What follows belongs to an exercise in optimizing a design on an open flow for small area, a short achievable clock period and few clock cycles; a production flow would make more cautious choices.
In this exercise RTL edits were held to simulation tests only and were not proved equivalent to the original.
The series may have gaps, and a smaller design here may also do less where the tests do not look.
No activity file was given, so power comes from the tool's default toggle rates.

run_1/critical_path.png
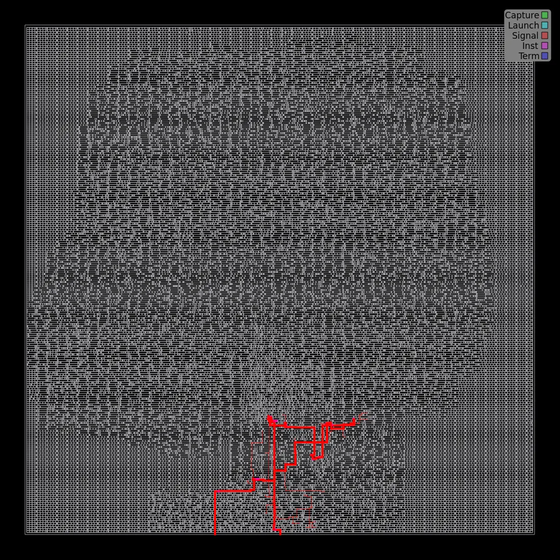
run_1/clock_wires.png
Scale: 1 px per µm.
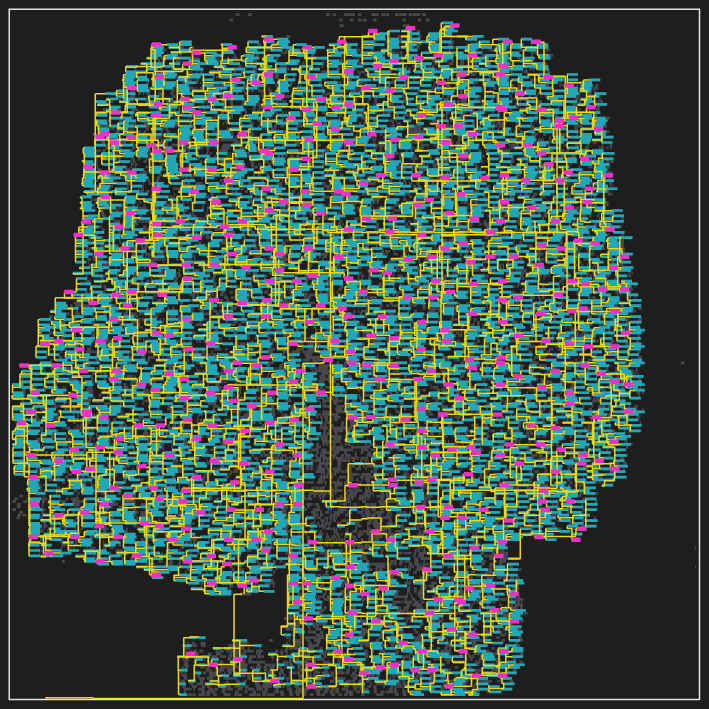
run_1/ff_map.png
Scale: 1 px per µm. Other sequential cells in the stronger gray, the rest of the logic in the fainter gray.
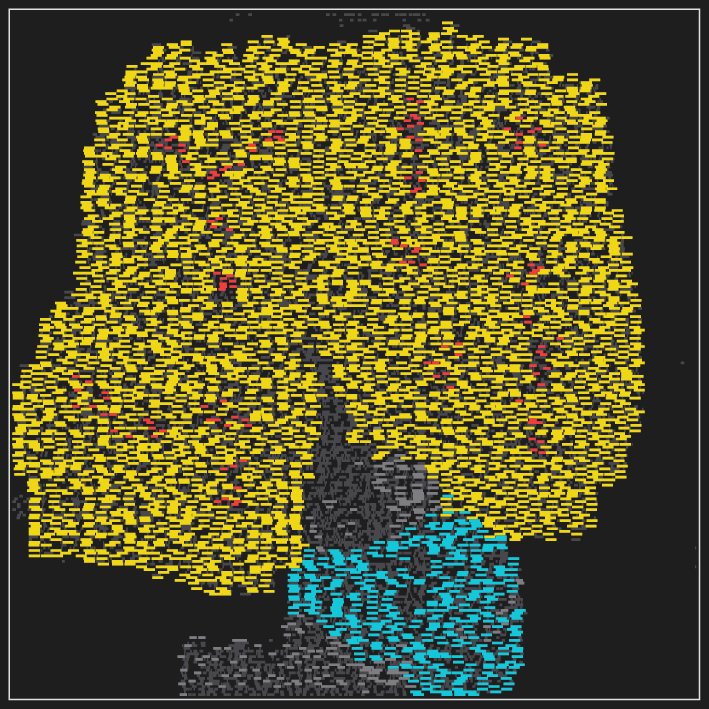
### flow/run.sh
#!/bin/bash
# synth_recipe.tcl (not shown) runs the flow's synth.tcl, then flattens the netlist and writes it again
# the make line also repeats each setting of config.mk as NAME=value (left out here)
make -C /OpenROAD-flow-scripts/flow DESIGN_CONFIG=/design/flow/config.mk WORK_HOME=/design/flow/orfs CLKGATE_MAP_FILE= SYNTH_SCRIPT=/design/flow/synth_recipe.tcl finish
### flow/config.mk
export PLATFORM = sky130hd
export DESIGN_NAME = dcache
export DESIGN_NICKNAME = dcache
export VERILOG_FILES = /design/flow/design.v
export SDC_FILE = /design/flow/constraint.sdc
export NUM_CORES = 4
export LEC_CHECK = 0
export CAP_MARGIN = 20
export CORE_MARGIN = 2
export CORE_UTILIZATION = 40
export SLEW_MARGIN = 20
### flow/constraint.sdc
create_clock -name core_clock -period 9.0 [get_ports {clk}]
set_input_delay 1.8000 -clock core_clock [delete_from_list [all_inputs] [get_ports {clk}]]
set_output_delay 1.8000 -clock core_clock [all_outputs]
set_load 0.01 [all_outputs]
### flow/design.v
module simple_ram #(
	parameter AddrBusWidth     = 16,
	parameter DataBusByteWidth = 4
) 
(
	input  wire                          clk   ,
	input  wire                          rst   ,
	input  wire                          re    ,
	input  wire [      AddrBusWidth-1:0] r_addr,
	input  wire                          we    ,
	input  wire [8*DataBusByteWidth-1:0] w_data,
	input  wire [      AddrBusWidth-1:0] w_addr,
	input  wire [  DataBusByteWidth-1:0] w_sel ,
	output reg  [8*DataBusByteWidth-1:0] r_data
);
	reg [8*DataBusByteWidth-1:0] data[(1<<AddrBusWidth)-1:0];
	always @ (posedge clk) begin
		if (!rst && we) begin
			if(w_sel[0]) data[w_addr][7:0] <= w_data[7:0];
			if(w_sel[1]) data[w_addr][15:8] <= w_data[15:8];
			if(w_sel[2]) data[w_addr][23:16] <= w_data[23:16];
			if(w_sel[3]) data[w_addr][31:24] <= w_data[31:24];
		end
	end
	always @ (posedge clk) begin
		if (rst) begin
			r_data <= 0;
		end else if (re) begin
			r_data <= data[r_addr];
		end else begin
			r_data <= 0;
		end
	end
endmodule  
module cache #(
	parameter WORD_SELECT_BIT = 3,  
	parameter INDEX_BIT       = 2,  
	parameter NASSOC          = 4
) (
	input             clk           ,
	input             rst           ,
	input      [ 1:0] rw_flag_      ,  
	input      [31:0] addr_         ,
	output     [31:0] read_data     ,
	input      [31:0] write_data_   ,
	input      [ 3:0] write_mask_   ,
	output reg        busy          ,
	output reg        done          ,
	input             flush_flag    ,
	input      [31:0] flush_addr    ,
	output reg [ 1:0] mem_rw_flag   ,
	output reg [31:0] mem_addr      ,
	input      [31:0] mem_read_data ,
	output reg [31:0] mem_write_data,
	output reg [ 3:0] mem_write_mask,
	input             mem_busy      ,
	input             mem_done
);
	localparam TAG_BIT			= 32 - 2 - INDEX_BIT - WORD_SELECT_BIT;
	localparam BYTE_SELECT_BIT	= WORD_SELECT_BIT + 2;
	localparam SET_SELECT_BIT	= 
	((NASSOC <= 0)		? -1 : 
	(NASSOC == 1)		? 0 : 
	(NASSOC <= 2) 		? 1 : 
	(NASSOC <= 4) 		? 2 : 
	(NASSOC <= 8) 		? 3 : 
	(NASSOC <= 16) 		? 4 : 
	(NASSOC <= 32)		? 5 : 
	(NASSOC <= 64)		? 6 : 
	(NASSOC <= 128)		? 7 : 
	(NASSOC <= 256)		? 8 : 
	(NASSOC <= 512)		? 9 : 
	(NASSOC <= 1024)		? 10 : 
	(NASSOC <= 2048)		? 11 : 
	(NASSOC <= 4096)		? 12 : 
	(NASSOC <= 8192)		? 13 : 
	(NASSOC <= 16384)	? 14 : 
	(NASSOC <= 32768)	? 15 : 
	(NASSOC <= 65536)	? 16 : 
	(NASSOC <= 131072)	? 17 : 
	(NASSOC <= 262144)	? 18 : 
	(NASSOC <= 524288)	? 19 : 
	(NASSOC <= 1048576)	? 20 : -1);
	localparam NBLOCK 			= 1 << INDEX_BIT;
	localparam NWORD			= 1 << WORD_SELECT_BIT;
	localparam BLOCK_SIZE 		= (1 << WORD_SELECT_BIT) * 4 * 8;
	reg [1:0]	pending_rw_flag;
	reg [31:0]	pending_addr;
	reg [31:0]	pending_write_data;
	reg [3:0]	pending_write_mask;
	wire [1:0]	rw_flag			= busy ? pending_rw_flag	: rw_flag_;
	wire [31:0]	addr			= busy ? pending_addr		: addr_;
	wire [31:0]	write_data_in	= busy ? pending_write_data : write_data_;
	wire [3:0]	write_mask_in	= busy ? pending_write_mask : write_mask_;
	wire [TAG_BIT-1:0] 			addr_tag 	= addr[31:31-TAG_BIT+1];
	wire [INDEX_BIT-1:0]		addr_index	= addr[BYTE_SELECT_BIT+INDEX_BIT-1:BYTE_SELECT_BIT];
	wire [WORD_SELECT_BIT-1:0]	addr_ws		= addr[WORD_SELECT_BIT+2-1:2];
	wire [TAG_BIT-1:0]			addr_flush_tag		= flush_addr[31:31-TAG_BIT+1];
	wire [INDEX_BIT-1:0]		addr_flush_index	= flush_addr[BYTE_SELECT_BIT+INDEX_BIT-1:BYTE_SELECT_BIT];
	reg [TAG_BIT-1:0]			tag[NASSOC-1:0][NBLOCK-1:0];
	reg 						valid[NASSOC-1:0][NBLOCK-1:0];
	reg [SET_SELECT_BIT-1:0]	recuse[NASSOC-1:0][NBLOCK-1:0];
	reg [SET_SELECT_BIT-1:0]	recent_use_counter[NBLOCK-1:0];
	wire [NASSOC-1:0]			found_in_cache, found_in_cache_flush;
	wire [SET_SELECT_BIT-1:0]	one_hot_lookup[(1<<NASSOC)-1:0];
	wire [SET_SELECT_BIT-1:0]	lru_tmp[(1<<SET_SELECT_BIT)*2-1:1];
	wire [SET_SELECT_BIT-1:0]	mru_tmp[(1<<SET_SELECT_BIT)*2-1:1];
	wire [SET_SELECT_BIT-1:0]	lru_id_tmp[(1<<SET_SELECT_BIT)*2-1:1];
	wire [SET_SELECT_BIT-1:0]	mru_id_tmp[(1<<SET_SELECT_BIT)*2-1:1];
	genvar i;
	generate
		for(i=0; i<(1<<NASSOC); i=i+1) begin: cinst
			assign one_hot_lookup[i] = 
	((i <= 0)		? -1 : 
	(i == 1)		? 0 : 
	(i <= 2) 		? 1 : 
	(i <= 4) 		? 2 : 
	(i <= 8) 		? 3 : 
	(i <= 16) 		? 4 : 
	(i <= 32)		? 5 : 
	(i <= 64)		? 6 : 
	(i <= 128)		? 7 : 
	(i <= 256)		? 8 : 
	(i <= 512)		? 9 : 
	(i <= 1024)		? 10 : 
	(i <= 2048)		? 11 : 
	(i <= 4096)		? 12 : 
	(i <= 8192)		? 13 : 
	(i <= 16384)	? 14 : 
	(i <= 32768)	? 15 : 
	(i <= 65536)	? 16 : 
	(i <= 131072)	? 17 : 
	(i <= 262144)	? 18 : 
	(i <= 524288)	? 19 : 
	(i <= 1048576)	? 20 : -1);
		end
		for(i=0; i<NASSOC; i=i+1) begin: dinst
			assign found_in_cache[i] 		= valid[i][addr_index] && tag[i][addr_index] == addr_tag;
			assign found_in_cache_flush[i]	= valid[i][addr_flush_index] && tag[i][addr_flush_index] == addr_flush_tag;
		end
		for(i=0; i<NASSOC; i=i+1) begin: einst
			assign lru_tmp[i+(1<<SET_SELECT_BIT)]		= recent_use_counter[addr_index] - recuse[i][addr_index];
			assign mru_tmp[i+(1<<SET_SELECT_BIT)]		= recent_use_counter[addr_index] - recuse[i][addr_index];
			assign lru_id_tmp[i+(1<<SET_SELECT_BIT)]	= i;
			assign mru_id_tmp[i+(1<<SET_SELECT_BIT)]	= i;
		end
		for(i=NASSOC; i<(1<<SET_SELECT_BIT); i=i+1) begin: finst
			assign lru_tmp[i+(1<<SET_SELECT_BIT)]		= {SET_SELECT_BIT{1'b1}};
			assign mru_tmp[i+(1<<SET_SELECT_BIT)]		= 0;
			assign lru_id_tmp[i+(1<<SET_SELECT_BIT)]	= 0;
			assign mru_id_tmp[i+(1<<SET_SELECT_BIT)]	= 0;
		end
		for(i=1; i<(1<<SET_SELECT_BIT); i=i+1) begin: hinst
			assign lru_tmp[i]		= lru_tmp[i*2] >= lru_tmp[i*2+1] ? lru_tmp[i*2]		: lru_tmp[i*2+1];
			assign mru_tmp[i]		= mru_tmp[i*2] <  mru_tmp[i*2+1] ? mru_tmp[i*2]		: mru_tmp[i*2+1];
			assign lru_id_tmp[i]	= lru_tmp[i*2] >= lru_tmp[i*2+1] ? lru_id_tmp[i*2]	: lru_id_tmp[i*2+1];
			assign mru_id_tmp[i]	= mru_tmp[i*2] <  mru_tmp[i*2+1] ? mru_id_tmp[i*2]	: mru_id_tmp[i*2+1];
		end
	endgenerate
	wire [SET_SELECT_BIT-1:0]	lru_id, mru_id;
	assign lru_id = lru_id_tmp[1];
	assign mru_id = mru_id_tmp[1];
	task use_cache;
		input [NASSOC-1:0]		cache_id;
		if(cache_id != mru_id) begin
			recent_use_counter[addr_index] <= recent_use_counter[addr_index] + 1;
			recuse[cache_id][addr_index] <= recent_use_counter[addr_index] + 1;
		end else if(recuse[cache_id][addr_index] != recent_use_counter[addr_index])
			$display("Assertion Failed: recuse[cache_id][addr_index] == recent_use_counter");
	endtask
	localparam STATE_IDLE					= 0;
	localparam STATE_WAIT_FOR_READ_PHASE_1	= 1;	 
	localparam STATE_WAIT_FOR_READ_PHASE_2	= 2;	 
	localparam STATE_WAIT_FOR_WRITE			= 4;
	reg [2:0] state;
	reg [2:0] next_state;
	reg [SET_SELECT_BIT-1:0]	current_cache;
	reg [TAG_BIT-1:0]			current_tag;
	reg [INDEX_BIT-1:0]			current_block;
	reg [WORD_SELECT_BIT-1:0]	current_word;
	reg [WORD_SELECT_BIT-1:0]	critical_word;
	reg signed [SET_SELECT_BIT:0]	write_cache;	 
	reg [INDEX_BIT-1:0]				write_block;
	reg [WORD_SELECT_BIT-1:0]		write_word;
	reg [31:0]						write_data;
	reg [3:0]						write_mask;
	reg signed [SET_SELECT_BIT:0]	read_cache;		 
	reg [INDEX_BIT-1:0]				read_block;
	reg [WORD_SELECT_BIT-1:0]		read_word;
	reg [SET_SELECT_BIT-1:0]	valid_cache;
	reg [INDEX_BIT-1:0]			valid_block;
	reg 						valid_flag;
	reg [TAG_BIT-1:0]			valid_tag;
	reg 						next_done;
	reg [NASSOC-1:0]			next_current_cache;
	reg [TAG_BIT-1:0]			next_current_tag;
	reg [INDEX_BIT-1:0]			next_current_block;
	reg [WORD_SELECT_BIT-1:0]	next_current_word;
	reg [WORD_SELECT_BIT-1:0]	next_critical_word;
	wire [31:0]					RAM_read_data[NASSOC-1:0];
	reg [SET_SELECT_BIT-1:0]	RAM_read_select;
	assign read_data = RAM_read_data[RAM_read_select];
	generate
		for(i=0; i<NASSOC; i=i+1) begin: jinst
			wire RAM_read_flag = read_cache == i;
			wire RAM_write_flag = write_cache == i;
			simple_ram #(.AddrBusWidth(INDEX_BIT+WORD_SELECT_BIT), .DataBusByteWidth(4)) RAM(
				clk, rst, RAM_read_flag,  {read_block, read_word}, 
				RAM_write_flag, write_data, {write_block, write_word}, write_mask, RAM_read_data[i]); 
		end
	endgenerate
	always @(posedge clk) begin
		if(rst) begin
			busy <= 0;
			pending_rw_flag		<= 0;
			pending_addr		<= 0;
			pending_write_data	<= 0;
			pending_write_mask 	<= 0;
		end else if (!busy) begin
			if(!next_done && rw_flag_ != 0) begin
				busy <= 1;
				pending_rw_flag		<= rw_flag_;
				pending_addr		<= addr_;
				pending_write_data	<= write_data_;
				pending_write_mask	<= write_mask_;
			end
		end else if (next_done)
			busy <= 0;
	end
	integer j, k;
	always @(posedge clk ) begin
		if(rst) begin
			done <= 0;
			for(j=0; j<NASSOC; j=j+1)
				for(k=0; k<NBLOCK; k=k+1) begin
					recuse[j][k] <= 0;
					valid[j][k] <= 0;
				end
			for(j=0; j<NBLOCK; j=j+1)
				recent_use_counter[j] <= 0;
			state <= STATE_IDLE;
			current_cache <= 0;
			current_block <= 0;
			current_block <= 0;
			current_word <= 0;
			critical_word <= 0;
			RAM_read_select <= 0;
		end else begin
			if(!read_cache[SET_SELECT_BIT]) begin
				if(read_block != addr_index)
					$display("Assertion Failed: read_block == addr_index");
				RAM_read_select <= read_cache[SET_SELECT_BIT-1:0];
				use_cache(read_cache);
			end
			if(valid_flag) begin
				valid[valid_cache][valid_block] <= 1;
				tag[valid_cache][valid_block] <= valid_tag;
			end
			if(flush_flag)
				valid[one_hot_lookup[found_in_cache_flush]][addr_flush_index] <= 0;
			state <= next_state;
			done <= next_done;
			current_cache <= next_current_cache;
			current_tag <= next_current_tag;
			current_block <= next_current_block;
			current_word <= next_current_word;
			critical_word <= next_critical_word;
		end
	end
	always @(*) begin
		next_state = state;
		next_current_cache = current_cache;
		next_current_tag = current_tag;
		next_current_block = current_block;
		next_current_word = current_word;
		next_critical_word = critical_word;
		next_done = 0;
		read_cache = -1;
		read_block = 0;
		read_word = 0;
		write_cache = -1;
		write_block = 0;
		write_word = 0;
		write_mask = 0;
		write_data = 0;
		valid_cache = 0;
		valid_block = 0;
		valid_flag = 0;
		valid_tag = 0;
		mem_rw_flag = 0;
		mem_addr = 0;
		mem_write_data = 0;
		mem_write_mask = 0;
		case(state)
		STATE_IDLE: begin
			case(1'b1)
			rw_flag[0]: begin
				if(found_in_cache != 0) begin
					read_cache = one_hot_lookup[found_in_cache];
					read_block = addr_index;
					read_word = addr_ws;
					next_done = 1;
				end else begin
					mem_rw_flag = 1;
					mem_addr = {addr_tag, addr_index, addr_ws, 2'b00};
					next_current_cache = lru_id;
					next_current_tag = addr_tag;
					next_current_block = addr_index;
					next_current_word = addr_ws;
					next_critical_word = addr_ws;
					next_state = STATE_WAIT_FOR_READ_PHASE_1;
					valid_cache = lru_id;
					valid_block = addr_index;
					valid_flag = 1;
					valid_tag = addr_tag;
				end
			end
			rw_flag[1]: begin
				if(found_in_cache != 0) begin
					write_cache = one_hot_lookup[found_in_cache];
					write_block = addr_index;
					write_word = addr_ws;
					write_data = write_data_in;
					write_mask = write_mask_in;
				end
				mem_rw_flag = 2;
				mem_addr = {addr_tag, addr_index, addr_ws, 2'b00};
				mem_write_data = write_data_in;
				mem_write_mask = write_mask_in;
				next_state = STATE_WAIT_FOR_WRITE;
				next_done = 1;
			end
			endcase
		end
		STATE_WAIT_FOR_READ_PHASE_1: begin
			if(mem_done) begin
				write_cache = current_cache;
				write_block = current_block;
				write_word = current_word;
				write_data = mem_read_data;
				write_mask = 4'b1111;
				next_current_word = critical_word == 0 ? 1 : 0;
				mem_rw_flag = 1;
				mem_addr = {current_tag, current_block, next_current_word, 2'b00};
				next_state = STATE_WAIT_FOR_READ_PHASE_2;
			end
		end
		STATE_WAIT_FOR_READ_PHASE_2: begin
			if(mem_done) begin
				write_cache = current_cache;
				write_block = current_block;
				write_word = current_word;
				write_data = mem_read_data;
				write_mask = 4'b1111;
				next_current_word = critical_word == current_word + 1 ? current_word + 2 : current_word + 1;
				if(next_current_word != 0) begin
					mem_rw_flag = 1;
					mem_addr = {current_tag, current_block, next_current_word, 2'b00};
				end else 
					next_state = STATE_IDLE;
			end
			if(rw_flag[0]) begin
				if(found_in_cache != 0) begin
					if(one_hot_lookup[found_in_cache] == current_cache && addr_index == current_block) begin
						if(addr_ws < current_word) begin
							read_cache = current_cache;
							read_block = current_block;
							read_word = addr_ws;
							next_done = 1;
						end
					end else begin
						read_cache = one_hot_lookup[found_in_cache];
						read_block = addr_index;
						read_word = addr_ws;
						next_done = 1;
					end
				end
			end
		end
		STATE_WAIT_FOR_WRITE: begin
			if(mem_done) begin
				next_state <= STATE_IDLE;
			end
		end
		endcase
	end
endmodule  
module dcache (
	input         clk           ,
	input         rst           ,
	input  [ 1:0] rw_flag       ,
	input  [31:0] addr          ,
	input  [31:0] write_data    ,
	input  [ 3:0] write_mask    ,
	output [31:0] read_data     ,
	output        busy          ,
	output        done          ,
	output [ 1:0] mem_rw_flag   ,
	output [31:0] mem_addr      ,
	output [31:0] mem_write_data,
	output [ 3:0] mem_write_mask,
	input  [31:0] mem_read_data ,
	input         mem_done
);
	cache dcache0 (
		.clk           (clk           ),
		.rst           (rst           ),
		.rw_flag_      (rw_flag       ),
		.addr_         (addr          ),
		.read_data     (read_data     ),
		.write_data_   (write_data    ),
		.write_mask_   (write_mask    ),
		.busy          (busy          ),
		.done          (done          ),
		.flush_flag    (1'b0          ),
		.flush_addr    (32'd0         ),
		.mem_rw_flag   (mem_rw_flag   ),
		.mem_addr      (mem_addr      ),
		.mem_read_data (mem_read_data ),
		.mem_write_data(mem_write_data),
		.mem_write_mask(mem_write_mask),
		.mem_busy      (1'b0          ),
		.mem_done      (mem_done      )
	);
endmodule
==> reports/metrics.csv, run 1 <==
metric,value,unit
cp.arrival,7.08,ns
routed_wl,608.5,mm
synth.cell_area,0.1876,mm²
fp.dieH,688.8,µm
irDropWorstVdd,0.0001917,V
relSlewSlack,14.37,%
holdBufCountCts,0,
synth.avg_cell_area,14.40,µm²
status,timing/DRC/antenna clean,
vias_per_cell,5.884,
worstSetupPathType,in2out,
setup_viol,0,
cp_data_required_time,7.20,ns
grt_util_all_layers,25.03,%
crit_chain,clkdlybuf4s50_1 > mux2i_4 > buf_4 > and3_1 > a2111oi_0 > xnor2_1 > nand3_1 > nor4b_1 > buf_4 > and2_1 > nor4_1 > or2_2 > nand3_1 > buf_12 > o22ai_1 > clkdlybuf4s50_1,
place_congestion,0.8816,
r2r_start,dcache0.busy$_SDFF_PP0_,
grt_max_degree,145,
final.min_clock_period,8.884,ns
p_leak,0.07336,µW
final_nets,13890,
root_buffer,clkbuf_16,
synth_cell_type_count,108,
min_to,dcache0.valid[4]$_DFF_P_,
hpwl,373.5,mm
slowest_stage,a2111oi_0,
grt-ovfl-total,0,
hold_path.class,reg2reg,
r2r_cells,18,
core_area,0.4670,mm²
start_util,40.16,%
finalClockSkew,0.09794,ns
first_global_vias,114300,
startpoint_type,primary input,
yosysWarnings,2,
wl_per_cell,29.83,µm
drt_first_iter_violations,15330,
io_buffer_count,204,
drive_gt1_share,13.56,%
max_stage_delay,0.78,ns
startpoint,addr[6],
synth-seq-cells,4790,
drv_cap,0,
rsz0062_at_grt,false,
Testbench counts for the RTL of run 1, summed over its fixed seeds: cycles 182,230.
Notes on critical_path.png above:
setup TNS: 0 ns
final core utilization: 47.01%

Notes on clock_wires.png above:
legend:
  clock wires:
    color: yellow
    length: 53.3 mm
  clock-net drivers:
    color: magenta
    count: 472
  flip-flops:
    color: cyan
    count: 4790
routed clock nets: 473
flops lie: spread over the die

Notes on ff_map.png above:
legend:
  `dcache0.jinst.RAM.r_data`:
    color: red
    placed_flops: 128
  `dcache0.jinst.RAM.data`:
    color: yellow
    placed_flops: 4096
  `dcache0.tag`:
    color: cyan
    placed_flops: 400
    where: south
not colored: 166

[run 1: layout by cell type (no fill, tap or decap), types with 38 or more instances in the layout]
cell             Yosys  layout
edfxtp_1          4561    4561
nor2_1            1234    1207
a21oi_1            657     654
nor3_1             147     143
and2_1             109     108
clkinv_2             0      87
inv_1               40      39
o21ai_0            540     539
a221o_1             39      39
o32ai_1            158     158
nand2_1           1727    1687
xnor2_1            142     142
a31oi_1            219     219
clkbuf_16            0     480
clkinv_1             2      61
clkbuf_8             0      60
a21o_1              40      39
a32o_1              43      43
dfxtp_1            229     226
buf_4               11     826
nor4_1              55      54
a2111oi_0          176     176
nand3_1            248     245
o211ai_1           184     184
and3_1              38      38
o21a_1              41      41
clkbuf_1           686     128
o22ai_1            258     258
o221ai_1            58      58
buf_12               0     157
o32a_1              67      67
nand4_1             87      87
clkdlybuf4s50_1      0     203
mux2i_1            488     483
[run 1: per-layer routing]
layer	wire length (µm)	vias to the layer above	global-route usage (%)
met5	215	-	0
met4	29810	34	11.04
met3	59990	1023	5.045
met2	281500	6067	39.43
met1	237000	61370	33.69
li1	-	51550	-
[run 1: power breakdown]
group | internal, µW | switching (µW) | total (µW) | leakage [µW]
clock network | 11200 | 8540 | 19700 | 0.00759
logic | 2100 | 5360 | 7460 | 0.0215
registers | 25500 | 154 | 25700 | 0.0442
[run 1: worst max-delay path by stage]
| stage | endpoint | depth (start not counted) | slack [ns] |
|---|---|---|---|
| 4_1_cts | mem_addr[4] | 16 | 0.26 |
| 2_1_floorplan | dcache0.tag[0][0]$_DFFE_PP_ | 22 | 1.28 |
| 5_1_grt | mem_addr[4] | 16 | 0.1 |
| 3_5_place_dp | mem_addr[4] | 16 | 0.26 |
| 3_3_place_gp | mem_addr[4] | 16 | 0.27 |
| 6_report | mem_addr[4] | 16 | 0.12 |
[run 1: flip-flops by register name, summed over array words and instances, names as in the netlist]
name	flops
dcache0.jinst.RAM.data	4096
dcache0.tag	400
dcache0.jinst.RAM.r_data	128
dcache0.pending_write_data	32
dcache0.recuse	32
dcache0.pending_addr	30
dcache0.current_tag	25
dcache0.valid	16
dcache0.recent_use_counter	8
dcache0.pending_write_mask	4
dcache0.critical_word	3
dcache0.current_word	3
dcache0.state	3
dcache0.RAM_read_select	2
dcache0.current_block	2
dcache0.current_cache	2
dcache0.pending_rw_flag	2
dcache0.busy	1
dcache0.done	1
[run 1: critical path, delay by kind of cell]
| family | cells | cell delay, ns |
|---|---|---|
| AO/OA/AOI/OAI | 2 | 1.30 |
| XOR/XNOR | 1 | 0.27 |
| buffers and inverters | 5 | 2.06 |
| multiplexers | 1 | 0.31 |
| AND/OR/NAND/NOR | 7 | 1.31 |
[run 1: cell type report]
cell class                 instances  area [µm²]
tap                             6198        7755
sequential                      4790      141600
antenna                           20       50.05
multi-input combinational       7269       43080
inverter                          48       187.7
clock buffer                     668       13320
fill                           40120      247500
clock inverter                   220        2178
timing repair buffer            1187       11400
[run 1: synth_stat cells (37+ instances only)]
cell type and number:
nand4_1 87, o221ai_1 58, and3_1 38, a2111oi_0 176
o32a_1 67, buf_2 81, mux4_2 37, nand3_1 248
o32ai_1 158, a31oi_1 219, dfxtp_1 229, buf_1 120
inv_1 40, nor4_1 55, nand2_1 1727, nor3_1 147
and2_1 109, clkbuf_1 686, a221o_1 39, a22o_1 37
o21a_1 41, edfxtp_1 4561, o21ai_0 540, a32o_1 43
mux2i_1 488, o211ai_1 184, o22ai_1 258, nor2_1 1234
xnor2_1 142, a21o_1 40, a21oi_1 657
[run 1: per-stage QoR]
stage          std cells  hold WS [ns]  setup WS, ns  instance area (µm²)  power [µW]
6_report           20400        0.4510        0.1158               219500       52840
3_5_place_dp       19490        0.4394        0.2649               203900       33500
4_1_cts            20380        0.4544        0.2559               219400       52960
3_3_place_gp       19490        0.4330        0.2655               203900       33420
2_1_floorplan      13030        0.4258         1.282               187600       30160
5_1_grt            20390        0.4703       0.09721               219500       54280
[run 1: cell families after synthesis]
kind of cell	after synthesis	synth area share (%)
adder cells (fa/ha/maj)	19	0.1268
buffers and inverters	969	2.106
multiplexers	548	3.202
XOR/XNOR	146	0.6818
AND/OR/NAND/NOR	3740	8.358
AO/OA/AOI/OAI	2814	10.05
flip-flops	4790	75.47
other	1	0.001999
--- run 2 (changed files replaced; the others as in run 1) ---
==> flow/design.v <==
module simple_ram (
	input             clk   ,
	input             we    ,
	input      [ 6:0] w_idx ,
	input      [ 3:0] w_sel ,
	input      [31:0] w_data,
	input      [ 4:0] r_idx ,  
	output     [127:0] r_data  
);
	wire [31:0] q [0:127];
	genvar i, b;
	generate
		for (i = 0; i < 128; i = i + 1) begin : word
			reg [31:0] d;
			wire hit = we && (w_idx == i);
			for (b = 0; b < 4; b = b + 1) begin : byte_
				always @(posedge clk)
					if (hit && w_sel[b])
						d[8*b+7:8*b] <= w_data[8*b+7:8*b];
			end
			assign q[i] = d;
		end
		for (i = 0; i < 4; i = i + 1) begin : way
			assign r_data[32*i+31:32*i] = q[{i[1:0], r_idx}];
		end
	endgenerate
endmodule
module cache (
	input         clk           ,
	input         rst           ,
	input  [ 1:0] rw_flag       ,
	input  [31:0] addr          ,
	input  [31:0] write_data    ,
	input  [ 3:0] write_mask    ,
	output [31:0] read_data     ,
	output        busy          ,
	output        done          ,
	output [ 1:0] mem_rw_flag   ,
	output [31:0] mem_addr      ,
	output [31:0] mem_write_data,
	output [ 3:0] mem_write_mask,
	input  [31:0] mem_read_data ,
	input         mem_done
);
	function [1:0] mru_way;
		input [1:0] c;
		input [7:0] r;
		reg [1:0] a0, a1, a2, a3, am0, am1;
		reg [1:0] m0, m1;
		begin
			a0 = c - r[1:0];
			a1 = c - r[3:2];
			a2 = c - r[5:4];
			a3 = c - r[7:6];
			m0  = (a0 < a1) ? 2'd0 : 2'd1;
			am0 = (a0 < a1) ? a0 : a1;
			m1  = (a2 < a3) ? 2'd2 : 2'd3;
			am1 = (a2 < a3) ? a2 : a3;
			mru_way = (am0 < am1) ? m0 : m1;
		end
	endfunction
	function [1:0] lru_way;
		input [1:0] c;
		input [7:0] r;
		reg [1:0] a0, a1, a2, a3, al0, al1;
		reg [1:0] l0, l1;
		begin
			a0 = c - r[1:0];
			a1 = c - r[3:2];
			a2 = c - r[5:4];
			a3 = c - r[7:6];
			l0  = (a0 >= a1) ? 2'd0 : 2'd1;
			al0 = (a0 >= a1) ? a0 : a1;
			l1  = (a2 >= a3) ? 2'd2 : 2'd3;
			al1 = (a2 >= a3) ? a2 : a3;
			lru_way = (al0 >= al1) ? l0 : l1;
		end
	endfunction
	function [1:0] enc4;
		input [3:0] oh;
		enc4 = {oh[3] | oh[2], oh[3] | oh[1]};
	endfunction
	function [3:0] dec4;
		input [1:0] v;
		dec4 = 4'b0001 << v;
	endfunction
	reg         req_v;       
	reg         req_w;
	reg  [31:2] req_addr;
	reg  [31:0] req_wdata;
	reg  [ 3:0] req_mask;
	reg  [ 3:0] req_hit;     
	reg         done_r;
	reg  [31:0] rdata_r;
	reg  [15:0] valid;       
	reg  [ 7:0] cnt;         
	reg  [31:0] stamp;       
	reg         fill_active;
	reg  [31:5] fill_line;
	reg  [ 1:0] fill_way;
	reg  [ 2:0] fill_crit;
	reg  [ 2:0] fill_cur;    
	reg  [ 2:0] fill_next;   
	reg  [ 2:0] fill_rem;    
	reg  [ 7:0] filled;
	reg         mo;          
	reg         mo_read;     
	reg  [ 1:0] wb_cnt;
	reg  [31:2] wb0_addr, wb1_addr;
	reg  [31:0] wb0_data, wb1_data;
	reg  [ 3:0] wb0_mask, wb1_mask;
	wire        rd_in   = rw_flag[0];
	wire        wr_in   = rw_flag[1];
	wire [ 1:0] set_in  = addr[6:5];
	wire [ 2:0] word_in = addr[4:2];
	wire [24:0] tag_q [0:15];
	wire [ 3:0] hit_in;
	genvar gi;
	generate
		for (gi = 0; gi < 4; gi = gi + 1) begin : cmp
			assign hit_in[gi] = valid[{gi[1:0], set_in}] && tag_q[{gi[1:0], set_in}] == addr[31:7];
		end
	endgenerate
	wire        hit_any_in = |hit_in;
	wire        arr_now   = mem_done && mo_read;    
	wire        infill_in = fill_active && set_in == fill_line[6:5] && hit_in[fill_way];
	wire        unf_in    = infill_in && !filled[word_in];
	wire        match_in  = arr_now && word_in == fill_cur;
	wire [ 1:0] req_set   = req_addr[6:5];
	wire [ 2:0] req_word  = req_addr[4:2];
	wire        req_hany  = |req_hit;
	wire        infill_r  = fill_active && req_set == fill_line[6:5] && req_hit[fill_way];
	wire        unf_r     = infill_r && !filled[req_word];
	wire        memfree   = !mo || mem_done;
	wire        fill_more = fill_rem != 3'd0;
	wire        wb_any    = wb_cnt != 2'd0;
	wire        iss_fill  = fill_more && mem_done;
	wire        iss_wb    = !fill_more && wb_any && memfree;
	wire        iss_miss  = !fill_more && !wb_any && req_v && !req_w && !req_hany && memfree;
	wire        wb_ok     = wb_cnt != 2'd2 || iss_wb;
	assign mem_rw_flag    = {iss_wb, iss_fill || iss_miss};
	assign mem_addr       = fill_more ? {fill_line, fill_next, 2'b00} :
	                        wb_any    ? {wb0_addr, 2'b00} : {req_addr, 2'b00};
	assign mem_write_data = wb0_data;
	assign mem_write_mask = wb0_mask;
	wire        rd_fast   = rd_in && hit_any_in && (!unf_in || match_in);
	wire        wr_ok_in  = wr_in && wb_ok && !(hit_any_in && (arr_now || unf_in));
	wire        byp       = req_v && !req_w && req_hany && arr_now && fill_cur == req_word;
	wire        wr_ok_r   = req_v && req_w && wb_ok && !(req_hany && (arr_now || unf_r));
	assign done      = done_r || byp;
	assign read_data = byp ? mem_read_data : rdata_r;
	assign busy      = 1'b0;
	wire        wr_arr_in = wr_ok_in && hit_any_in;
	wire        wr_arr_r  = wr_ok_r && req_hany;
	wire        ram_we    = arr_now || wr_arr_in || wr_arr_r;
	wire [ 6:0] ram_widx  = arr_now ? {fill_way, fill_line[6:5], fill_cur} :
	                        wr_in   ? {enc4(hit_in), set_in, word_in} :
	                                  {enc4(req_hit), req_set, req_word};
	wire [ 3:0] ram_wsel  = arr_now ? 4'b1111 : wr_in ? write_mask : req_mask;
	wire [31:0] ram_wdata = arr_now ? mem_read_data : wr_in ? write_data : req_wdata;
	wire [127:0] ram_q;
	simple_ram ram (
		.clk   (clk      ),
		.we    (ram_we   ),
		.w_idx (ram_widx ),
		.w_sel (ram_wsel ),
		.w_data(ram_wdata),
		.r_idx ({set_in, word_in}),
		.r_data(ram_q    )
	);
	wire [31:0] rd_word = ({32{hit_in[0]}} & ram_q[ 31: 0]) |
	                      ({32{hit_in[1]}} & ram_q[ 63:32]) |
	                      ({32{hit_in[2]}} & ram_q[ 95:64]) |
	                      ({32{hit_in[3]}} & ram_q[127:96]);
	wire [ 1:0] victim  = lru_way(cnt[2*req_set +: 2], stamp[8*req_set +: 8]);
	wire        use_en  = (rd_in && hit_any_in) || iss_miss;
	wire [ 1:0] use_set = rd_in ? set_in : req_set;
	wire [ 1:0] use_way = rd_in ? enc4(hit_in) : victim;
	wire [ 1:0] use_c   = cnt[2*use_set +: 2];
	wire        use_upd = use_en && use_way != mru_way(use_c, stamp[8*use_set +: 8]);
	always @(posedge clk) begin
		if (rst) begin
			valid <= 16'd0;
			cnt   <= 8'd0;
			stamp <= 32'd0;
		end else begin
			if (use_upd) begin
				cnt[2*use_set +: 2] <= use_c + 2'd1;
				stamp[8*use_set + 2*use_way +: 2] <= use_c + 2'd1;
			end
			if (iss_miss)
				valid[{victim, req_set}] <= 1'b1;
		end
	end
	generate
		for (gi = 0; gi < 16; gi = gi + 1) begin : tags
			reg [24:0] t;
			always @(posedge clk)
				if (iss_miss && {victim, req_set} == gi)
					t <= req_addr[31:7];
			assign tag_q[gi] = t;
		end
	endgenerate
	always @(posedge clk) begin
		if (rst) begin
			req_v  <= 1'b0;
			done_r <= 1'b0;
		end else begin
			done_r <= rd_fast || wr_ok_in || wr_ok_r;
			if (rd_in || wr_in)
				req_v <= (rd_in && !rd_fast) || (wr_in && !wr_ok_in);
			else if (byp || wr_ok_r)
				req_v <= 1'b0;
		end
		if (rd_in || wr_in) begin
			req_w     <= wr_in;
			req_addr  <= addr[31:2];
			req_wdata <= write_data;
			req_mask  <= write_mask;
			req_hit   <= hit_in;
		end else if (iss_miss)
			req_hit   <= dec4(victim);
		if (rd_in)
			rdata_r <= match_in && unf_in ? mem_read_data : rd_word;
	end
	always @(posedge clk) begin
		if (rst) begin
			fill_active <= 1'b0;
			fill_rem    <= 3'd0;
			mo          <= 1'b0;
			mo_read     <= 1'b0;
		end else begin
			if (iss_miss) begin
				fill_active <= 1'b1;
				fill_line   <= req_addr[31:5];
				fill_way    <= victim;
				fill_crit   <= req_word;
				fill_cur    <= req_word;
				fill_next   <= (req_word == 3'd0) ? 3'd1 : 3'd0;
				fill_rem    <= 3'd7;
				filled      <= 8'd0;
			end else if (arr_now) begin
				filled[fill_cur] <= 1'b1;
				if (fill_more) begin
					fill_cur  <= fill_next;
					fill_next <= (fill_next + 3'd1 == fill_crit) ? fill_next + 3'd2 : fill_next + 3'd1;
					fill_rem  <= fill_rem - 3'd1;
				end else
					fill_active <= 1'b0;
			end
			if (iss_fill || iss_miss || iss_wb) begin
				mo      <= 1'b1;
				mo_read <= !iss_wb;
			end else if (mem_done) begin
				mo      <= 1'b0;
				mo_read <= 1'b0;
			end
		end
	end
	wire        push   = wr_ok_in || wr_ok_r;
	wire [31:2] p_addr = wr_in ? addr[31:2] : req_addr;
	wire [31:0] p_data = wr_in ? write_data : req_wdata;
	wire [ 3:0] p_mask = wr_in ? write_mask : req_mask;
	always @(posedge clk) begin
		if (rst)
			wb_cnt <= 2'd0;
		else
			wb_cnt <= wb_cnt + {1'b0, push} - {1'b0, iss_wb};
		if (iss_wb) begin
			wb0_addr <= (push && wb_cnt == 2'd1) ? p_addr : wb1_addr;
			wb0_data <= (push && wb_cnt == 2'd1) ? p_data : wb1_data;
			wb0_mask <= (push && wb_cnt == 2'd1) ? p_mask : wb1_mask;
		end else if (push && wb_cnt == 2'd0) begin
			wb0_addr <= p_addr;
			wb0_data <= p_data;
			wb0_mask <= p_mask;
		end
		if (push && (iss_wb ? wb_cnt == 2'd2 : wb_cnt == 2'd1)) begin
			wb1_addr <= p_addr;
			wb1_data <= p_data;
			wb1_mask <= p_mask;
		end
	end
endmodule
module dcache (
	input         clk           ,
	input         rst           ,
	input  [ 1:0] rw_flag       ,
	input  [31:0] addr          ,
	input  [31:0] write_data    ,
	input  [ 3:0] write_mask    ,
	output [31:0] read_data     ,
	output        busy          ,
	output        done          ,
	output [ 1:0] mem_rw_flag   ,
	output [31:0] mem_addr      ,
	output [31:0] mem_write_data,
	output [ 3:0] mem_write_mask,
	input  [31:0] mem_read_data ,
	input         mem_done
);
	cache dcache0 (
		.clk           (clk           ),
		.rst           (rst           ),
		.rw_flag       (rw_flag       ),
		.addr          (addr          ),
		.write_data    (write_data    ),
		.write_mask    (write_mask    ),
		.read_data     (read_data     ),
		.busy          (busy          ),
		.done          (done          ),
		.mem_rw_flag   (mem_rw_flag   ),
		.mem_addr      (mem_addr      ),
		.mem_write_data(mem_write_data),
		.mem_write_mask(mem_write_mask),
		.mem_read_data (mem_read_data ),
		.mem_done      (mem_done      )
	);
endmodule
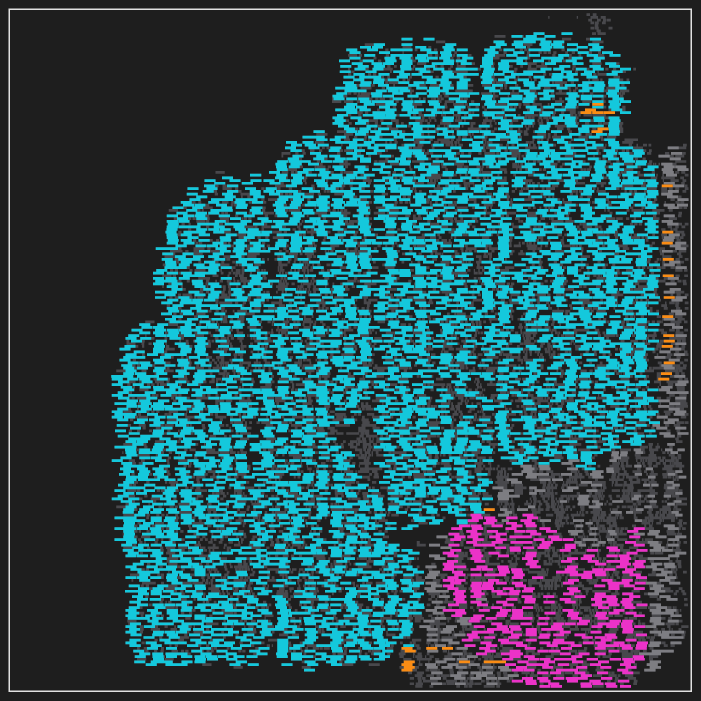
run_2/ff_map.png
Scale: 1 px per µm. Other sequential cells in the stronger gray, the rest of the logic in the fainter gray.
legend:
  `dcache0.rdata_r`:
    color: orange
    placed_flops: 32
  `dcache0.tags.t`:
    color: magenta
    placed_flops: 400
    where: south-east
  `dcache0.ram.word.d`:
    color: cyan
    placed_flops: 4096
    where: spread over the die
not colored: 315

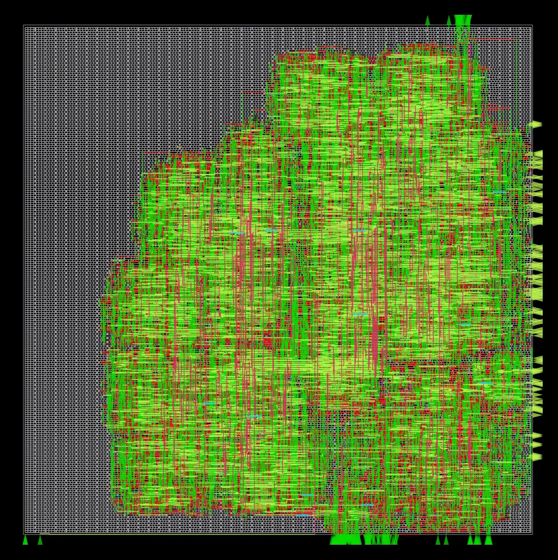
run_2/routed.png
Metal-1 WL: 233.4 mm
Total Routing Usage GR: 26.26%
met3 routed WL: 81.85 mm
Highest Signal Layer: met5
WL final: 626.1 mm

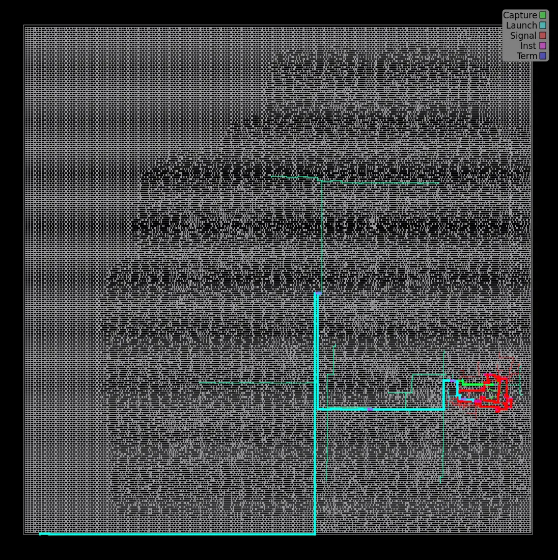
run_2/critical_path.png
Final Worst Setup Slack: 1.545 ns
final core utilization: 46.73%
Final min period: 7.455 ns

==> run 2 against run 1 <==
Effect of this change: still clean; cell area fell by 2.9%; worst setup slack improved by 1.4 ns; register-to-register slack got worse by 0.13 ns; power fell by 6.6%; via count fell by 6.3%; non-clock buffer count fell by 145; area after synthesis fell by 2.4%; sequential power barely moved; synthesized cell count fell by 22%; critical path depth rose by 6; sequential cell count rose by 53; critical path type is now reg2reg.
==> reports/metrics.csv, run 2 <==
metric,value,unit,change
cp_data_required_time,9.84,ns,+2.64 ns
vias_per_cell,6.491,,+10%
final_cell_mix,"4777 x edfxtp_1, 832 x a221oi_1, 827 x a22o_1",,
drv_cap,0,,unchanged
sequentialPowerShare,52.4,%,+3.8 points
fp.dieH,680.5,µm,-1.2%
relSlewSlack,5.760,%,-8.6 points
core_area,0.4561,mm²,-2.3%
p_sw_share,22.90,%,-3.7 points
startpoint_type,register,,
final_nets,11070,,-20%
r2r_cells,22,,+4
root_buffer,clkbuf_16,,
yosysMostFrequentCell,edfxtp_1,,
grt-ovfl-total,0,,unchanged
cp.arrival,8.30,ns,+1.22 ns
p_leak,0.06703,µW,-8.6%
multi_input_area,0.03604,mm²,-16%
largest_register_ff_count,4096,,unchanged
synth.avg_cell_area,18.06,µm²,+25%
setup_tns,0,ns,unchanged
final_common_cell,edfxtp_1,,
start_util,40.14,%,about the same
power.internal,38070,µW,-1.8%
yosysWarnings,2,,unchanged
holdWs,0.4820,ns,+0.03098 ns
largest-register,dcache0.ram.word.d,,
switchingPower,11310,µW,-20%
setup_viol,0,,unchanged
register_area,0.1448,mm²,+2.3%
status,timing/DRC/antenna clean,,
irDropWorstVdd,0.0001945,V,+1.4%
power_frac_comb,7.2,%,-6.9 points
Testbench counts for the RTL of run 2, summed over its fixed seeds: cycles 134,254.
==> run 2: cell count changes after synthesis, moves of 190 or more <==
cell      previous run  this run
nand2_1           1727       186
nor2_1            1234       228
a221oi_1            13       832
a22o_1              37       827
a21oi_1            657        97
o21ai_0            540       138
nor3_1             147       533
mux2i_1            488       133
a22oi_1             18       364
o22ai_1            258        11
edfxtp_1          4561      4777
a31oi_1            219        12
clkbuf_1           686       483
nand4_1             87       277
==> run 2: area by class of cell <==
class                           instances  share of cell area, %
Clock buffer                          554                  5.650
Inverter                               40                0.07161
Timing Repair Buffer                 1042                  4.315
Clock inverter                        308                  1.607
Multi-Input combinational cell       4529                  16.91
Antenna cell                           13                0.01526
Sequential cell                      4843                  67.91
Tap cell                             6000                  3.522
==> run 2: power by group through the flow <==
| stage | combinational, µW | sequential (µW) | clock (µW) |
|---|---|---|---|
| after floorplan | 1700 | 26400 | 0 |
| after global placement | 3410 | 26300 | 0 |
| after detailed placement | 3480 | 26300 | 0 |
| after CTS | 3490 | 25900 | 20100 |
| after global routing | 3700 | 25900 | 20900 |
| final | 3550 | 25900 | 20000 |
==> run 2: metal layers <==
layer / track usage, % / vias to the layer above / wire length (µm)
met1: 36.07 / 58150 / 233400
li1: - / 44260 / -
met2: 40.52 / 8621 / 282900
met4: 10.15 / 24 / 27830
met5: 0 / - / 175
met3: 6.304 / 1426 / 81850
==> run 2: stage by stage <==
stage / setup slack [ns] / std cells / util [%] / instance area [µm²]
6_report: 1.545 / 17330 / 46.73 / 213200
5_1_grt: 1.130 / 17320 / 46.73 / 213100
4_1_cts: 1.581 / 17310 / 46.69 / 213000
3_5_place_dp: 1.116 / 16450 / 43.30 / 197500
3_3_place_gp: 1.100 / 16440 / 43.25 / 197300
2_1_floorplan: 2.038 / 10140 / - / 183100
==> run 2: how the worst max path moves through the flow <==
| stage | to | slack, ns | cells after the start |
|---|---|---|---|
| 5_1_grt | dcache0.stamp[12]$_SDFFE_PP0P_ | 1.13 | 21 |
| 2_1_floorplan | dcache0.stamp[8]$_SDFFE_PP0P_ | 2.04 | 23 |
| 4_1_cts | dcache0.stamp[12]$_SDFFE_PP0P_ | 1.58 | 21 |
| 6_report | dcache0.stamp[12]$_SDFFE_PP0P_ | 1.55 | 22 |
| 3_3_place_gp | dcache0.ram.word[14].d[31]$_DFFE_PP_ | 1.10 | 13 |
| 3_5_place_dp | dcache0.ram.word[12].d[8]$_DFFE_PP_ | 1.12 | 15 |
==> run 2: cell families (layout without fill, tap and decap cells) <==
kind of cell / count (synthesis) / after routing / synth area share, %
AO/OA/AOI/OAI: 2461 / 2461 / 11.06
AND/OR/NAND/NOR: 1457 / 1457 / 4.059
flip-flops: 4843 / 4843 / 79.07
XOR/XNOR: 134 / 134 / 0.6410
adder cells (fa/ha/maj): 41 / 41 / 0.2802
multiplexers: 433 / 433 / 3.134
other: 1 / 16 / 0.002048
buffers and inverters: 768 / 1944 / 1.753
==> run 2: worst max-delay path, cell delays in order (launching register included) <==
cell	delay [ns]
edfxtp_1	0.69
buf_4	0.35
mux4_2	0.55
ha_1	0.23
xnor2_1	0.19
xor2_1	0.22
ha_1	0.27
o21bai_1	0.48
nor2_1	0.09
a21oi_1	0.19
ha_1	0.26
nand2b_1	0.14
a21oi_1	0.15
buf_4	0.21
nand2b_1	0.56
nand2_1	0.25
o21ai_1	0.72
o21a_1	0.22
ha_1	0.19
and3_1	0.42
nand2_1	0.16
a2111oi_4	0.42
mux2_1	0.36
==> run 3: a larger rewrite; changed files in full <==
removed: flow/run.sh
==> flow/design.v <==
module simple_ram (
	input             clk   ,
	input             we    ,
	input      [ 6:0] w_idx ,
	input      [ 3:0] w_sel ,
	input      [31:0] w_data,
	input      [ 4:0] r_idx ,  
	output     [127:0] r_data  
);
	wire [31:0] q [0:127];
	genvar i, b;
	generate
		for (i = 0; i < 128; i = i + 1) begin : word
			reg [31:0] d;
			wire hit = we && (w_idx == i);
			for (b = 0; b < 4; b = b + 1) begin : byte_
				always @(posedge clk)
					if (hit && w_sel[b])
						d[8*b+7:8*b] <= w_data[8*b+7:8*b];
			end
			assign q[i] = d;
		end
		for (i = 0; i < 4; i = i + 1) begin : way
			assign r_data[32*i+31:32*i] = q[{i[1:0], r_idx}];
		end
	endgenerate
endmodule
module cache (
	input         clk           ,
	input         rst           ,
	input  [ 1:0] rw_flag       ,
	input  [31:0] addr          ,
	input  [31:0] write_data    ,
	input  [ 3:0] write_mask    ,
	output [31:0] read_data     ,
	output        busy          ,
	output        done          ,
	output [ 1:0] mem_rw_flag   ,
	output [31:0] mem_addr      ,
	output [31:0] mem_write_data,
	output [ 3:0] mem_write_mask,
	input  [31:0] mem_read_data ,
	input         mem_done
);
	function [1:0] mru_way;
		input [1:0] c;
		input [7:0] r;
		reg [1:0] a0, a1, a2, a3, am0, am1;
		reg [1:0] m0, m1;
		begin
			a0 = c - r[1:0];
			a1 = c - r[3:2];
			a2 = c - r[5:4];
			a3 = c - r[7:6];
			m0  = (a0 < a1) ? 2'd0 : 2'd1;
			am0 = (a0 < a1) ? a0 : a1;
			m1  = (a2 < a3) ? 2'd2 : 2'd3;
			am1 = (a2 < a3) ? a2 : a3;
			mru_way = (am0 < am1) ? m0 : m1;
		end
	endfunction
	function [1:0] lru_way;
		input [1:0] c;
		input [7:0] r;
		reg [1:0] a0, a1, a2, a3, al0, al1;
		reg [1:0] l0, l1;
		begin
			a0 = c - r[1:0];
			a1 = c - r[3:2];
			a2 = c - r[5:4];
			a3 = c - r[7:6];
			l0  = (a0 >= a1) ? 2'd0 : 2'd1;
			al0 = (a0 >= a1) ? a0 : a1;
			l1  = (a2 >= a3) ? 2'd2 : 2'd3;
			al1 = (a2 >= a3) ? a2 : a3;
			lru_way = (al0 >= al1) ? l0 : l1;
		end
	endfunction
	function [1:0] enc4;
		input [3:0] oh;
		enc4 = {oh[3] | oh[2], oh[3] | oh[1]};
	endfunction
	reg         req_v;       
	reg         req_w;
	reg  [31:2] req_addr;
	reg  [31:0] req_wdata;
	reg  [ 3:0] req_mask;
	reg  [ 3:0] req_hit;     
	reg  [ 1:0] req_victim;  
	reg         req_vupd;    
	reg         rsel;        
	reg         rr;          
	reg         req_unf;     
	reg         done_r;
	reg  [ 3:0] hit_q;       
	reg  [127:0] word_q;     
	reg  [15:0] valid;       
	reg  [ 7:0] cnt;         
	reg  [31:0] stamp;       
	reg         fill_active;
	reg  [31:5] fill_line;
	reg  [ 1:0] fill_way;
	reg  [ 2:0] fill_crit;
	reg  [ 2:0] fill_cur;    
	reg  [ 2:0] fill_next;   
	reg  [ 2:0] fill_rem;    
	reg  [ 7:0] filled;
	reg         mo;          
	reg         mo_read;     
	reg  [ 1:0] wb_cnt;
	reg  [31:2] wb0_addr, wb1_addr;
	reg  [31:0] wb0_data, wb1_data;
	reg  [ 3:0] wb0_mask, wb1_mask;
	wire        rd_in   = rw_flag[0];
	wire        wr_in   = rw_flag[1];
	wire [ 1:0] set_in  = addr[6:5];
	wire [ 2:0] word_in = addr[4:2];
	wire [24:0] tag_q [0:15];
	wire [15:0] match;       
	wire [ 3:0] set_oh  = 4'b0001 << set_in;
	wire [ 3:0] hit_in;
	genvar gi;
	generate
		for (gi = 0; gi < 16; gi = gi + 1) begin : cmp
			assign match[gi] = valid[gi] && tag_q[gi] == addr[31:7];
		end
		for (gi = 0; gi < 4; gi = gi + 1) begin : sel
			assign hit_in[gi] = |(match[4*gi +: 4] & set_oh);
		end
	endgenerate
	wire        hit_any_in = |hit_in;
	wire        arr_now   = mem_done && mo_read;    
	wire        infill_in = fill_active && set_in == fill_line[6:5] && hit_in[fill_way];
	wire        unf_in    = infill_in && !filled[word_in];
	wire        match_in  = mo_read && word_in == fill_cur;  
	wire [ 1:0] req_set   = req_addr[6:5];
	wire [ 2:0] req_word  = req_addr[4:2];
	wire        req_hany  = |req_hit;
	wire        req_wmatch = fill_cur == req_word;
	wire        memfree   = !mo || mem_done;
	wire        fill_more = fill_rem != 3'd0;
	wire        wb_any    = wb_cnt != 2'd0;
	wire        wb_ok     = wb_cnt != 2'd2 || (!fill_more && memfree);
	wire        wr_go     = req_v && req_w && wb_ok && !(req_hany && (arr_now || req_unf));
	wire        iss_fill  = fill_more && mem_done;
	wire        iss_wb    = !fill_more && wb_any && memfree;
	wire        iss_wreq  = !fill_more && !wb_any && memfree && wr_go;
	wire        iss_miss  = !fill_more && !wb_any && req_v && !req_w && !req_hany && memfree;
	wire        push      = wr_go && !iss_wreq;
	assign mem_rw_flag    = {iss_wb || iss_wreq, iss_fill || iss_miss};
	assign mem_addr       = fill_more ? {fill_line, fill_next, 2'b00} :
	                        wb_any    ? {wb0_addr, 2'b00} : {req_addr, 2'b00};
	assign mem_write_data = wb_any ? wb0_data : req_wdata;
	assign mem_write_mask = wb_any ? wb0_mask : req_mask;
	wire        byp       = rsel && req_wmatch && arr_now;
	wire        wr_hit_go = wr_go && req_hany;
	wire [ 4:0] in_idx    = {set_in, word_in};
	wire        raw_in    = wr_hit_go && in_idx == req_addr[6:2];
	wire        rd_fast   = rd_in && hit_any_in && !unf_in && !raw_in;
	assign done      = done_r || byp || wr_go;
	assign read_data = rsel ? mem_read_data :
	                   ({32{hit_q[0]}} & word_q[ 31: 0]) |
	                   ({32{hit_q[1]}} & word_q[ 63:32]) |
	                   ({32{hit_q[2]}} & word_q[ 95:64]) |
	                   ({32{hit_q[3]}} & word_q[127:96]);
	assign busy      = 1'b0;
	wire        ram_we    = arr_now || wr_hit_go;
	wire [ 6:0] ram_widx  = arr_now ? {fill_way, fill_line[6:5], fill_cur} :
	                                  {enc4(req_hit), req_set, req_word};
	wire [ 3:0] ram_wsel  = arr_now ? 4'b1111 : req_mask;
	wire [31:0] ram_wdata = arr_now ? mem_read_data : req_wdata;
	wire [127:0] ram_q;
	simple_ram ram (
		.clk   (clk      ),
		.we    (ram_we   ),
		.w_idx (ram_widx ),
		.w_sel (ram_wsel ),
		.w_data(ram_wdata),
		.r_idx (rr ? req_addr[6:2] : in_idx),
		.r_data(ram_q    )
	);
	always @(posedge clk) begin
		word_q <= ram_q;
		hit_q  <= rr ? req_hit : hit_in;
	end
	wire [ 1:0] c_in    = cnt[2*set_in +: 2];
	wire [ 7:0] r_in    = stamp[8*set_in +: 8];
	wire [ 1:0] mru_in  = mru_way(c_in, r_in);
	wire [ 1:0] lru_in  = lru_way(c_in, r_in);
	wire [ 3:0] nmru_in = ~(4'b0001 << mru_in);
	wire [ 1:0] c_inc   = c_in + 2'd1;
	wire [ 3:0] use_w   = {4{rd_in}} & hit_in & nmru_in;   
	wire        use_hit = |use_w;
	wire [ 1:0] victim  = req_victim;
	wire        use_vic = iss_miss && req_vupd;
	wire [ 1:0] c_req   = cnt[2*req_set +: 2];
	integer s, w;
	always @(posedge clk) begin
		if (rst) begin
			valid <= 16'd0;
			cnt   <= 8'd0;
			stamp <= 32'd0;
		end else begin
			for (s = 0; s < 4; s = s + 1) begin
				if (set_oh[s] && use_hit)
					cnt[2*s +: 2] <= c_inc;
				for (w = 0; w < 4; w = w + 1)
					if (set_oh[s] && use_w[w])
						stamp[8*s + 2*w +: 2] <= c_inc;
			end
			if (use_vic) begin
				cnt[2*req_set +: 2] <= c_req + 2'd1;
				stamp[8*req_set + 2*victim +: 2] <= c_req + 2'd1;
			end
			if (iss_miss)
				valid[{victim, req_set}] <= 1'b1;
		end
	end
	generate
		for (gi = 0; gi < 16; gi = gi + 1) begin : tags
			reg [24:0] t;
			always @(posedge clk)
				if (iss_miss && {victim, req_set} == gi)
					t <= req_addr[31:7];
			assign tag_q[gi] = t;
		end
	endgenerate
	always @(posedge clk) begin
		if (rst) begin
			req_v  <= 1'b0;
			done_r <= 1'b0;
			rsel   <= 1'b0;
			rr     <= 1'b0;
		end else begin
			done_r <= rd_fast || rr;
			if (rd_in || wr_in) begin
				req_v <= !rd_fast;
				rsel  <= rd_in && hit_any_in && unf_in && !(mem_done && match_in);
				rr    <= rd_in && hit_any_in && ((unf_in && mem_done && match_in) || (!unf_in && raw_in));
			end else begin
				if (byp || wr_go || rr)
					req_v <= 1'b0;
				if (iss_miss)
					rsel <= 1'b1;
				else if (byp)
					rsel <= 1'b0;
				rr <= 1'b0;
			end
		end
		if (rd_in || wr_in)
			req_unf    <= unf_in && !(mem_done && match_in);
		else if (arr_now && req_wmatch)
			req_unf    <= 1'b0;
		if (rd_in || wr_in) begin
			req_w      <= wr_in;
			req_addr   <= addr[31:2];
			req_wdata  <= write_data;
			req_mask   <= write_mask;
			req_hit    <= hit_in;
			req_victim <= lru_in;
			req_vupd   <= lru_in != mru_in;
		end else if (iss_miss)
			req_hit    <= 4'b0001 << victim;
	end
	always @(posedge clk) begin
		if (rst) begin
			fill_active <= 1'b0;
			fill_rem    <= 3'd0;
			mo          <= 1'b0;
			mo_read     <= 1'b0;
		end else begin
			if (iss_miss) begin
				fill_active <= 1'b1;
				fill_line   <= req_addr[31:5];
				fill_way    <= victim;
				fill_crit   <= req_word;
				fill_cur    <= req_word;
				fill_next   <= (req_word == 3'd0) ? 3'd1 : 3'd0;
				fill_rem    <= 3'd7;
				filled      <= 8'd0;
			end else if (arr_now) begin
				filled[fill_cur] <= 1'b1;
				if (fill_more) begin
					fill_cur  <= fill_next;
					fill_next <= (fill_next + 3'd1 == fill_crit) ? fill_next + 3'd2 : fill_next + 3'd1;
					fill_rem  <= fill_rem - 3'd1;
				end else
					fill_active <= 1'b0;
			end
			if (iss_fill || iss_miss || iss_wb || iss_wreq) begin
				mo      <= 1'b1;
				mo_read <= iss_fill || iss_miss;
			end else if (mem_done) begin
				mo      <= 1'b0;
				mo_read <= 1'b0;
			end
		end
	end
	always @(posedge clk) begin
		if (rst)
			wb_cnt <= 2'd0;
		else
			wb_cnt <= wb_cnt + {1'b0, push} - {1'b0, iss_wb};
		if (iss_wb) begin
			wb0_addr <= (push && wb_cnt == 2'd1) ? req_addr  : wb1_addr;
			wb0_data <= (push && wb_cnt == 2'd1) ? req_wdata : wb1_data;
			wb0_mask <= (push && wb_cnt == 2'd1) ? req_mask  : wb1_mask;
		end else if (push && wb_cnt == 2'd0) begin
			wb0_addr <= req_addr;
			wb0_data <= req_wdata;
			wb0_mask <= req_mask;
		end
		if (push && (iss_wb ? wb_cnt == 2'd2 : wb_cnt == 2'd1)) begin
			wb1_addr <= req_addr;
			wb1_data <= req_wdata;
			wb1_mask <= req_mask;
		end
	end
endmodule
module dcache (
	input         clk           ,
	input         rst           ,
	input  [ 1:0] rw_flag       ,
	input  [31:0] addr          ,
	input  [31:0] write_data    ,
	input  [ 3:0] write_mask    ,
	output [31:0] read_data     ,
	output        busy          ,
	output        done          ,
	output [ 1:0] mem_rw_flag   ,
	output [31:0] mem_addr      ,
	output [31:0] mem_write_data,
	output [ 3:0] mem_write_mask,
	input  [31:0] mem_read_data ,
	input         mem_done
);
	cache dcache0 (
		.clk           (clk           ),
		.rst           (rst           ),
		.rw_flag       (rw_flag       ),
		.addr          (addr          ),
		.write_data    (write_data    ),
		.write_mask    (write_mask    ),
		.read_data     (read_data     ),
		.busy          (busy          ),
		.done          (done          ),
		.mem_rw_flag   (mem_rw_flag   ),
		.mem_addr      (mem_addr      ),
		.mem_write_data(mem_write_data),
		.mem_write_mask(mem_write_mask),
		.mem_read_data (mem_read_data ),
		.mem_done      (mem_done      )
	);
endmodule
==> flow/flow/run.sh <==
#!/bin/bash
set -euo pipefail
bash standard.sh BUFFER_PORTS_ARGS="-buffer_cell sky130_fd_sc_hd__buf_4" finish > make.log 2>&1
==> flow/standard.sh <==
#!/bin/bash
# synth_recipe.tcl (not shown) runs the flow's synth.tcl, then flattens the netlist and writes it again
# the make line also repeats each setting of config.mk as NAME=value (left out here)
make -C /OpenROAD-flow-scripts/flow DESIGN_CONFIG=/design/flow/config.mk WORK_HOME=/design/flow/orfs CLKGATE_MAP_FILE= SYNTH_SCRIPT=/design/flow/synth_recipe.tcl "${@:-finish}"
==> flow/config.mk <==
export PLATFORM = sky130hd
export DESIGN_NAME = dcache
export DESIGN_NICKNAME = dcache
export VERILOG_FILES = /design/flow/design.v
export SDC_FILE = /design/flow/constraint.sdc
export NUM_CORES = 4
export LEC_CHECK = 0
export CAP_MARGIN = 20
export CORE_MARGIN = 2
export CORE_UTILIZATION = 60
export CTS_BUF_LIST = sky130_fd_sc_hd__clkbuf_16
export CTS_CLUSTER_DIAMETER = 60
export CTS_CLUSTER_SIZE = 25
export SETUP_SLACK_MARGIN = 4.5
export SLEW_MARGIN = 20
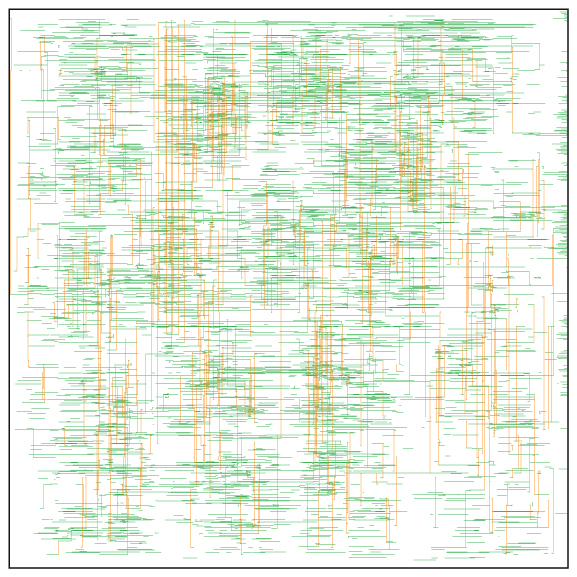
run_3/layers.png
Scale: 1 px per µm. Two of the layers only.
legend:
  M3:
    color: green
    wire_length: 77.9 mm
  M4:
    color: orange
    wire_length: 29.1 mm

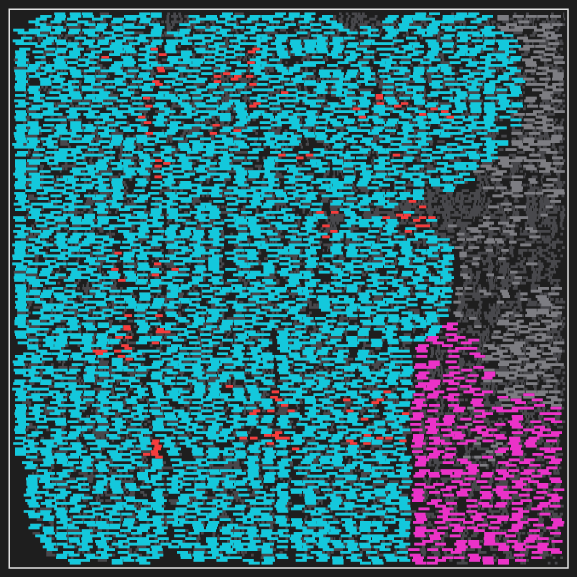
run_3/ff_map.png
Scale: 1 px per µm. Other sequential cells in the stronger gray, the rest of the logic in the fainter gray.
legend:
  `dcache0.word_q`:
    color: red
    placed_flops: 128
  `dcache0.tags.t`:
    color: magenta
    placed_flops: 400
    where: south-east
  `dcache0.ram.word.d`:
    color: cyan
    placed_flops: 4096
    where: spread over the die

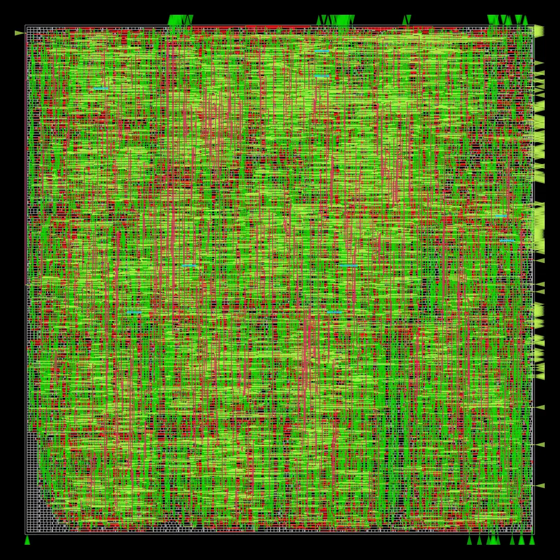
run_3/routed.png
met3 routed WL: 77.92 mm
WL/cell: 40.14 µm

==> run 3 against run 2 <==
Effect of this change: still clean; die area shrank 33%; register-to-register slack better by 3.0 ns; count of clock-buffer cells in the layout shrank 225; synthesized cell count is 3.3% higher; cell area is 3.7% lower; sequential cell count up 106; via count shrank 3.4%; clock power fell by about 20%; final cell count is 13% lower; clock skew shrank 0.031 ns; fmax rose by 58%; wire length decreased by 3.8%; critical path type is now in2reg; critical endpoint is now dcache0.ram.word[126].d[21]$_DFFE_PP_.
==> reports/metrics.csv, run 3 <==
metric,value,unit,change
status,timing/DRC/antenna clean,,
setup_viol,0,,unchanged
final_nets,10770,,-2.7%
yosysWarnings,2,,unchanged
irDropWorstVdd,0.0002563,V,+32%
final_common_cell,edfxtp_1,,
yosysMostFrequentCell,edfxtp_1,,
setup_tns,0,ns,unchanged
p_leak,0.06354,µW,-5.2%
core_area,0.3053,mm²,-33%
vias_per_cell,7.241,,+12%
power.internal,34740,µW,-8.8%
utilization,67.23,%,+20 points
cp.arrival,5.28,ns,-3.02 ns
synth.avg_cell_area,17.53,µm²,-2.9%
grt-ovfl-total,0,,unchanged
largest_register_ff_count,4096,,unchanged
routed_wl,602.3,mm,-3.8%
place_area,0.1909,mm²,-3.3%
final_cell_count_no_fill,15000,,-13%
drv_cap,0,,unchanged
start_util,60.16,%,+20 points
dp_cells,14350,,-13%
final.min_clock_period,4.728,ns,-2.727 ns
largest-register,dcache0.ram.word.d,,
grt_util_all_layers,38.37,%,+12 points
holdWs,0.4552,ns,-0.02687 ns
cp_data_required_time,9.56,ns,-0.28 ns
fp.dieH,557.3,µm,-18%
sequentialPowerShare,57.1,%,+4.7 points
Testbench counts for the RTL of run 3, summed over its fixed seeds: cycles 133,262.
-- run 3: cell types whose count changed after synthesis, moves of 131 or more --
| cell | delta |
|---|---|
| nor2_1 | +412 |
| nand3_1 | +157 |
| xor2_1 | +172 |
| a221oi_1 | -360 |
| nor3_1 | -510 |
| dfxtp_1 | +134 |
| xnor2_1 | +131 |
| a22o_1 | -353 |
| a22oi_1 | +772 |
-- run 3: worst paths after layout --
check | from | to | slack (ns) | cells past startpoint
max | mem_done | dcache0.ram.word[126].d[21]$_DFFE_PP_ | 4.27 | 9
min | dcache0.ram.word[0].d[4]$_DFFE_PP_ | dcache0.word_q[4]$_DFF_P_ | 0.46 | 1
max reg2reg | dcache0.req_addr[5]$_DFFE_PN_ | dcache0.word_q[108]$_DFF_P_ | 4.50 | 9
min reg2reg | dcache0.ram.word[0].d[4]$_DFFE_PP_ | dcache0.word_q[4]$_DFF_P_ | 0.46 | 1
-- run 3: cell type report --
class	count	area (µm²)	area share (%)
Multi-Input combinational cell	4820	37700	18.37
Inverter	30	115.1	0.05609
Clock buffer	329	8233	4.011
Sequential cell	4949	146600	71.44
Tap cell	4100	5130	2.499
Clock inverter	246	2689	1.310
Antenna cell	19	47.55	0.02317
Timing Repair Buffer	511	4696	2.288
-- run 3: metal layers --
metal	wire length, µm	track usage (%)
met1	220600	54.57
met2	274500	58.69
met3	77920	8.170
met4	29120	15.04
met5	124	0
-- run 3: logic make-up after synthesis --
family	count (synthesis)	synth area share [%]
DFF	4949	79.83
and+or+nand+nor	1774	4.722
adders and majority gates	34	0.2316
muxes	245	1.531
AOI/OAI and AO/OA	2324	10.04
other	1	0.002042
buffers and inverters	712	1.551
xor gates and xnor gates	438	2.093
-- run 3: what timing repair did --
item / in CTS / in global routing
endpoints found under the hold margin: 0 / 0
gates cloned: 3 / 2
resized for setup: 550 / 189
setup buffers: 26 / 20
endpoints found under the setup margin: 4149 / 2882
pin swaps: 14 / 18
-- run 3: critical path, cell delays in order --
cell and delay, ns:
buf_8 0.10, nand2_2 0.05, buf_4 0.49, nor2_1 0.14
a21o_1 0.37, nor3_4 0.22, buf_4 0.39, nand2_1 0.53
nor2_1 1.15
-- run 3: per-stage QoR --
step | setup WS [ns] | total power (µW)
4_1_cts | 4.232 | 45900
2_1_floorplan | 3.743 | 28590
6_report | 4.272 | 46030
5_1_grt | 4.196 | 46980
3_5_place_dp | 2.150 | 30370
3_3_place_gp | 2.182 | 30300
-- run 3: power groups by stage --
stage,logic (µW),clock network (µW),registers (µW)
2_1_floorplan,1830,0,26800
3_3_place_gp,3520,0,26800
3_5_place_dp,3580,0,26800
4_1_cts,3700,15900,26300
5_1_grt,3990,16700,26300
6_report,3840,15900,26300
--- run 4 (changed files replaced; the others as in run 3) ---
==> flow/design.v <==
module simple_ram (
	input             clk   ,
	input             sel   ,  
	input             f_en  ,
	input      [ 6:0] f_idx ,
	input             c_en1 ,
	input             c_en0 ,
	input      [ 6:0] c_idx ,
	input      [ 3:0] c_sel ,
	input      [31:0] w_data,
	input      [ 4:0] r_idx ,  
	output     [127:0] r_data  
);
	wire [31:0] q [0:127];
	genvar i, b;
	generate
		for (i = 0; i < 128; i = i + 1) begin : word
			reg [31:0] d;
			wire f_hit = f_en && (f_idx == i);
			wire c_hit1 = c_en1 && (c_idx == i);
			wire c_hit0 = c_en0 && (c_idx == i);
			for (b = 0; b < 4; b = b + 1) begin : byte_
				wire en = sel ? f_hit || (c_hit1 && c_sel[b]) : c_hit0 && c_sel[b];
				always @(posedge clk)
					if (en)
						d[8*b+7:8*b] <= w_data[8*b+7:8*b];
			end
			assign q[i] = d;
		end
		for (i = 0; i < 4; i = i + 1) begin : way
			assign r_data[32*i+31:32*i] = q[{i[1:0], r_idx}];
		end
	endgenerate
endmodule
module cache (
	input         clk           ,
	input         rst           ,
	input  [ 1:0] rw_flag       ,
	input  [31:0] addr          ,
	input  [31:0] write_data    ,
	input  [ 3:0] write_mask    ,
	output [31:0] read_data     ,
	output        busy          ,
	output        done          ,
	output [ 1:0] mem_rw_flag   ,
	output [31:0] mem_addr      ,
	output [31:0] mem_write_data,
	output [ 3:0] mem_write_mask,
	input  [31:0] mem_read_data ,
	input         mem_done
);
	function [1:0] mru_way;
		input [7:0] a;   
		reg [1:0] am0, am1;
		reg [1:0] m0, m1;
		begin
			m0  = (a[1:0] < a[3:2]) ? 2'd0 : 2'd1;
			am0 = (a[1:0] < a[3:2]) ? a[1:0] : a[3:2];
			m1  = (a[5:4] < a[7:6]) ? 2'd2 : 2'd3;
			am1 = (a[5:4] < a[7:6]) ? a[5:4] : a[7:6];
			mru_way = (am0 < am1) ? m0 : m1;
		end
	endfunction
	function [1:0] lru_way;
		input [7:0] a;
		reg [1:0] al0, al1;
		reg [1:0] l0, l1;
		begin
			l0  = (a[1:0] >= a[3:2]) ? 2'd0 : 2'd1;
			al0 = (a[1:0] >= a[3:2]) ? a[1:0] : a[3:2];
			l1  = (a[5:4] >= a[7:6]) ? 2'd2 : 2'd3;
			al1 = (a[5:4] >= a[7:6]) ? a[5:4] : a[7:6];
			lru_way = (al0 >= al1) ? l0 : l1;
		end
	endfunction
	function [7:0] aged;
		input [7:0] a;
		input [3:0] u;
		integer k;
		begin
			for (k = 0; k < 4; k = k + 1)
				aged[2*k +: 2] = u[k] ? 2'd0 : a[2*k +: 2] + 2'd1;
		end
	endfunction
	function [1:0] enc4;
		input [3:0] oh;
		enc4 = {oh[3] | oh[2], oh[3] | oh[1]};
	endfunction
	reg         req_v;       
	reg         req_w;
	reg  [31:2] req_addr;
	reg  [31:0] req_wdata;
	reg  [ 3:0] req_mask;
	reg  [ 3:0] req_hit;     
	reg  [ 1:0] req_victim;  
	reg         req_vupd;    
	reg         rsel;        
	reg         rr;          
	reg         req_sent;    
	reg         req_unf;     
	reg         done_r;
	reg  [ 3:0] sel_q;       
	reg  [127:0] word_q;     
	reg  [15:0] valid;       
	reg  [31:0] age;         
	reg         fill_active;
	reg  [31:5] fill_line;
	reg  [ 1:0] fill_way;
	reg  [ 2:0] fill_crit;
	reg  [ 2:0] fill_cur;    
	reg  [ 2:0] fill_next;   
	reg  [ 2:0] fill_rem;    
	reg  [ 7:0] filled;
	reg         mo;          
	reg         mo_read;     
	reg  [ 1:0] wb_cnt;
	reg  [31:2] wb0_addr, wb1_addr;
	reg  [31:0] wb0_data, wb1_data;
	reg  [ 3:0] wb0_mask, wb1_mask;
	wire        rd_in   = rw_flag[0];
	wire        wr_in   = rw_flag[1];
	wire [ 1:0] set_in  = addr[6:5];
	wire [ 2:0] word_in = addr[4:2];
	wire [24:0] tag_q [0:15];
	wire [15:0] match;       
	wire [ 3:0] set_oh  = 4'b0001 << set_in;
	wire [ 3:0] hit_in;
	genvar gi;
	generate
		for (gi = 0; gi < 16; gi = gi + 1) begin : cmp
			assign match[gi] = valid[gi] && tag_q[gi] == addr[31:7];
		end
		for (gi = 0; gi < 4; gi = gi + 1) begin : sel
			assign hit_in[gi] = |(match[4*gi +: 4] & set_oh);
		end
	endgenerate
	wire        hit_any_in = |hit_in;
	wire        arr_now   = mem_done && mo_read;    
	wire        infill_in = fill_active && set_in == fill_line[6:5] && hit_in[fill_way];
	wire        unf_in    = infill_in && !filled[word_in];
	wire        match_in  = mo_read && word_in == fill_cur;  
	wire [ 1:0] req_set   = req_addr[6:5];
	wire [ 2:0] req_word  = req_addr[4:2];
	wire        req_hany  = |req_hit;
	wire        req_wmatch = fill_cur == req_word;
	wire        memfree   = !mo || mem_done;
	wire        fill_more = fill_rem != 3'd0;
	wire        wb_any    = wb_cnt != 2'd0;
	wire        wr_ok     = req_v && req_w && !(req_hany && req_unf);
	wire        wr_go0    = wr_ok && (req_sent || wb_cnt != 2'd2 || (!fill_more && !mo));
	wire        wr_go1    = wr_ok && (req_sent || wb_cnt != 2'd2 || !fill_more) && !(req_hany && mo_read);
	wire        wr_go     = mem_done ? wr_go1 : wr_go0;
	wire        mem_idle  = !fill_more && !wb_any;    
	wire        iss_fill  = fill_more && mem_done;
	wire        iss_wb    = !fill_more && wb_any && memfree;
	wire        iss_wreq  = mem_idle && memfree && wr_go && !req_sent;
	wire        iss_win   = mem_idle && memfree && wr_in && !req_v;
	wire        iss_miss  = mem_idle && req_v && !req_w && !req_hany && memfree;
	wire        push      = wr_go && !iss_wreq && !req_sent;
	wire        miss_rdy  = mem_idle && req_v && !req_w && !req_hany;
	wire        wb_rdy    = !fill_more && wb_any;
	wire        wr_rdy1   = mem_idle && wr_go1 && !req_sent;
	wire        wr_rdy0   = mem_idle && wr_go0 && !req_sent;
	wire        win_rdy   = mem_idle && !req_v;
	assign mem_rw_flag[0] = mem_done ? fill_more || miss_rdy : !mo && miss_rdy;
	assign mem_rw_flag[1] = (mem_done ? wb_rdy || wr_rdy1 : !mo && (wb_rdy || wr_rdy0)) ||
	                        (wr_in && win_rdy && (mem_done || !mo));
	assign mem_addr       = fill_more ? {fill_line, fill_next, 2'b00} :
	                        wb_any    ? {wb0_addr, 2'b00} :
	                        req_v     ? {req_addr, 2'b00} : {addr[31:2], 2'b00};
	assign mem_write_data = wb_any ? wb0_data : req_v ? req_wdata : write_data;
	assign mem_write_mask = wb_any ? wb0_mask : req_v ? req_mask : write_mask;
	wire        byp1      = rsel && req_wmatch && mo_read;
	wire        byp       = byp1 && mem_done;
	wire        rsel_d    = rst ? 1'b0 :
	                        (rd_in || wr_in) ? rd_in && hit_any_in && unf_in && !(mem_done && match_in) :
	                        iss_miss ? 1'b1 : byp ? 1'b0 : rsel;
	wire        wr_hit_go = wr_go && req_hany;
	wire [ 4:0] in_idx    = {set_in, word_in};
	wire        raw_in    = wr_hit_go && in_idx == req_addr[6:2];
	wire        rd_fast   = rd_in && hit_any_in && !unf_in && !raw_in;
	assign done      = done_r || (mem_done ? (wr_go1 || byp1) : wr_go0);
	assign read_data = rsel ? mem_read_data :
	                   ({32{sel_q[0]}} & word_q[ 31: 0]) |
	                   ({32{sel_q[1]}} & word_q[ 63:32]) |
	                   ({32{sel_q[2]}} & word_q[ 95:64]) |
	                   ({32{sel_q[3]}} & word_q[127:96]);
	assign busy      = 1'b0;
	wire [31:0] ram_wdata = arr_now ? mem_read_data : req_wdata;
	wire [127:0] ram_q;
	simple_ram ram (
		.clk   (clk      ),
		.sel   (mem_done ),
		.f_en  (mo_read  ),
		.f_idx ({fill_way, fill_line[6:5], fill_cur}),
		.c_en1 (wr_go1 && req_hany),
		.c_en0 (wr_go0 && req_hany),
		.c_idx ({enc4(req_hit), req_set, req_word}),
		.c_sel (req_mask ),
		.w_data(ram_wdata),
		.r_idx (rr ? req_addr[6:2] : in_idx),
		.r_data(ram_q    )
	);
	always @(posedge clk) begin
		word_q <= ram_q;
		sel_q  <= (rr ? req_hit : hit_in) & {4{!rsel_d}};
	end
	wire [ 7:0] a_in    = age[8*set_in +: 8];
	wire [ 1:0] mru_in  = mru_way(a_in);
	wire [ 1:0] lru_in  = lru_way(a_in);
	wire [ 3:0] nmru_in = ~(4'b0001 << mru_in);
	wire [ 3:0] use_w   = {4{rd_in}} & hit_in & nmru_in;   
	wire        use_hit = |use_w;
	wire [ 1:0] victim  = req_victim;
	wire        use_vic = iss_miss && req_vupd;
	wire [ 7:0] a_req   = age[8*req_set +: 8];
	integer s;
	always @(posedge clk) begin
		if (rst) begin
			valid <= 16'd0;
			age   <= 32'd0;
		end else begin
			for (s = 0; s < 4; s = s + 1)
				if (set_oh[s] && use_hit)
					age[8*s +: 8] <= aged(a_in, use_w);
			if (use_vic)
				age[8*req_set +: 8] <= aged(a_req, 4'b0001 << victim);
			if (iss_miss)
				valid[{victim, req_set}] <= 1'b1;
		end
	end
	generate
		for (gi = 0; gi < 16; gi = gi + 1) begin : tags
			reg [24:0] t;
			always @(posedge clk)
				if (iss_miss && {victim, req_set} == gi)
					t <= req_addr[31:7];
			assign tag_q[gi] = t;
		end
	endgenerate
	always @(posedge clk) begin
		rsel <= rsel_d;
		if (rst) begin
			req_v  <= 1'b0;
			done_r <= 1'b0;
			rr     <= 1'b0;
		end else begin
			done_r <= rd_fast || rr;
			if (rd_in || wr_in) begin
				req_v <= !rd_fast;
				rr    <= rd_in && hit_any_in && ((unf_in && mem_done && match_in) || (!unf_in && raw_in));
			end else begin
				if (byp || wr_go || rr)
					req_v <= 1'b0;
				rr <= 1'b0;
			end
		end
		if (rd_in || wr_in)
			req_unf    <= unf_in && !(mem_done && match_in);
		else if (arr_now && req_wmatch)
			req_unf    <= 1'b0;
		if (rd_in || wr_in) begin
			req_w      <= wr_in;
			req_sent   <= iss_win;
			req_addr   <= addr[31:2];
			req_wdata  <= write_data;
			req_mask   <= write_mask;
			req_hit    <= hit_in;
			req_victim <= lru_in;
			req_vupd   <= lru_in != mru_in;
		end else if (iss_miss)
			req_hit    <= 4'b0001 << victim;
	end
	always @(posedge clk) begin
		if (rst) begin
			fill_active <= 1'b0;
			fill_rem    <= 3'd0;
			mo          <= 1'b0;
			mo_read     <= 1'b0;
		end else begin
			if (iss_miss) begin
				fill_active <= 1'b1;
				fill_line   <= req_addr[31:5];
				fill_way    <= victim;
				fill_crit   <= req_word;
				fill_cur    <= req_word;
				fill_next   <= (req_word == 3'd0) ? 3'd1 : 3'd0;
				fill_rem    <= 3'd7;
				filled      <= 8'd0;
			end else if (arr_now) begin
				filled[fill_cur] <= 1'b1;
				if (fill_more) begin
					fill_cur  <= fill_next;
					fill_next <= (fill_next + 3'd1 == fill_crit) ? fill_next + 3'd2 : fill_next + 3'd1;
					fill_rem  <= fill_rem - 3'd1;
				end else
					fill_active <= 1'b0;
			end
			if (iss_fill || iss_miss || iss_wb || iss_wreq || iss_win) begin
				mo      <= 1'b1;
				mo_read <= iss_fill || iss_miss;
			end else if (mem_done) begin
				mo      <= 1'b0;
				mo_read <= 1'b0;
			end
		end
	end
	always @(posedge clk) begin
		if (rst)
			wb_cnt <= 2'd0;
		else
			wb_cnt <= wb_cnt + {1'b0, push} - {1'b0, iss_wb};
		if (iss_wb) begin
			wb0_addr <= (push && wb_cnt == 2'd1) ? req_addr  : wb1_addr;
			wb0_data <= (push && wb_cnt == 2'd1) ? req_wdata : wb1_data;
			wb0_mask <= (push && wb_cnt == 2'd1) ? req_mask  : wb1_mask;
		end else if (push && wb_cnt == 2'd0) begin
			wb0_addr <= req_addr;
			wb0_data <= req_wdata;
			wb0_mask <= req_mask;
		end
		if (push && (iss_wb ? wb_cnt == 2'd2 : wb_cnt == 2'd1)) begin
			wb1_addr <= req_addr;
			wb1_data <= req_wdata;
			wb1_mask <= req_mask;
		end
	end
endmodule
module dcache (
	input         clk           ,
	input         rst           ,
	input  [ 1:0] rw_flag       ,
	input  [31:0] addr          ,
	input  [31:0] write_data    ,
	input  [ 3:0] write_mask    ,
	output [31:0] read_data     ,
	output        busy          ,
	output        done          ,
	output [ 1:0] mem_rw_flag   ,
	output [31:0] mem_addr      ,
	output [31:0] mem_write_data,
	output [ 3:0] mem_write_mask,
	input  [31:0] mem_read_data ,
	input         mem_done
);
	cache dcache0 (
		.clk           (clk           ),
		.rst           (rst           ),
		.rw_flag       (rw_flag       ),
		.addr          (addr          ),
		.write_data    (write_data    ),
		.write_mask    (write_mask    ),
		.read_data     (read_data     ),
		.busy          (busy          ),
		.done          (done          ),
		.mem_rw_flag   (mem_rw_flag   ),
		.mem_addr      (mem_addr      ),
		.mem_write_data(mem_write_data),
		.mem_write_mask(mem_write_mask),
		.mem_read_data (mem_read_data ),
		.mem_done      (mem_done      )
	);
endmodule
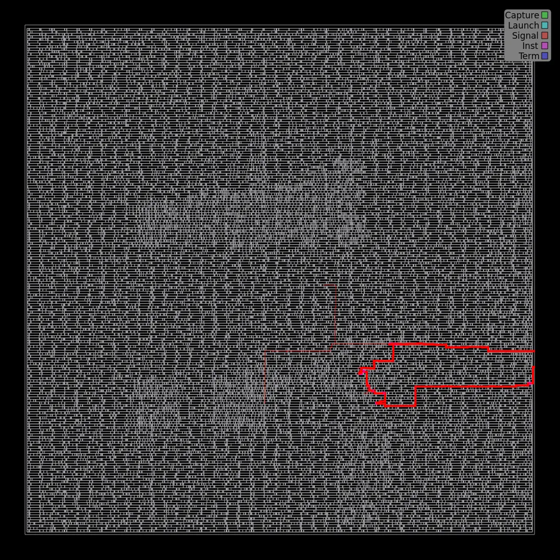
run_4/critical_path.png
Final Worst Setup Slack: 3.953 ns
Final min period: 5.047 ns

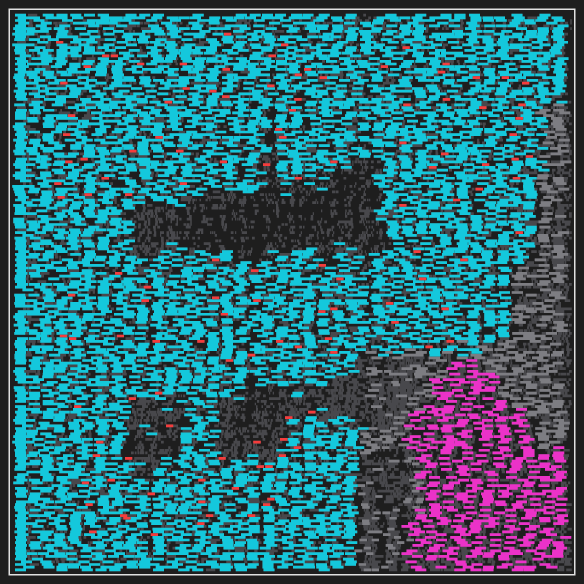
run_4/ff_map.png
Scale: 1 px per µm. Other sequential cells in the stronger gray, the rest of the logic in the fainter gray.
legend:
  `dcache0.ram.word.d`:
    color: cyan
    placed_flops: 4096
    where: spread over the die
  `dcache0.word_q`:
    color: red
    placed_flops: 128
    where: spread over the die
  `dcache0.tags.t`:
    color: magenta
    placed_flops: 400
    where: south-east
not colored: 318

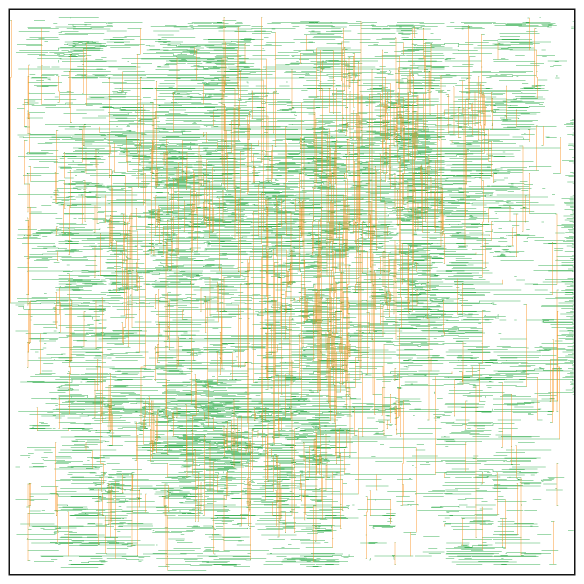
run_4/layers.png
Scale: 1 px per µm. Two of the layers only.
legend:
  M4:
    color: orange
    wire_length: 35.9 mm
  M3:
    color: green
    wire_length: 112 mm

==> run 4 against run 3 <==
Effect of this change: non-clock buffer count grew 229; critical path depth shrank 1; wire length grew 15%; count of clock-buffer cells in the layout shrank 15; largest cell class unchanged; critical endpoint is now done; highest routed layer unchanged; final cell count grew 6.8%; combinational power shrank 5.2%; critical path type is now in2out; fmax shrank 6.3%; die area grew 2.4%; area after synthesis grew 2.5%; sequential share of layout area shrank 1.5 points.
==> reports/metrics.csv, run 4 <==
metric,value,unit,change
p_leak,0.06843,µW,+7.7%
cp_max_fo,5,,
yosysMostFrequentCell,edfxtp_1,,
synthArstFlopShare,0,%,
largest-register,dcache0.ram.word.d,,
fp.dieH,564.0,µm,+1.2%
grt_util_all_layers,43.07,%,+4.7 points
power,45520,µW,-1.1%
r2r_end,dcache0.req_v$_SDFFE_PP0P_,,
routed_wl,694.3,mm,+15%
ioPinCount,209,,
finalMaxSlewViolations,0,,
r2r_cells,32,,+23
setup_viol,0,,unchanged
utilization,67.17,%,about the same
io_buffer_count,203,,
wl_per_cell,43.31,µm,+7.9%
antenna_left,0,,
die_w,564.0,µm,
relSlewSlack,17.97,%,
path_clk_slew,0.10,ns,
largest_register_ff_count,4096,,unchanged
reg2reg_slack,4.08,ns,-0.42 ns
hp-start,dcache0.ram.word[0].d[23]$_DFFE_PP_,,
hold_path.class,reg2reg,,
r2r_start,dcache0.fill_cur[2]$_DFFE_PP_,,
cp_data_required_time,7.20,ns,-2.36 ns
min_to,dcache0.word_q[23]$_DFF_P_,,
final_common_cell,edfxtp_1,,
setup_tns,0,ns,unchanged
cp.arrival,3.25,ns,-2.03 ns
grt_max_degree,117,,
vias_per_cell,7.513,,+3.8%
syn2layout_area_growth,11.34,%,
status,timing/DRC/antenna clean,,
synth_edf_count,4750,,
cts-htree-levels,5,,
core_area,0.3119,mm²,+2.2%
post-route-period-util,56.08,%,
drv_cap,0,,unchanged
irDropWorstVdd,0.0002112,V,-18%
holdWs,0.4705,ns,+0.01531 ns
start_util,60.33,%,+0.17 points
grt-ovfl-total,0,,unchanged
antenna_found_initial,37,,
final_nets,11740,,+9.0%
hold_path_depth,1,,unchanged
place_area,0.1960,mm²,+2.6%
synth.avg_cell_area,16.63,µm²,-5.2%
synth_area_leaders,"edfxtp_1 76%, a22oi_1 4.6%, a22o_1 2.2%",,
yosysWarnings,2,,unchanged
Testbench counts for the RTL of run 4, summed over its fixed seeds: cycles 132,549.
## run 4: cell count changes in the layout (fill, tap and decap cells not counted), moves of 88 or more
cell,previous run,this run
nor2_2,273,17
nand2_1,175,752
o22ai_1,19,258
buf_4,434,617
a21o_1,5,191
o21ai_1,4,92
nor2_4,210,23
## run 4: routing by layer
layer	GRT usage, %	wire length (µm)
met1	61.19	246600
met2	62.76	300000
met3	13.00	111600
met4	17.42	35900
met5	0	253
## run 4: logic make-up after synthesis
family	synth area share, %
mux	1.558
flops	77.85
fa+ha+maj	0.1795
other cells	0.001993
compound gates	11.91
xor+xnor	2.025
buf+inv	1.702
simple gates	4.778
## run 4: layout make-up
type	instances	area [µm²]
tap	4140	5180
multi-input combinational	5572	39910
clock buffer	314	7858
antenna	25	62.56
timing repair buffer	740	6943
clock inverter	256	2907
inverter	40	156.4
fill	20900	102400
sequential	4942	146500
## run 4: worst max path at each step
stage / startpoint / slack (ns) / endpoint / cells after the start
floorplan: addr[5] / 4.23 / dcache0.age[24]$_SDFF_PP0_ / 14
global placement: mem_done / 2.99 / mem_rw_flag[0] / 8
detailed placement: mem_done / 2.91 / mem_rw_flag[0] / 8
CTS: dcache0.wb_cnt[1]$_SDFF_PP0_ / 4.15 / mem_addr[28] / 5
global route: mem_done / 3.92 / dcache0.req_v$_SDFFE_PP0P_ / 32
finish: mem_done / 3.95 / done / 8
## run 4: through the flow
stage / cells / worst slack, ns
2_1_floorplan: 11320 / 4.233
3_3_place_gp: 15270 / 2.989
3_5_place_dp: 15280 / 2.914
4_1_cts: 15910 / 4.150
5_1_grt: 16010 / 3.919
6_report: 16030 / 3.953
## run 4: power breakdown
group | switching (µW) | total [µW] | leakage, µW | internal (µW)
Combinational | 2510 | 3640 | 0.0187 | 1120
Clock | 8450 | 15700 | 0.00537 | 7230
Sequential | 246 | 26200 | 0.0444 | 26000
Total | 11200 | 45500 | 0.0684 | 34300
## run 4: critical path, cell delays in order
cell,delay (ns)
buf_16,0.10
nand2_4,0.05
or4_4,0.45
inv_2,0.07
nand2_2,0.06
buf_4,0.19
nand3b_1,0.34
buf_6,0.17
## run 4: repair_timing
action,CTS,global route
gates cloned,5,4
pin swaps,42,51
buffers inserted,59,86
gates resized for setup,181,117
endpoints found under the setup margin,209,810
==> run 5: a larger rewrite; changed files in full <==
==> flow/design.v <==
module simple_ram (
	input             clk   ,
	input             sel   ,  
	input             f_en  ,
	input      [ 6:0] f_idx ,
	input             c_en1 ,
	input             c_en0 ,
	input      [ 6:0] c_idx ,
	input      [ 3:0] c_sel ,
	input      [31:0] w_data,
	input      [ 4:0] r_idx ,  
	output     [127:0] r_data  
);
	wire [31:0] q [0:127];
	genvar i, b;
	generate
		for (i = 0; i < 128; i = i + 1) begin : word
			reg [31:0] d;
			wire f_hit = f_en && (f_idx == i);
			wire c_hit1 = c_en1 && (c_idx == i);
			wire c_hit0 = c_en0 && (c_idx == i);
			for (b = 0; b < 4; b = b + 1) begin : byte_
				wire en = sel ? f_hit || (c_hit1 && c_sel[b]) : c_hit0 && c_sel[b];
				always @(posedge clk)
					if (en)
						d[8*b+7:8*b] <= w_data[8*b+7:8*b];
			end
			assign q[i] = d;
		end
		for (i = 0; i < 4; i = i + 1) begin : way
			assign r_data[32*i+31:32*i] = q[{i[1:0], r_idx}];
		end
	endgenerate
endmodule
module cache (
	input         clk           ,
	input         rst           ,
	input  [ 1:0] rw_flag       ,
	input  [31:0] addr          ,
	input  [31:0] write_data    ,
	input  [ 3:0] write_mask    ,
	output [31:0] read_data     ,
	output        busy          ,
	output        done          ,
	output [ 1:0] mem_rw_flag   ,
	output [31:0] mem_addr      ,
	output [31:0] mem_write_data,
	output [ 3:0] mem_write_mask,
	input  [31:0] mem_read_data ,
	input         mem_done
);
	function [1:0] mru_way;
		input [7:0] a;   
		reg [1:0] am0, am1;
		reg [1:0] m0, m1;
		begin
			m0  = (a[1:0] < a[3:2]) ? 2'd0 : 2'd1;
			am0 = (a[1:0] < a[3:2]) ? a[1:0] : a[3:2];
			m1  = (a[5:4] < a[7:6]) ? 2'd2 : 2'd3;
			am1 = (a[5:4] < a[7:6]) ? a[5:4] : a[7:6];
			mru_way = (am0 < am1) ? m0 : m1;
		end
	endfunction
	function [1:0] lru_way;
		input [7:0] a;
		reg [1:0] al0, al1;
		reg [1:0] l0, l1;
		begin
			l0  = (a[1:0] >= a[3:2]) ? 2'd0 : 2'd1;
			al0 = (a[1:0] >= a[3:2]) ? a[1:0] : a[3:2];
			l1  = (a[5:4] >= a[7:6]) ? 2'd2 : 2'd3;
			al1 = (a[5:4] >= a[7:6]) ? a[5:4] : a[7:6];
			lru_way = (al0 >= al1) ? l0 : l1;
		end
	endfunction
	function [7:0] aged;
		input [7:0] a;
		input [3:0] u;
		integer k;
		begin
			for (k = 0; k < 4; k = k + 1)
				aged[2*k +: 2] = u[k] ? 2'd0 : a[2*k +: 2] + 2'd1;
		end
	endfunction
	function [1:0] enc4;
		input [3:0] oh;
		enc4 = {oh[3] | oh[2], oh[3] | oh[1]};
	endfunction
	reg         req_v;       
	reg         req_w;
	reg  [31:2] req_addr;
	reg  [31:0] req_wdata;
	reg  [ 3:0] req_mask;
	reg  [ 3:0] req_hit;     
	reg  [ 1:0] req_victim;  
	reg         req_vupd;    
	reg         rsel;        
	reg         rr;          
	reg         req_sent;    
	reg         req_unf;     
	reg         done_r;
	reg  [ 3:0] sel_q;       
	reg  [127:0] word_q;     
	reg  [15:0] valid;       
	reg  [31:0] age;         
	reg         fill_active;
	reg  [31:5] fill_line;
	reg  [ 1:0] fill_way;
	reg  [ 2:0] fill_crit;
	reg  [ 2:0] fill_cur;    
	reg  [ 2:0] fill_next;   
	reg  [ 2:0] fill_rem;    
	reg  [ 7:0] filled;
	reg         mo;          
	reg         mo_read;     
	reg  [ 1:0] wb_cnt;
	reg  [31:2] wb0_addr, wb1_addr;
	reg  [31:0] wb0_data, wb1_data;
	reg  [ 3:0] wb0_mask, wb1_mask;
	reg         t_wg0;       
	reg         t_wg1;       
	reg         t_byp;       
	reg         t_miss;      
	reg         t_f1;        
	reg         t_f0;        
	reg         t_w1;        
	reg         t_w0;        
	reg         t_i1;        
	reg         t_i0;        
	reg         t_wb1;       
	reg         t_wb0;       
	reg         t_wr1;       
	reg         t_wr0;       
	reg  [ 3:0] t_src;       
	wire        rd_in   = rw_flag[0];
	wire        wr_in   = rw_flag[1];
	wire        pres    = rd_in || wr_in;
	wire [ 1:0] set_in  = addr[6:5];
	wire [ 2:0] word_in = addr[4:2];
	wire [24:0] tag_q [0:15];
	wire [15:0] match;       
	wire [ 3:0] set_oh  = 4'b0001 << set_in;
	wire [ 3:0] hit_in;
	genvar gi;
	generate
		for (gi = 0; gi < 16; gi = gi + 1) begin : cmp
			assign match[gi] = valid[gi] && tag_q[gi] == addr[31:7];
		end
		for (gi = 0; gi < 4; gi = gi + 1) begin : sel
			assign hit_in[gi] = |(match[4*gi +: 4] & set_oh);
		end
	endgenerate
	wire        hit_any_in = |hit_in;
	wire        arr_now   = mem_done && mo_read;    
	wire        infill_in = fill_active && set_in == fill_line[6:5] && hit_in[fill_way];
	wire        unf_in    = infill_in && !filled[word_in];
	wire        match_in  = mo_read && word_in == fill_cur;  
	wire [ 1:0] req_set   = req_addr[6:5];
	wire [ 2:0] req_word  = req_addr[4:2];
	wire        req_wmatch = fill_cur == req_word;
	wire        fill_more = fill_rem != 3'd0;
	wire        wr_go     = mem_done ? t_wg1 : t_wg0;
	wire        iss_fill  = fill_more && mem_done;
	wire        iss_miss  = t_miss && (mem_done || !mo);
	wire        iss_wb    = mem_done ? t_wb1 : t_wb0;
	wire        iss_wreq  = mem_done ? t_wr1 : t_wr0;
	wire        iss_win   = wr_in && (mem_done ? t_i1 : t_i0);
	wire        push      = wr_go && !iss_wreq && !req_sent;
	assign mem_rw_flag[0] = mem_done ? t_f1 : t_f0;
	assign mem_rw_flag[1] = (mem_done ? t_w1 : t_w0) || (wr_in && (mem_done ? t_i1 : t_i0));
	assign mem_addr       = {({30{t_src[0]}} & {fill_line, fill_next}) |
	                         ({30{t_src[1]}} & wb0_addr) |
	                         ({30{t_src[2]}} & req_addr) |
	                         ({30{t_src[3]}} & addr[31:2]), 2'b00};
	assign mem_write_data = ({32{t_src[1]}} & wb0_data) |
	                        ({32{t_src[2]}} & req_wdata) |
	                        ({32{t_src[3]}} & write_data);
	assign mem_write_mask = ({4{t_src[1]}} & wb0_mask) |
	                        ({4{t_src[2]}} & req_mask) |
	                        ({4{t_src[3]}} & write_mask);
	wire        byp       = t_byp && mem_done;
	wire        wr_hit_go = wr_go && |req_hit;
	wire [ 4:0] in_idx    = {set_in, word_in};
	wire        raw_in    = wr_hit_go && in_idx == req_addr[6:2];
	wire        rd_fast   = rd_in && hit_any_in && !unf_in && !raw_in;
	assign done      = done_r || (mem_done ? t_wg1 || t_byp : t_wg0);
	assign read_data = rsel ? mem_read_data :
	                   ({32{sel_q[0]}} & word_q[ 31: 0]) |
	                   ({32{sel_q[1]}} & word_q[ 63:32]) |
	                   ({32{sel_q[2]}} & word_q[ 95:64]) |
	                   ({32{sel_q[3]}} & word_q[127:96]);
	assign busy      = 1'b0;
	wire        req_v_d    = rst ? 1'b0 : pres ? !rd_fast : (byp || wr_go || rr) ? 1'b0 : req_v;
	wire        req_w_d    = pres ? wr_in : req_w;
	wire        req_sent_d = pres ? iss_win : req_sent;
	wire [ 2:0] req_word_d = pres ? word_in : req_word;
	wire [ 3:0] req_hit_d  = pres ? hit_in : iss_miss ? 4'b0001 << req_victim : req_hit;
	wire        req_unf_d  = pres ? unf_in && !(mem_done && match_in) :
	                         (arr_now && req_wmatch) ? 1'b0 : req_unf;
	wire        rsel_d     = rst ? 1'b0 :
	                         pres ? rd_in && hit_any_in && unf_in && !(mem_done && match_in) :
	                         iss_miss ? 1'b1 : byp ? 1'b0 : rsel;
	wire [ 2:0] fill_rem_d = rst ? 3'd0 : iss_miss ? 3'd7 :
	                         (arr_now && fill_more) ? fill_rem - 3'd1 : fill_rem;
	wire [ 2:0] fill_cur_d = iss_miss ? req_word : (arr_now && fill_more) ? fill_next : fill_cur;
	wire        iss_any    = iss_fill || iss_miss || iss_wb || iss_wreq || iss_win;
	wire        mo_d       = rst ? 1'b0 : iss_any ? 1'b1 : mem_done ? 1'b0 : mo;
	wire        mo_read_d  = rst ? 1'b0 : iss_any ? iss_fill || iss_miss : mem_done ? 1'b0 : mo_read;
	wire [ 1:0] wb_cnt_d   = rst ? 2'd0 : wb_cnt + {1'b0, push} - {1'b0, iss_wb};
	wire        n_more  = fill_rem_d != 3'd0;
	wire        n_wbany = wb_cnt_d != 2'd0;
	wire        n_wbok  = wb_cnt_d != 2'd2;
	wire        n_hany  = |req_hit_d;
	wire        n_idle  = !n_more && !n_wbany;
	wire        n_wrok  = req_v_d && req_w_d && !(n_hany && req_unf_d);
	wire        n_wg0   = n_wrok && (req_sent_d || n_wbok || (!n_more && !mo_d));
	wire        n_wg1   = n_wrok && (req_sent_d || n_wbok || !n_more) && !(n_hany && mo_read_d);
	wire        n_miss  = n_idle && req_v_d && !req_w_d && !n_hany;
	wire        n_wbrdy = !n_more && n_wbany;
	always @(posedge clk) begin
		t_wg0  <= n_wg0;
		t_wg1  <= n_wg1;
		t_byp  <= rsel_d && fill_cur_d == req_word_d && mo_read_d;
		t_miss <= n_miss;
		t_f1   <= n_more || n_miss;
		t_f0   <= !mo_d && n_miss;
		t_wb1  <= n_wbrdy;
		t_wb0  <= n_wbrdy && !mo_d;
		t_wr1  <= n_idle && n_wg1 && !req_sent_d;
		t_wr0  <= n_idle && n_wg0 && !req_sent_d && !mo_d;
		t_w1   <= n_wbrdy || (n_idle && n_wg1 && !req_sent_d);
		t_w0   <= !mo_d && (n_wbrdy || (n_idle && n_wg0 && !req_sent_d));
		t_i1   <= n_idle && !req_v_d;
		t_i0   <= n_idle && !req_v_d && !mo_d;
		t_src  <= n_more ? 4'b0001 : n_wbany ? 4'b0010 : req_v_d ? 4'b0100 : 4'b1000;
	end
	wire [31:0] ram_wdata = arr_now ? mem_read_data : req_wdata;
	wire [127:0] ram_q;
	simple_ram ram (
		.clk   (clk      ),
		.sel   (mem_done ),
		.f_en  (mo_read  ),
		.f_idx ({fill_way, fill_line[6:5], fill_cur}),
		.c_en1 (t_wg1 && |req_hit),
		.c_en0 (t_wg0 && |req_hit),
		.c_idx ({enc4(req_hit), req_set, req_word}),
		.c_sel (req_mask ),
		.w_data(ram_wdata),
		.r_idx (rr ? req_addr[6:2] : in_idx),
		.r_data(ram_q    )
	);
	always @(posedge clk) begin
		word_q <= ram_q;
		sel_q  <= (rr ? req_hit : hit_in) & {4{!rsel_d}};
	end
	wire [ 7:0] a_in    = age[8*set_in +: 8];
	wire [ 1:0] mru_in  = mru_way(a_in);
	wire [ 1:0] lru_in  = lru_way(a_in);
	wire [ 3:0] nmru_in = ~(4'b0001 << mru_in);
	wire [ 3:0] use_w   = {4{rd_in}} & hit_in & nmru_in;   
	wire        use_hit = |use_w;
	wire [ 1:0] victim  = req_victim;
	wire        use_vic = iss_miss && req_vupd;
	wire [ 7:0] a_req   = age[8*req_set +: 8];
	integer s;
	always @(posedge clk) begin
		if (rst) begin
			valid <= 16'd0;
			age   <= 32'd0;
		end else begin
			for (s = 0; s < 4; s = s + 1)
				if (set_oh[s] && use_hit)
					age[8*s +: 8] <= aged(a_in, use_w);
			if (use_vic)
				age[8*req_set +: 8] <= aged(a_req, 4'b0001 << victim);
			if (iss_miss)
				valid[{victim, req_set}] <= 1'b1;
		end
	end
	generate
		for (gi = 0; gi < 16; gi = gi + 1) begin : tags
			reg [24:0] t;
			always @(posedge clk)
				if (iss_miss && {victim, req_set} == gi)
					t <= req_addr[31:7];
			assign tag_q[gi] = t;
		end
	endgenerate
	always @(posedge clk) begin
		req_v    <= req_v_d;
		req_w    <= req_w_d;
		req_sent <= req_sent_d;
		req_hit  <= req_hit_d;
		req_unf  <= req_unf_d;
		rsel     <= rsel_d;
		if (rst) begin
			done_r <= 1'b0;
			rr     <= 1'b0;
		end else begin
			done_r <= rd_fast || rr;
			rr     <= pres && rd_in && hit_any_in &&
			          ((unf_in && mem_done && match_in) || (!unf_in && raw_in));
		end
		if (pres) begin
			req_addr   <= addr[31:2];
			req_wdata  <= write_data;
			req_mask   <= write_mask;
			req_victim <= lru_in;
			req_vupd   <= lru_in != mru_in;
		end
	end
	always @(posedge clk) begin
		fill_rem <= fill_rem_d;
		fill_cur <= fill_cur_d;
		mo       <= mo_d;
		mo_read  <= mo_read_d;
		if (rst)
			fill_active <= 1'b0;
		else if (iss_miss) begin
			fill_active <= 1'b1;
			fill_line   <= req_addr[31:5];
			fill_way    <= victim;
			fill_crit   <= req_word;
			fill_next   <= (req_word == 3'd0) ? 3'd1 : 3'd0;
			filled      <= 8'd0;
		end else if (arr_now) begin
			filled[fill_cur] <= 1'b1;
			if (fill_more)
				fill_next <= (fill_next + 3'd1 == fill_crit) ? fill_next + 3'd2 : fill_next + 3'd1;
			else
				fill_active <= 1'b0;
		end
	end
	always @(posedge clk) begin
		wb_cnt <= wb_cnt_d;
		if (iss_wb) begin
			wb0_addr <= (push && wb_cnt == 2'd1) ? req_addr  : wb1_addr;
			wb0_data <= (push && wb_cnt == 2'd1) ? req_wdata : wb1_data;
			wb0_mask <= (push && wb_cnt == 2'd1) ? req_mask  : wb1_mask;
		end else if (push && wb_cnt == 2'd0) begin
			wb0_addr <= req_addr;
			wb0_data <= req_wdata;
			wb0_mask <= req_mask;
		end
		if (push && (iss_wb ? wb_cnt == 2'd2 : wb_cnt == 2'd1)) begin
			wb1_addr <= req_addr;
			wb1_data <= req_wdata;
			wb1_mask <= req_mask;
		end
	end
endmodule
module dcache (
	input         clk           ,
	input         rst           ,
	input  [ 1:0] rw_flag       ,
	input  [31:0] addr          ,
	input  [31:0] write_data    ,
	input  [ 3:0] write_mask    ,
	output [31:0] read_data     ,
	output        busy          ,
	output        done          ,
	output [ 1:0] mem_rw_flag   ,
	output [31:0] mem_addr      ,
	output [31:0] mem_write_data,
	output [ 3:0] mem_write_mask,
	input  [31:0] mem_read_data ,
	input         mem_done
);
	cache dcache0 (
		.clk           (clk           ),
		.rst           (rst           ),
		.rw_flag       (rw_flag       ),
		.addr          (addr          ),
		.write_data    (write_data    ),
		.write_mask    (write_mask    ),
		.read_data     (read_data     ),
		.busy          (busy          ),
		.done          (done          ),
		.mem_rw_flag   (mem_rw_flag   ),
		.mem_addr      (mem_addr      ),
		.mem_write_data(mem_write_data),
		.mem_write_mask(mem_write_mask),
		.mem_read_data (mem_read_data ),
		.mem_done      (mem_done      )
	);
endmodule
==> flow/config.mk <==
export PLATFORM = sky130hd
export DESIGN_NAME = dcache
export DESIGN_NICKNAME = dcache
export VERILOG_FILES = /design/flow/design.v
export SDC_FILE = /design/flow/constraint.sdc
export NUM_CORES = 4
export LEC_CHECK = 0
export CAP_MARGIN = 20
export CORE_MARGIN = 2
export CORE_UTILIZATION = 50
export CTS_BUF_LIST = sky130_fd_sc_hd__clkbuf_16
export CTS_CLUSTER_DIAMETER = 60
export CTS_CLUSTER_SIZE = 25
export SETUP_SLACK_MARGIN = 4.5
export SLEW_MARGIN = 20
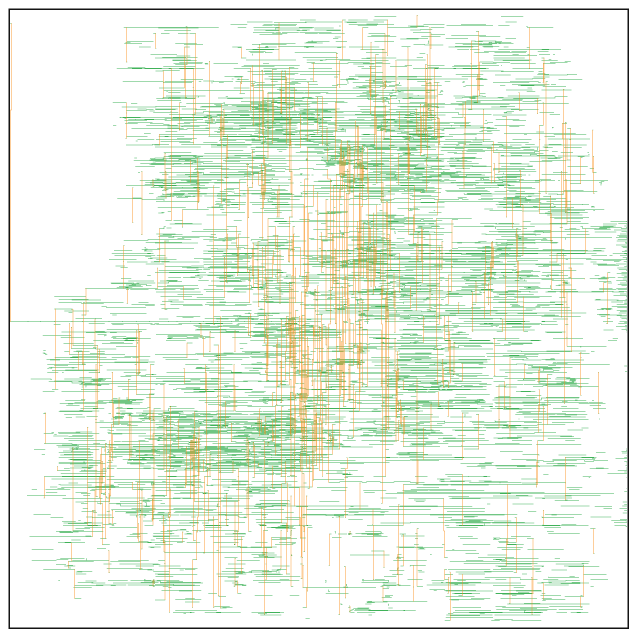
run_5/layers.png
Scale: 1 px per µm. Two of the layers only.
legend:
  M3:
    color: green
    wire_length: 92.7 mm
  M4:
    color: orange
    wire_length: 28.6 mm

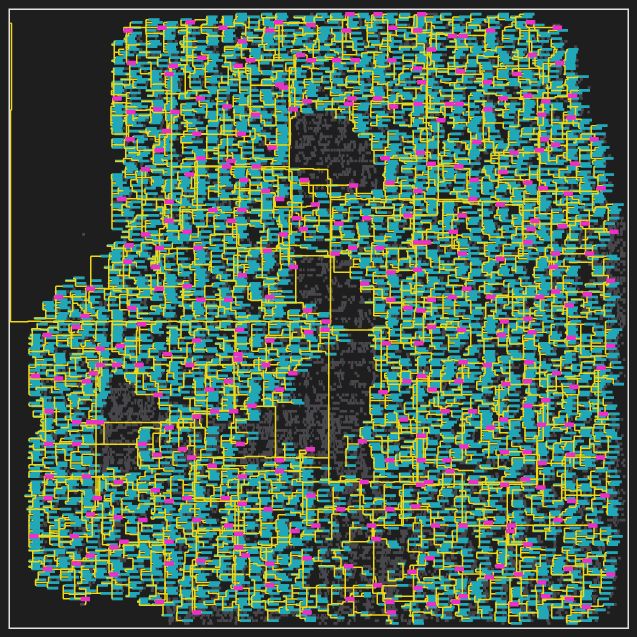
run_5/clock_wires.png
Scale: 1 px per µm.
legend:
  flip-flops:
    color: cyan
    count: 4960
  clock-net drivers:
    color: magenta
    count: 348
  clock wires:
    color: yellow
    length: 50.3 mm
routed clock nets: 349

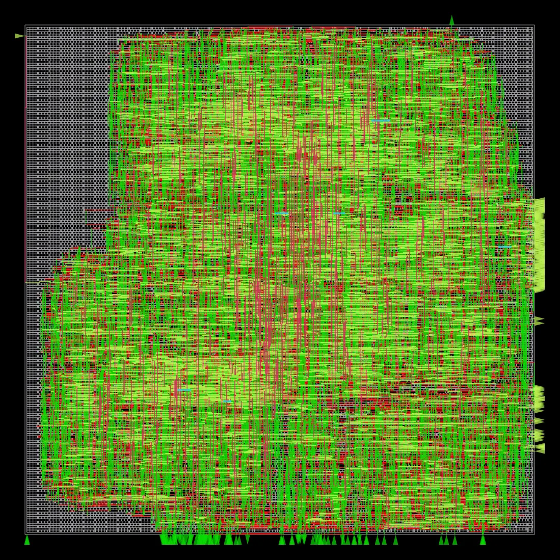
run_5/routed.png
met3 routed WL: 92.74 mm
metal2 WL: 300.8 mm
WL/cell: 41.20 µm
total vias in the final route: 117100
Metal-1 WL: 251.8 mm

==> run 5 against run 4 <==
Effect of this change: still clean on timing, DRC and antenna; utilization fell by 11 points; sequential share of layout area fell by 0.18 points; count of clock-buffer cells in the layout rose by 34; via count fell by 2.7%; fmax rose by 9.0%; register-to-register slack improved by 0.29 ns; non-clock buffer count fell by 154; synthesized cell count fell by 3.7%; area after synthesis barely moved; critical path type is now reg2reg; highest routed layer unchanged.
==> reports/metrics.csv, run 5 <==
metric,value,unit,change
place_ws,3.120,ns,+0.2063 ns
cp_max_fo,23,,+18
final_nets,11190,,-4.7%
synth_edf_count,4740,,-0.21%
drv_cap,0,,unchanged
syn2layout_area_growth,11.83,%,
yosysMostFrequentCell,edfxtp_1,,
postLayoutSetupSlackWorst,4.368,ns,+0.4149 ns
cp_data_required_time,9.91,ns,+2.71 ns
fillers,28360,,+36%
hold_path.class,reg2reg,,
vias_per_cell,7.162,,-4.7%
multi_input_area,0.03957,mm²,-0.83%
largest_register_ff_count,4096,,unchanged
final.min_clock_period,4.632,ns,-0.4149 ns
path_clk_slew,0.09,ns,about the same
setup_tns,0,ns,unchanged
cp.arrival,5.54,ns,+2.29 ns
fp.dieH,617.5,µm,+9.5%
ioPinCount,209,,unchanged
finalMaxSlewViolations,0,,unchanged
post-route-period-util,51.47,%,-4.6 points
irDropWorstVdd,0.0001499,V,-29%
routed_wl,673.9,mm,-2.9%
synth.avg_cell_area,17.27,µm²,+3.9%
core_area,0.3753,mm²,+20%
p_leak,0.06841,µW,about the same
register_area,0.1468,mm²,+0.18%
yosysWarnings,2,,unchanged
switchingPower,12020,µW,+7.2%
synth_area_leaders,"edfxtp_1 76%, a22oi_1 4.6%, dfxtp_1 2.3%",,
power_frac_comb,7.7,%,-0.3 points
grt_max_degree,123,,+5.1%
power.internal,35340,µW,+3.0%
antenna_left,0,,unchanged
status,timing/DRC/antenna clean,,
cts-htree-levels,5,,unchanged
setup_viol,0,,unchanged
synthArstFlopShare,0,%,unchanged
grt_util_all_layers,34.58,%,-8.5 points
grt-ovfl-total,0,,unchanged
largest-register,dcache0.ram.word.d,,
Testbench counts for the RTL of run 5, summed over its fixed seeds: cycles 132,549.
run 5: changes by cell type in the layout (fill, tap and decap cells not counted), sizes merged, moves of 101 or more:
cell / before / now
a222oi: 0 / 164
nand4: 303 / 443
nand2: 799 / 321
buf: 731 / 583
a21o: 195 / 380
nand3: 292 / 72
o21ai: 205 / 43
a2111o: 0 / 101
run 5: path summary, 6_finish.rpt:
check                                  startpoint                           to  slack [ns]  cells after the start
max reg2reg         dcache0.req_addr[2]$_DFFE_PN_  dcache0.word_q[109]$_DFF_P_        4.37                      9
max                 dcache0.req_addr[2]$_DFFE_PN_  dcache0.word_q[109]$_DFF_P_        4.37                      9
min reg2reg  dcache0.ram.word[32].d[15]$_DFFE_PP_   dcache0.word_q[47]$_DFF_P_        0.44                      1
min          dcache0.ram.word[32].d[15]$_DFFE_PP_   dcache0.word_q[47]$_DFF_P_        0.44                      1
run 5: power by group through the flow:
stage,Combinational [µW],Sequential [µW],Clock [µW]
floorplan,1900,26800,0
global placement,3310,27000,0
detailed placement,3390,27100,0
CTS,3510,26500,17300
global route,3800,26500,18100
finish,3630,26500,17200
run 5: cell families after synthesis:
family | share of synthesized area, %
flip-flops | 77.98
other | 0.001993
adder cells (fa/ha/maj) | 0.1795
AO/OA/AOI/OAI | 13.12
XOR/XNOR | 2.037
multiplexers | 1.289
buffers and inverters | 1.888
AND/OR/NAND/NOR | 3.506
run 5: critical path, cell delays in order, from the launching register on:
cell and delay (ns):
edfxtp_1 0.77, nor2_1 0.86, a21oi_1 0.16, buf_4 0.24, nor2_4 0.84, buf_4 0.41
buf_4 0.54, a222oi_1 0.15, nand4_1 0.35, a2111o_1 0.14
run 5: layer usage:
| metal | routed length (µm) | up-vias | global-route usage, % |
|---|---|---|---|
| met2 | 300800 | 9312 | 52.58 |
| met1 | 251800 | 60720 | 49.00 |
| li1 | - | 45630 | - |
| met5 | 80 | - | 0.05051 |
| met4 | 28560 | 12 | 11.90 |
| met3 | 92740 | 1457 | 8.390 |
run 5: what timing repair did:
action	CTS	global route
pin swaps	30	10
endpoints found under the setup margin	130	80
resized for setup	91	22
setup buffers	11	6
cloned	3	0
hold buffers	0	0
run 5: cell type report:
type,count,area share [%]
Timing Repair Buffer,586,2.423
Clock inverter,302,1.786
Antenna cell,7,0.008324
Tap cell,4994,2.969
Inverter,71,0.1290
Clock buffer,348,4.138
Multi-Input combinational cell,5087,18.80
Sequential cell,4960,69.74
run 5: stage by stage:
stage,cell area (µm²),std cells,hold slack (ns),util [%],total power (µW)
3_3_place_gp,196900,15670,0.4401,52.47,30350
3_5_place_dp,197100,15680,0.4452,52.52,30440
6_report,210400,16360,0.4386,56.08,47360
4_1_cts,210200,16340,0.4519,56.02,47360
2_1_floorplan,188400,10900,0.4244,-,28690
5_1_grt,210400,16350,0.4742,56.08,48460
==> run 6: changes to the inputs <==
--- a/flow/config.mk
+++ b/flow/config.mk
@@ -13,3 +13,3 @@
 export CTS_CLUSTER_SIZE = 25
-export SETUP_SLACK_MARGIN = 4.5
+export SETUP_SLACK_MARGIN = 4.7
 export SLEW_MARGIN = 20
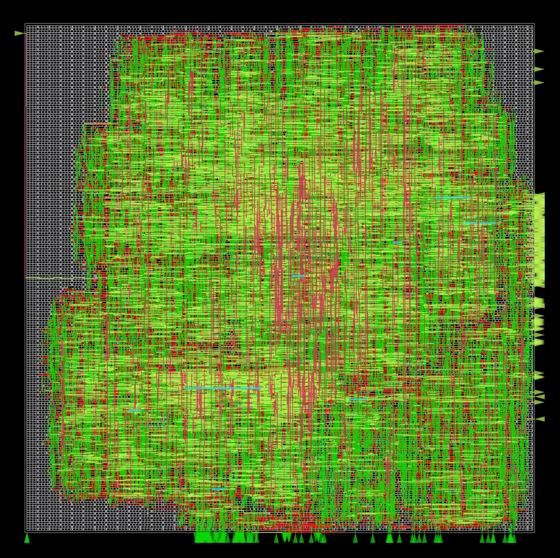
run_6/routed.png
Metal-1 WL: 253.6 mm
WL final: 702.4 mm

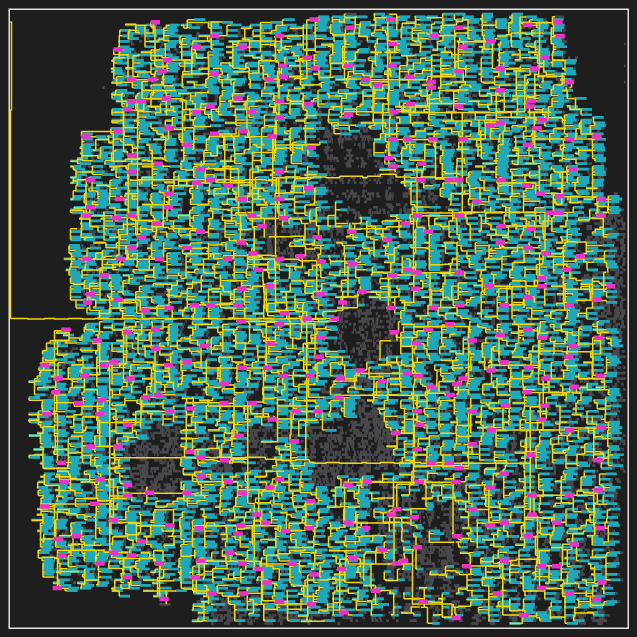
run_6/clock_wires.png
Scale: 1 px per µm.
legend:
  clock-net drivers:
    color: magenta
    count: 358
  flip-flops:
    color: cyan
    count: 4960
  clock wires:
    color: yellow
    length: 51.0 mm
routed clock nets: 359
flops lie: spread over the die

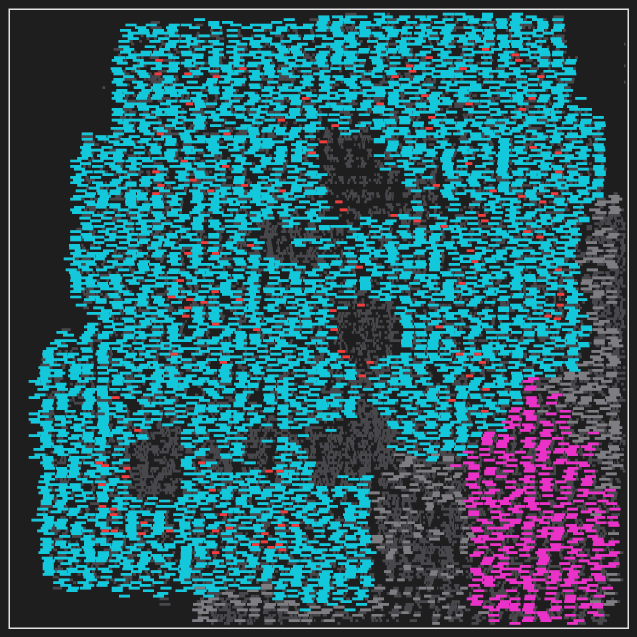
run_6/ff_map.png
Scale: 1 px per µm. Other sequential cells in the stronger gray, the rest of the logic in the fainter gray.
legend:
  `dcache0.tags.t`:
    color: magenta
    placed_flops: 400
    where: south-east
  `dcache0.word_q`:
    color: red
    placed_flops: 128
    where: spread over the die
  `dcache0.ram.word.d`:
    color: cyan
    placed_flops: 4096
    where: spread over the die
not colored: 336

==> run 6 against run 5 <==
Effect of this change: die area unchanged; power increased by 1.4%; synthesized cell count unchanged; utilization increased by 0.62 points; clock power increased by 3%; sequential share of layout area decreased by 0.76 points; combinational power increased by 5%; wire length increased by 4.2%; still clean on timing, DRC and antenna; global-route usage increased by 1.4 points; largest power group unchanged; critical path depth decreased by 3; final cell count increased by 0.64%; critical path type is now reg2out.
==> reports/metrics.csv, run 6 <==
metric,value,unit,change
status,timing/DRC/antenna clean,,
drv_cap,0,,unchanged
cp_data_required_time,7.20,ns,-2.71 ns
power,48050,µW,+1.4%
dr.pass1.iters,10,,
synthArstFlopShare,0,%,unchanged
finalClockSkew,0.06163,ns,
irDropWorstVdd,0.0002164,V,+44%
fmax,217.0,MHz,
postLayoutSetupSlackWorst,4.391,ns,+0.02366 ns
tightestPinTransition,1.281,ns,
register_area,0.1468,mm²,about the same
cp.arrival,2.81,ns,-2.73 ns
yosysWarnings,2,,unchanged
setup_tns,0,ns,unchanged
fp.dieH,617.5,µm,unchanged
finalMaxSlewViolations,0,,unchanged
synth_edf_count,4740,,unchanged
final_nets,11250,,+0.61%
grt_max_degree,186,,+51%
cp_max_fo,7,,-70%
final_cell_mix,"4740 x edfxtp_1, 1087 x a22oi_1, 494 x buf_4",,
antenna_found_initial,29,,
final.min_clock_period,4.609,ns,-0.02366 ns
setup_viol,0,,unchanged
fin_area,0.2128,mm²,+1.1%
largest-register,dcache0.ram.word.d,,
vias_per_cell,7.254,,+1.3%
path_clk_slew,0.09,ns,about the same
place_ws,2.911,ns,-0.2089 ns
p_leak,0.06926,µW,+1.2%
netlist_instances,10900,,
grt_util_all_layers,35.94,%,+1.4 points
synth.avg_cell_area,17.27,µm²,unchanged
core_area,0.3753,mm²,unchanged
wl_per_cell,42.68,µm,+3.6%
grt-ovfl-total,0,,unchanged
post-route-period-util,51.21,%,-0.26 points
vias,119400,,+1.9%
largest_register_ff_count,4096,,unchanged
cts-htree-levels,5,,unchanged
yosysMostFrequentCell,edfxtp_1,,
synth_area_leaders,"edfxtp_1 76%, a22oi_1 4.6%, dfxtp_1 2.3%",,
antenna_left,0,,unchanged
root_buffer,clkbuf_16,,
hold_path.class,reg2reg,,
drive_gt1_share,15.69,%,
ioPinCount,209,,unchanged
synth_cell_type_count,82,,
syn2layout_area_growth,13.07,%,
holdBufCountCts,0,,unchanged
ys.flop_type,edfxtp_1,,
multi_input_area,0.04006,mm²,+1.2%
hold_viol,0,,
fillers,28250,,-0.39%
place_area,0.1973,mm²,about the same
-- run 6: metal layers --
layer,vias up,track usage (%),share of wire (%)
met3,1812,10.04,14
met1,61530,49.37,36
met2,10190,54.42,44
met5,-,0.1010,0.033
li1,45840,-,-
met4,18,14.46,5.2
-- run 6: worst paths after layout --
check,from,end,slack (ns),cells past startpoint
max,dcache0.sel_q[3]$_DFF_P_,read_data[20],4.39,6
min,dcache0.ram.word[32].d[5]$_DFFE_PP_,dcache0.word_q[37]$_DFF_P_,0.45,1
max reg2reg,dcache0.fill_way[0]$_DFFE_PP_,dcache0.ram.word[58].d[3]$_DFFE_PP_,4.62,5
min reg2reg,dcache0.ram.word[32].d[5]$_DFFE_PP_,dcache0.word_q[37]$_DFF_P_,0.45,1
-- run 6: logic make-up (layout without fill, tap and decap cells) --
family,after synthesis,after routing,synth area share [%]
xor gates and xnor gates,436,436,2.037
other,1,38,0.001993
and+or+nand+nor,1297,1300,3.506
buffers and inverters,852,1380,1.888
adders and majority gates,27,27,0.1795
AOI/OAI and AO/OA,3123,3123,13.12
DFF,4960,4960,77.98
muxes,201,201,1.289
-- run 6: area by class of cell --
type,count,share of cell area [%]
flip-flops and latches,4960,68.98
multi-input cells,5090,18.83
clock buffers,364,4.281
repair buffers,641,2.965
well taps,4994,2.937
clock inverters,304,1.842
inverters,71,0.1276
diodes,35,0.04116
-- run 6: critical path: stages (launching register included) --
cell and delay (ns):
dfxtp_4 0.37, buf_16 0.18, buf_12 0.20, a22oi_2 0.31
nand2_4 0.25, mux2_4 0.34, buf_6 0.12
-- run 6: through the flow --
| stage | hold WS [ns] | utilization [%] | cells |
|---|---|---|---|
| CTS | 0.4645 | 56.50 | 16390 |
| detailed placement | 0.4423 | 52.56 | 15670 |
| floorplan | 0.4244 | - | 10900 |
| finish | 0.4470 | 56.70 | 16460 |
| global route | 0.4639 | 56.68 | 16430 |
| global placement | 0.4382 | 52.52 | 15660 |
-- run 6: what timing repair did --
item,in CTS,in global routing
gates resized for setup,233,69
pin swaps,58,42
gates cloned,12,2
setup buffers,47,25
endpoints found under the hold margin,0,0
endpoints found under the setup margin,320,208
-- run 6: power breakdown --
| group | total [µW] | leakage (µW) | internal [µW] | switching [µW] |
|---|---|---|---|---|
| logic | 3810 | 0.0184 | 1110 | 2700 |
| registers | 26500 | 0.0445 | 26100 | 356 |
| clock network | 17700 | 0.00635 | 8460 | 9280 |
| total | 48000 | 0.0693 | 35700 | 12300 |

## Gallery

Clock network drawn from the DEF.
Scale: 1 px per µm.
image #1
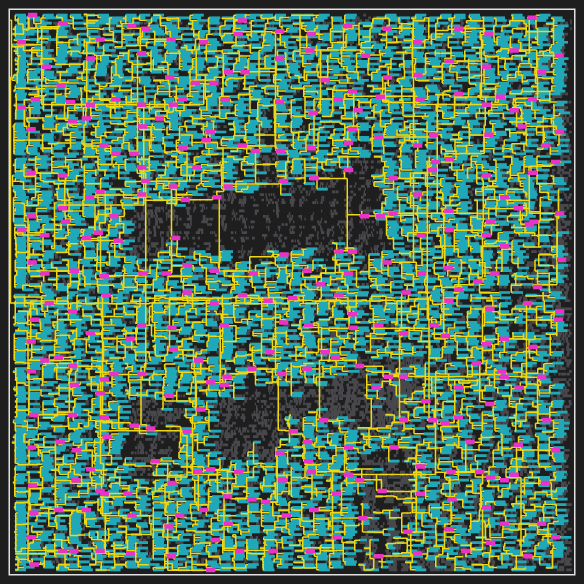
image #2
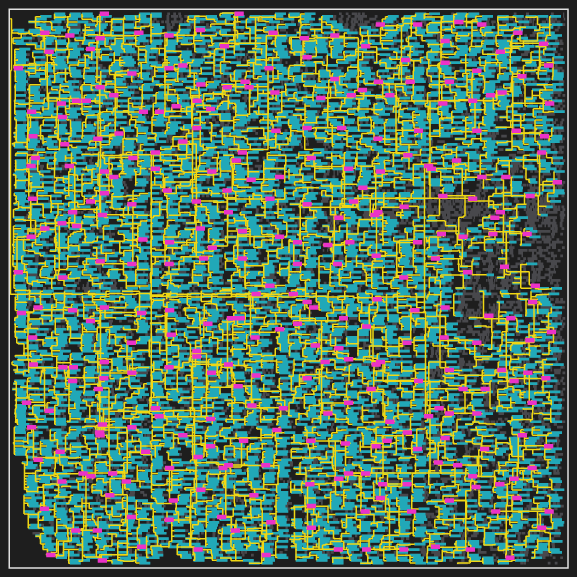
image #3
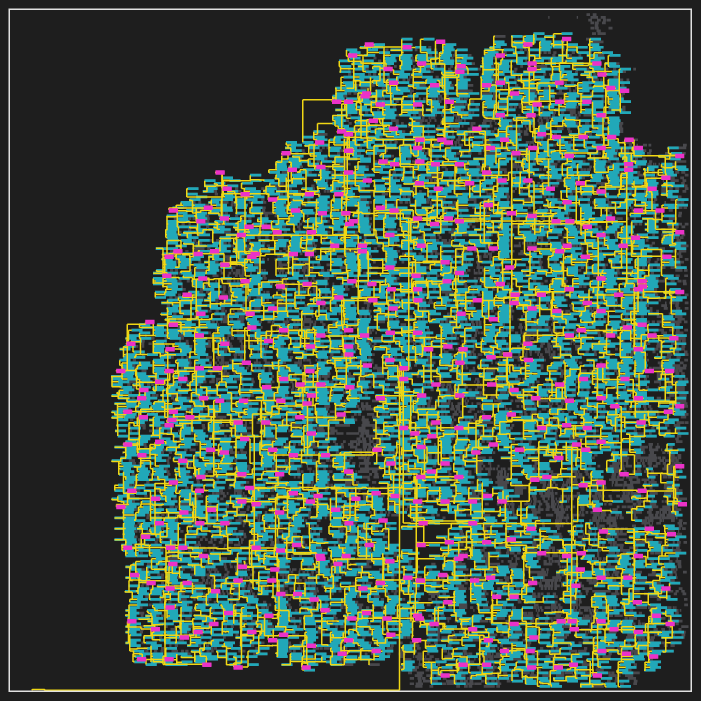
- largest die: image #3
Image #3 comes from run 2.
Image #1 comes from run 4.
Image #2 comes from run 3.

Key to image #2:
legend:
  clock wires:
    color: yellow
    length: 49.0 mm
  clock-net drivers:
    color: magenta
    count: 316
  flip-flops:
    color: cyan
    count: 4949
flops lie: spread over the die
routed clock nets: 317

## separate check: timing with driven ports
How much do the figures lean on ideal ports? The routed layouts below were timed once more, with nothing changed but the port constraints.
Step 1 sets driving cells, clkbuf_16 on the clock port and buf_2 on the other inputs (assumed; they add their load-dependent delay and slew).
Step 2 adds t to the input delays and takes it off the output delays; t is the mean of the earliest and latest rising clock arrival at the registers after step 1. Input paths then give back, and output paths get back, about the clock's delay inside the block.
a / b / c = ideal / step 1 / step 2; a / b = the first two.
run	shift t [ns]	slack for setup (ns)	hold WS [ns]
run 1	1.126	0.116 / 0.058 / 0.058	0.451 / 0.451 / 0.451
run 2	1.099	1.545 / 1.545 / 1.040	0.482 / 0.482 / 0.482
run 3	1.047	4.272 / 4.255 / 3.289	0.455 / 0.455 / 0.455
run 4	1.069	3.953 / 3.532 / 2.569	0.470 / 0.470 / 0.470
run 5	1.095	4.368 / 4.176 / 3.442	0.439 / 0.439 / 0.439
run 6	1.104	4.391 / 4.204 / 3.556	0.447 / 0.447 / 0.447
After both steps every run listed still meets setup and hold. The setup slack of run 4, which loses most, moves by -0.421 ns with the drivers and by -1.384 ns with both steps.
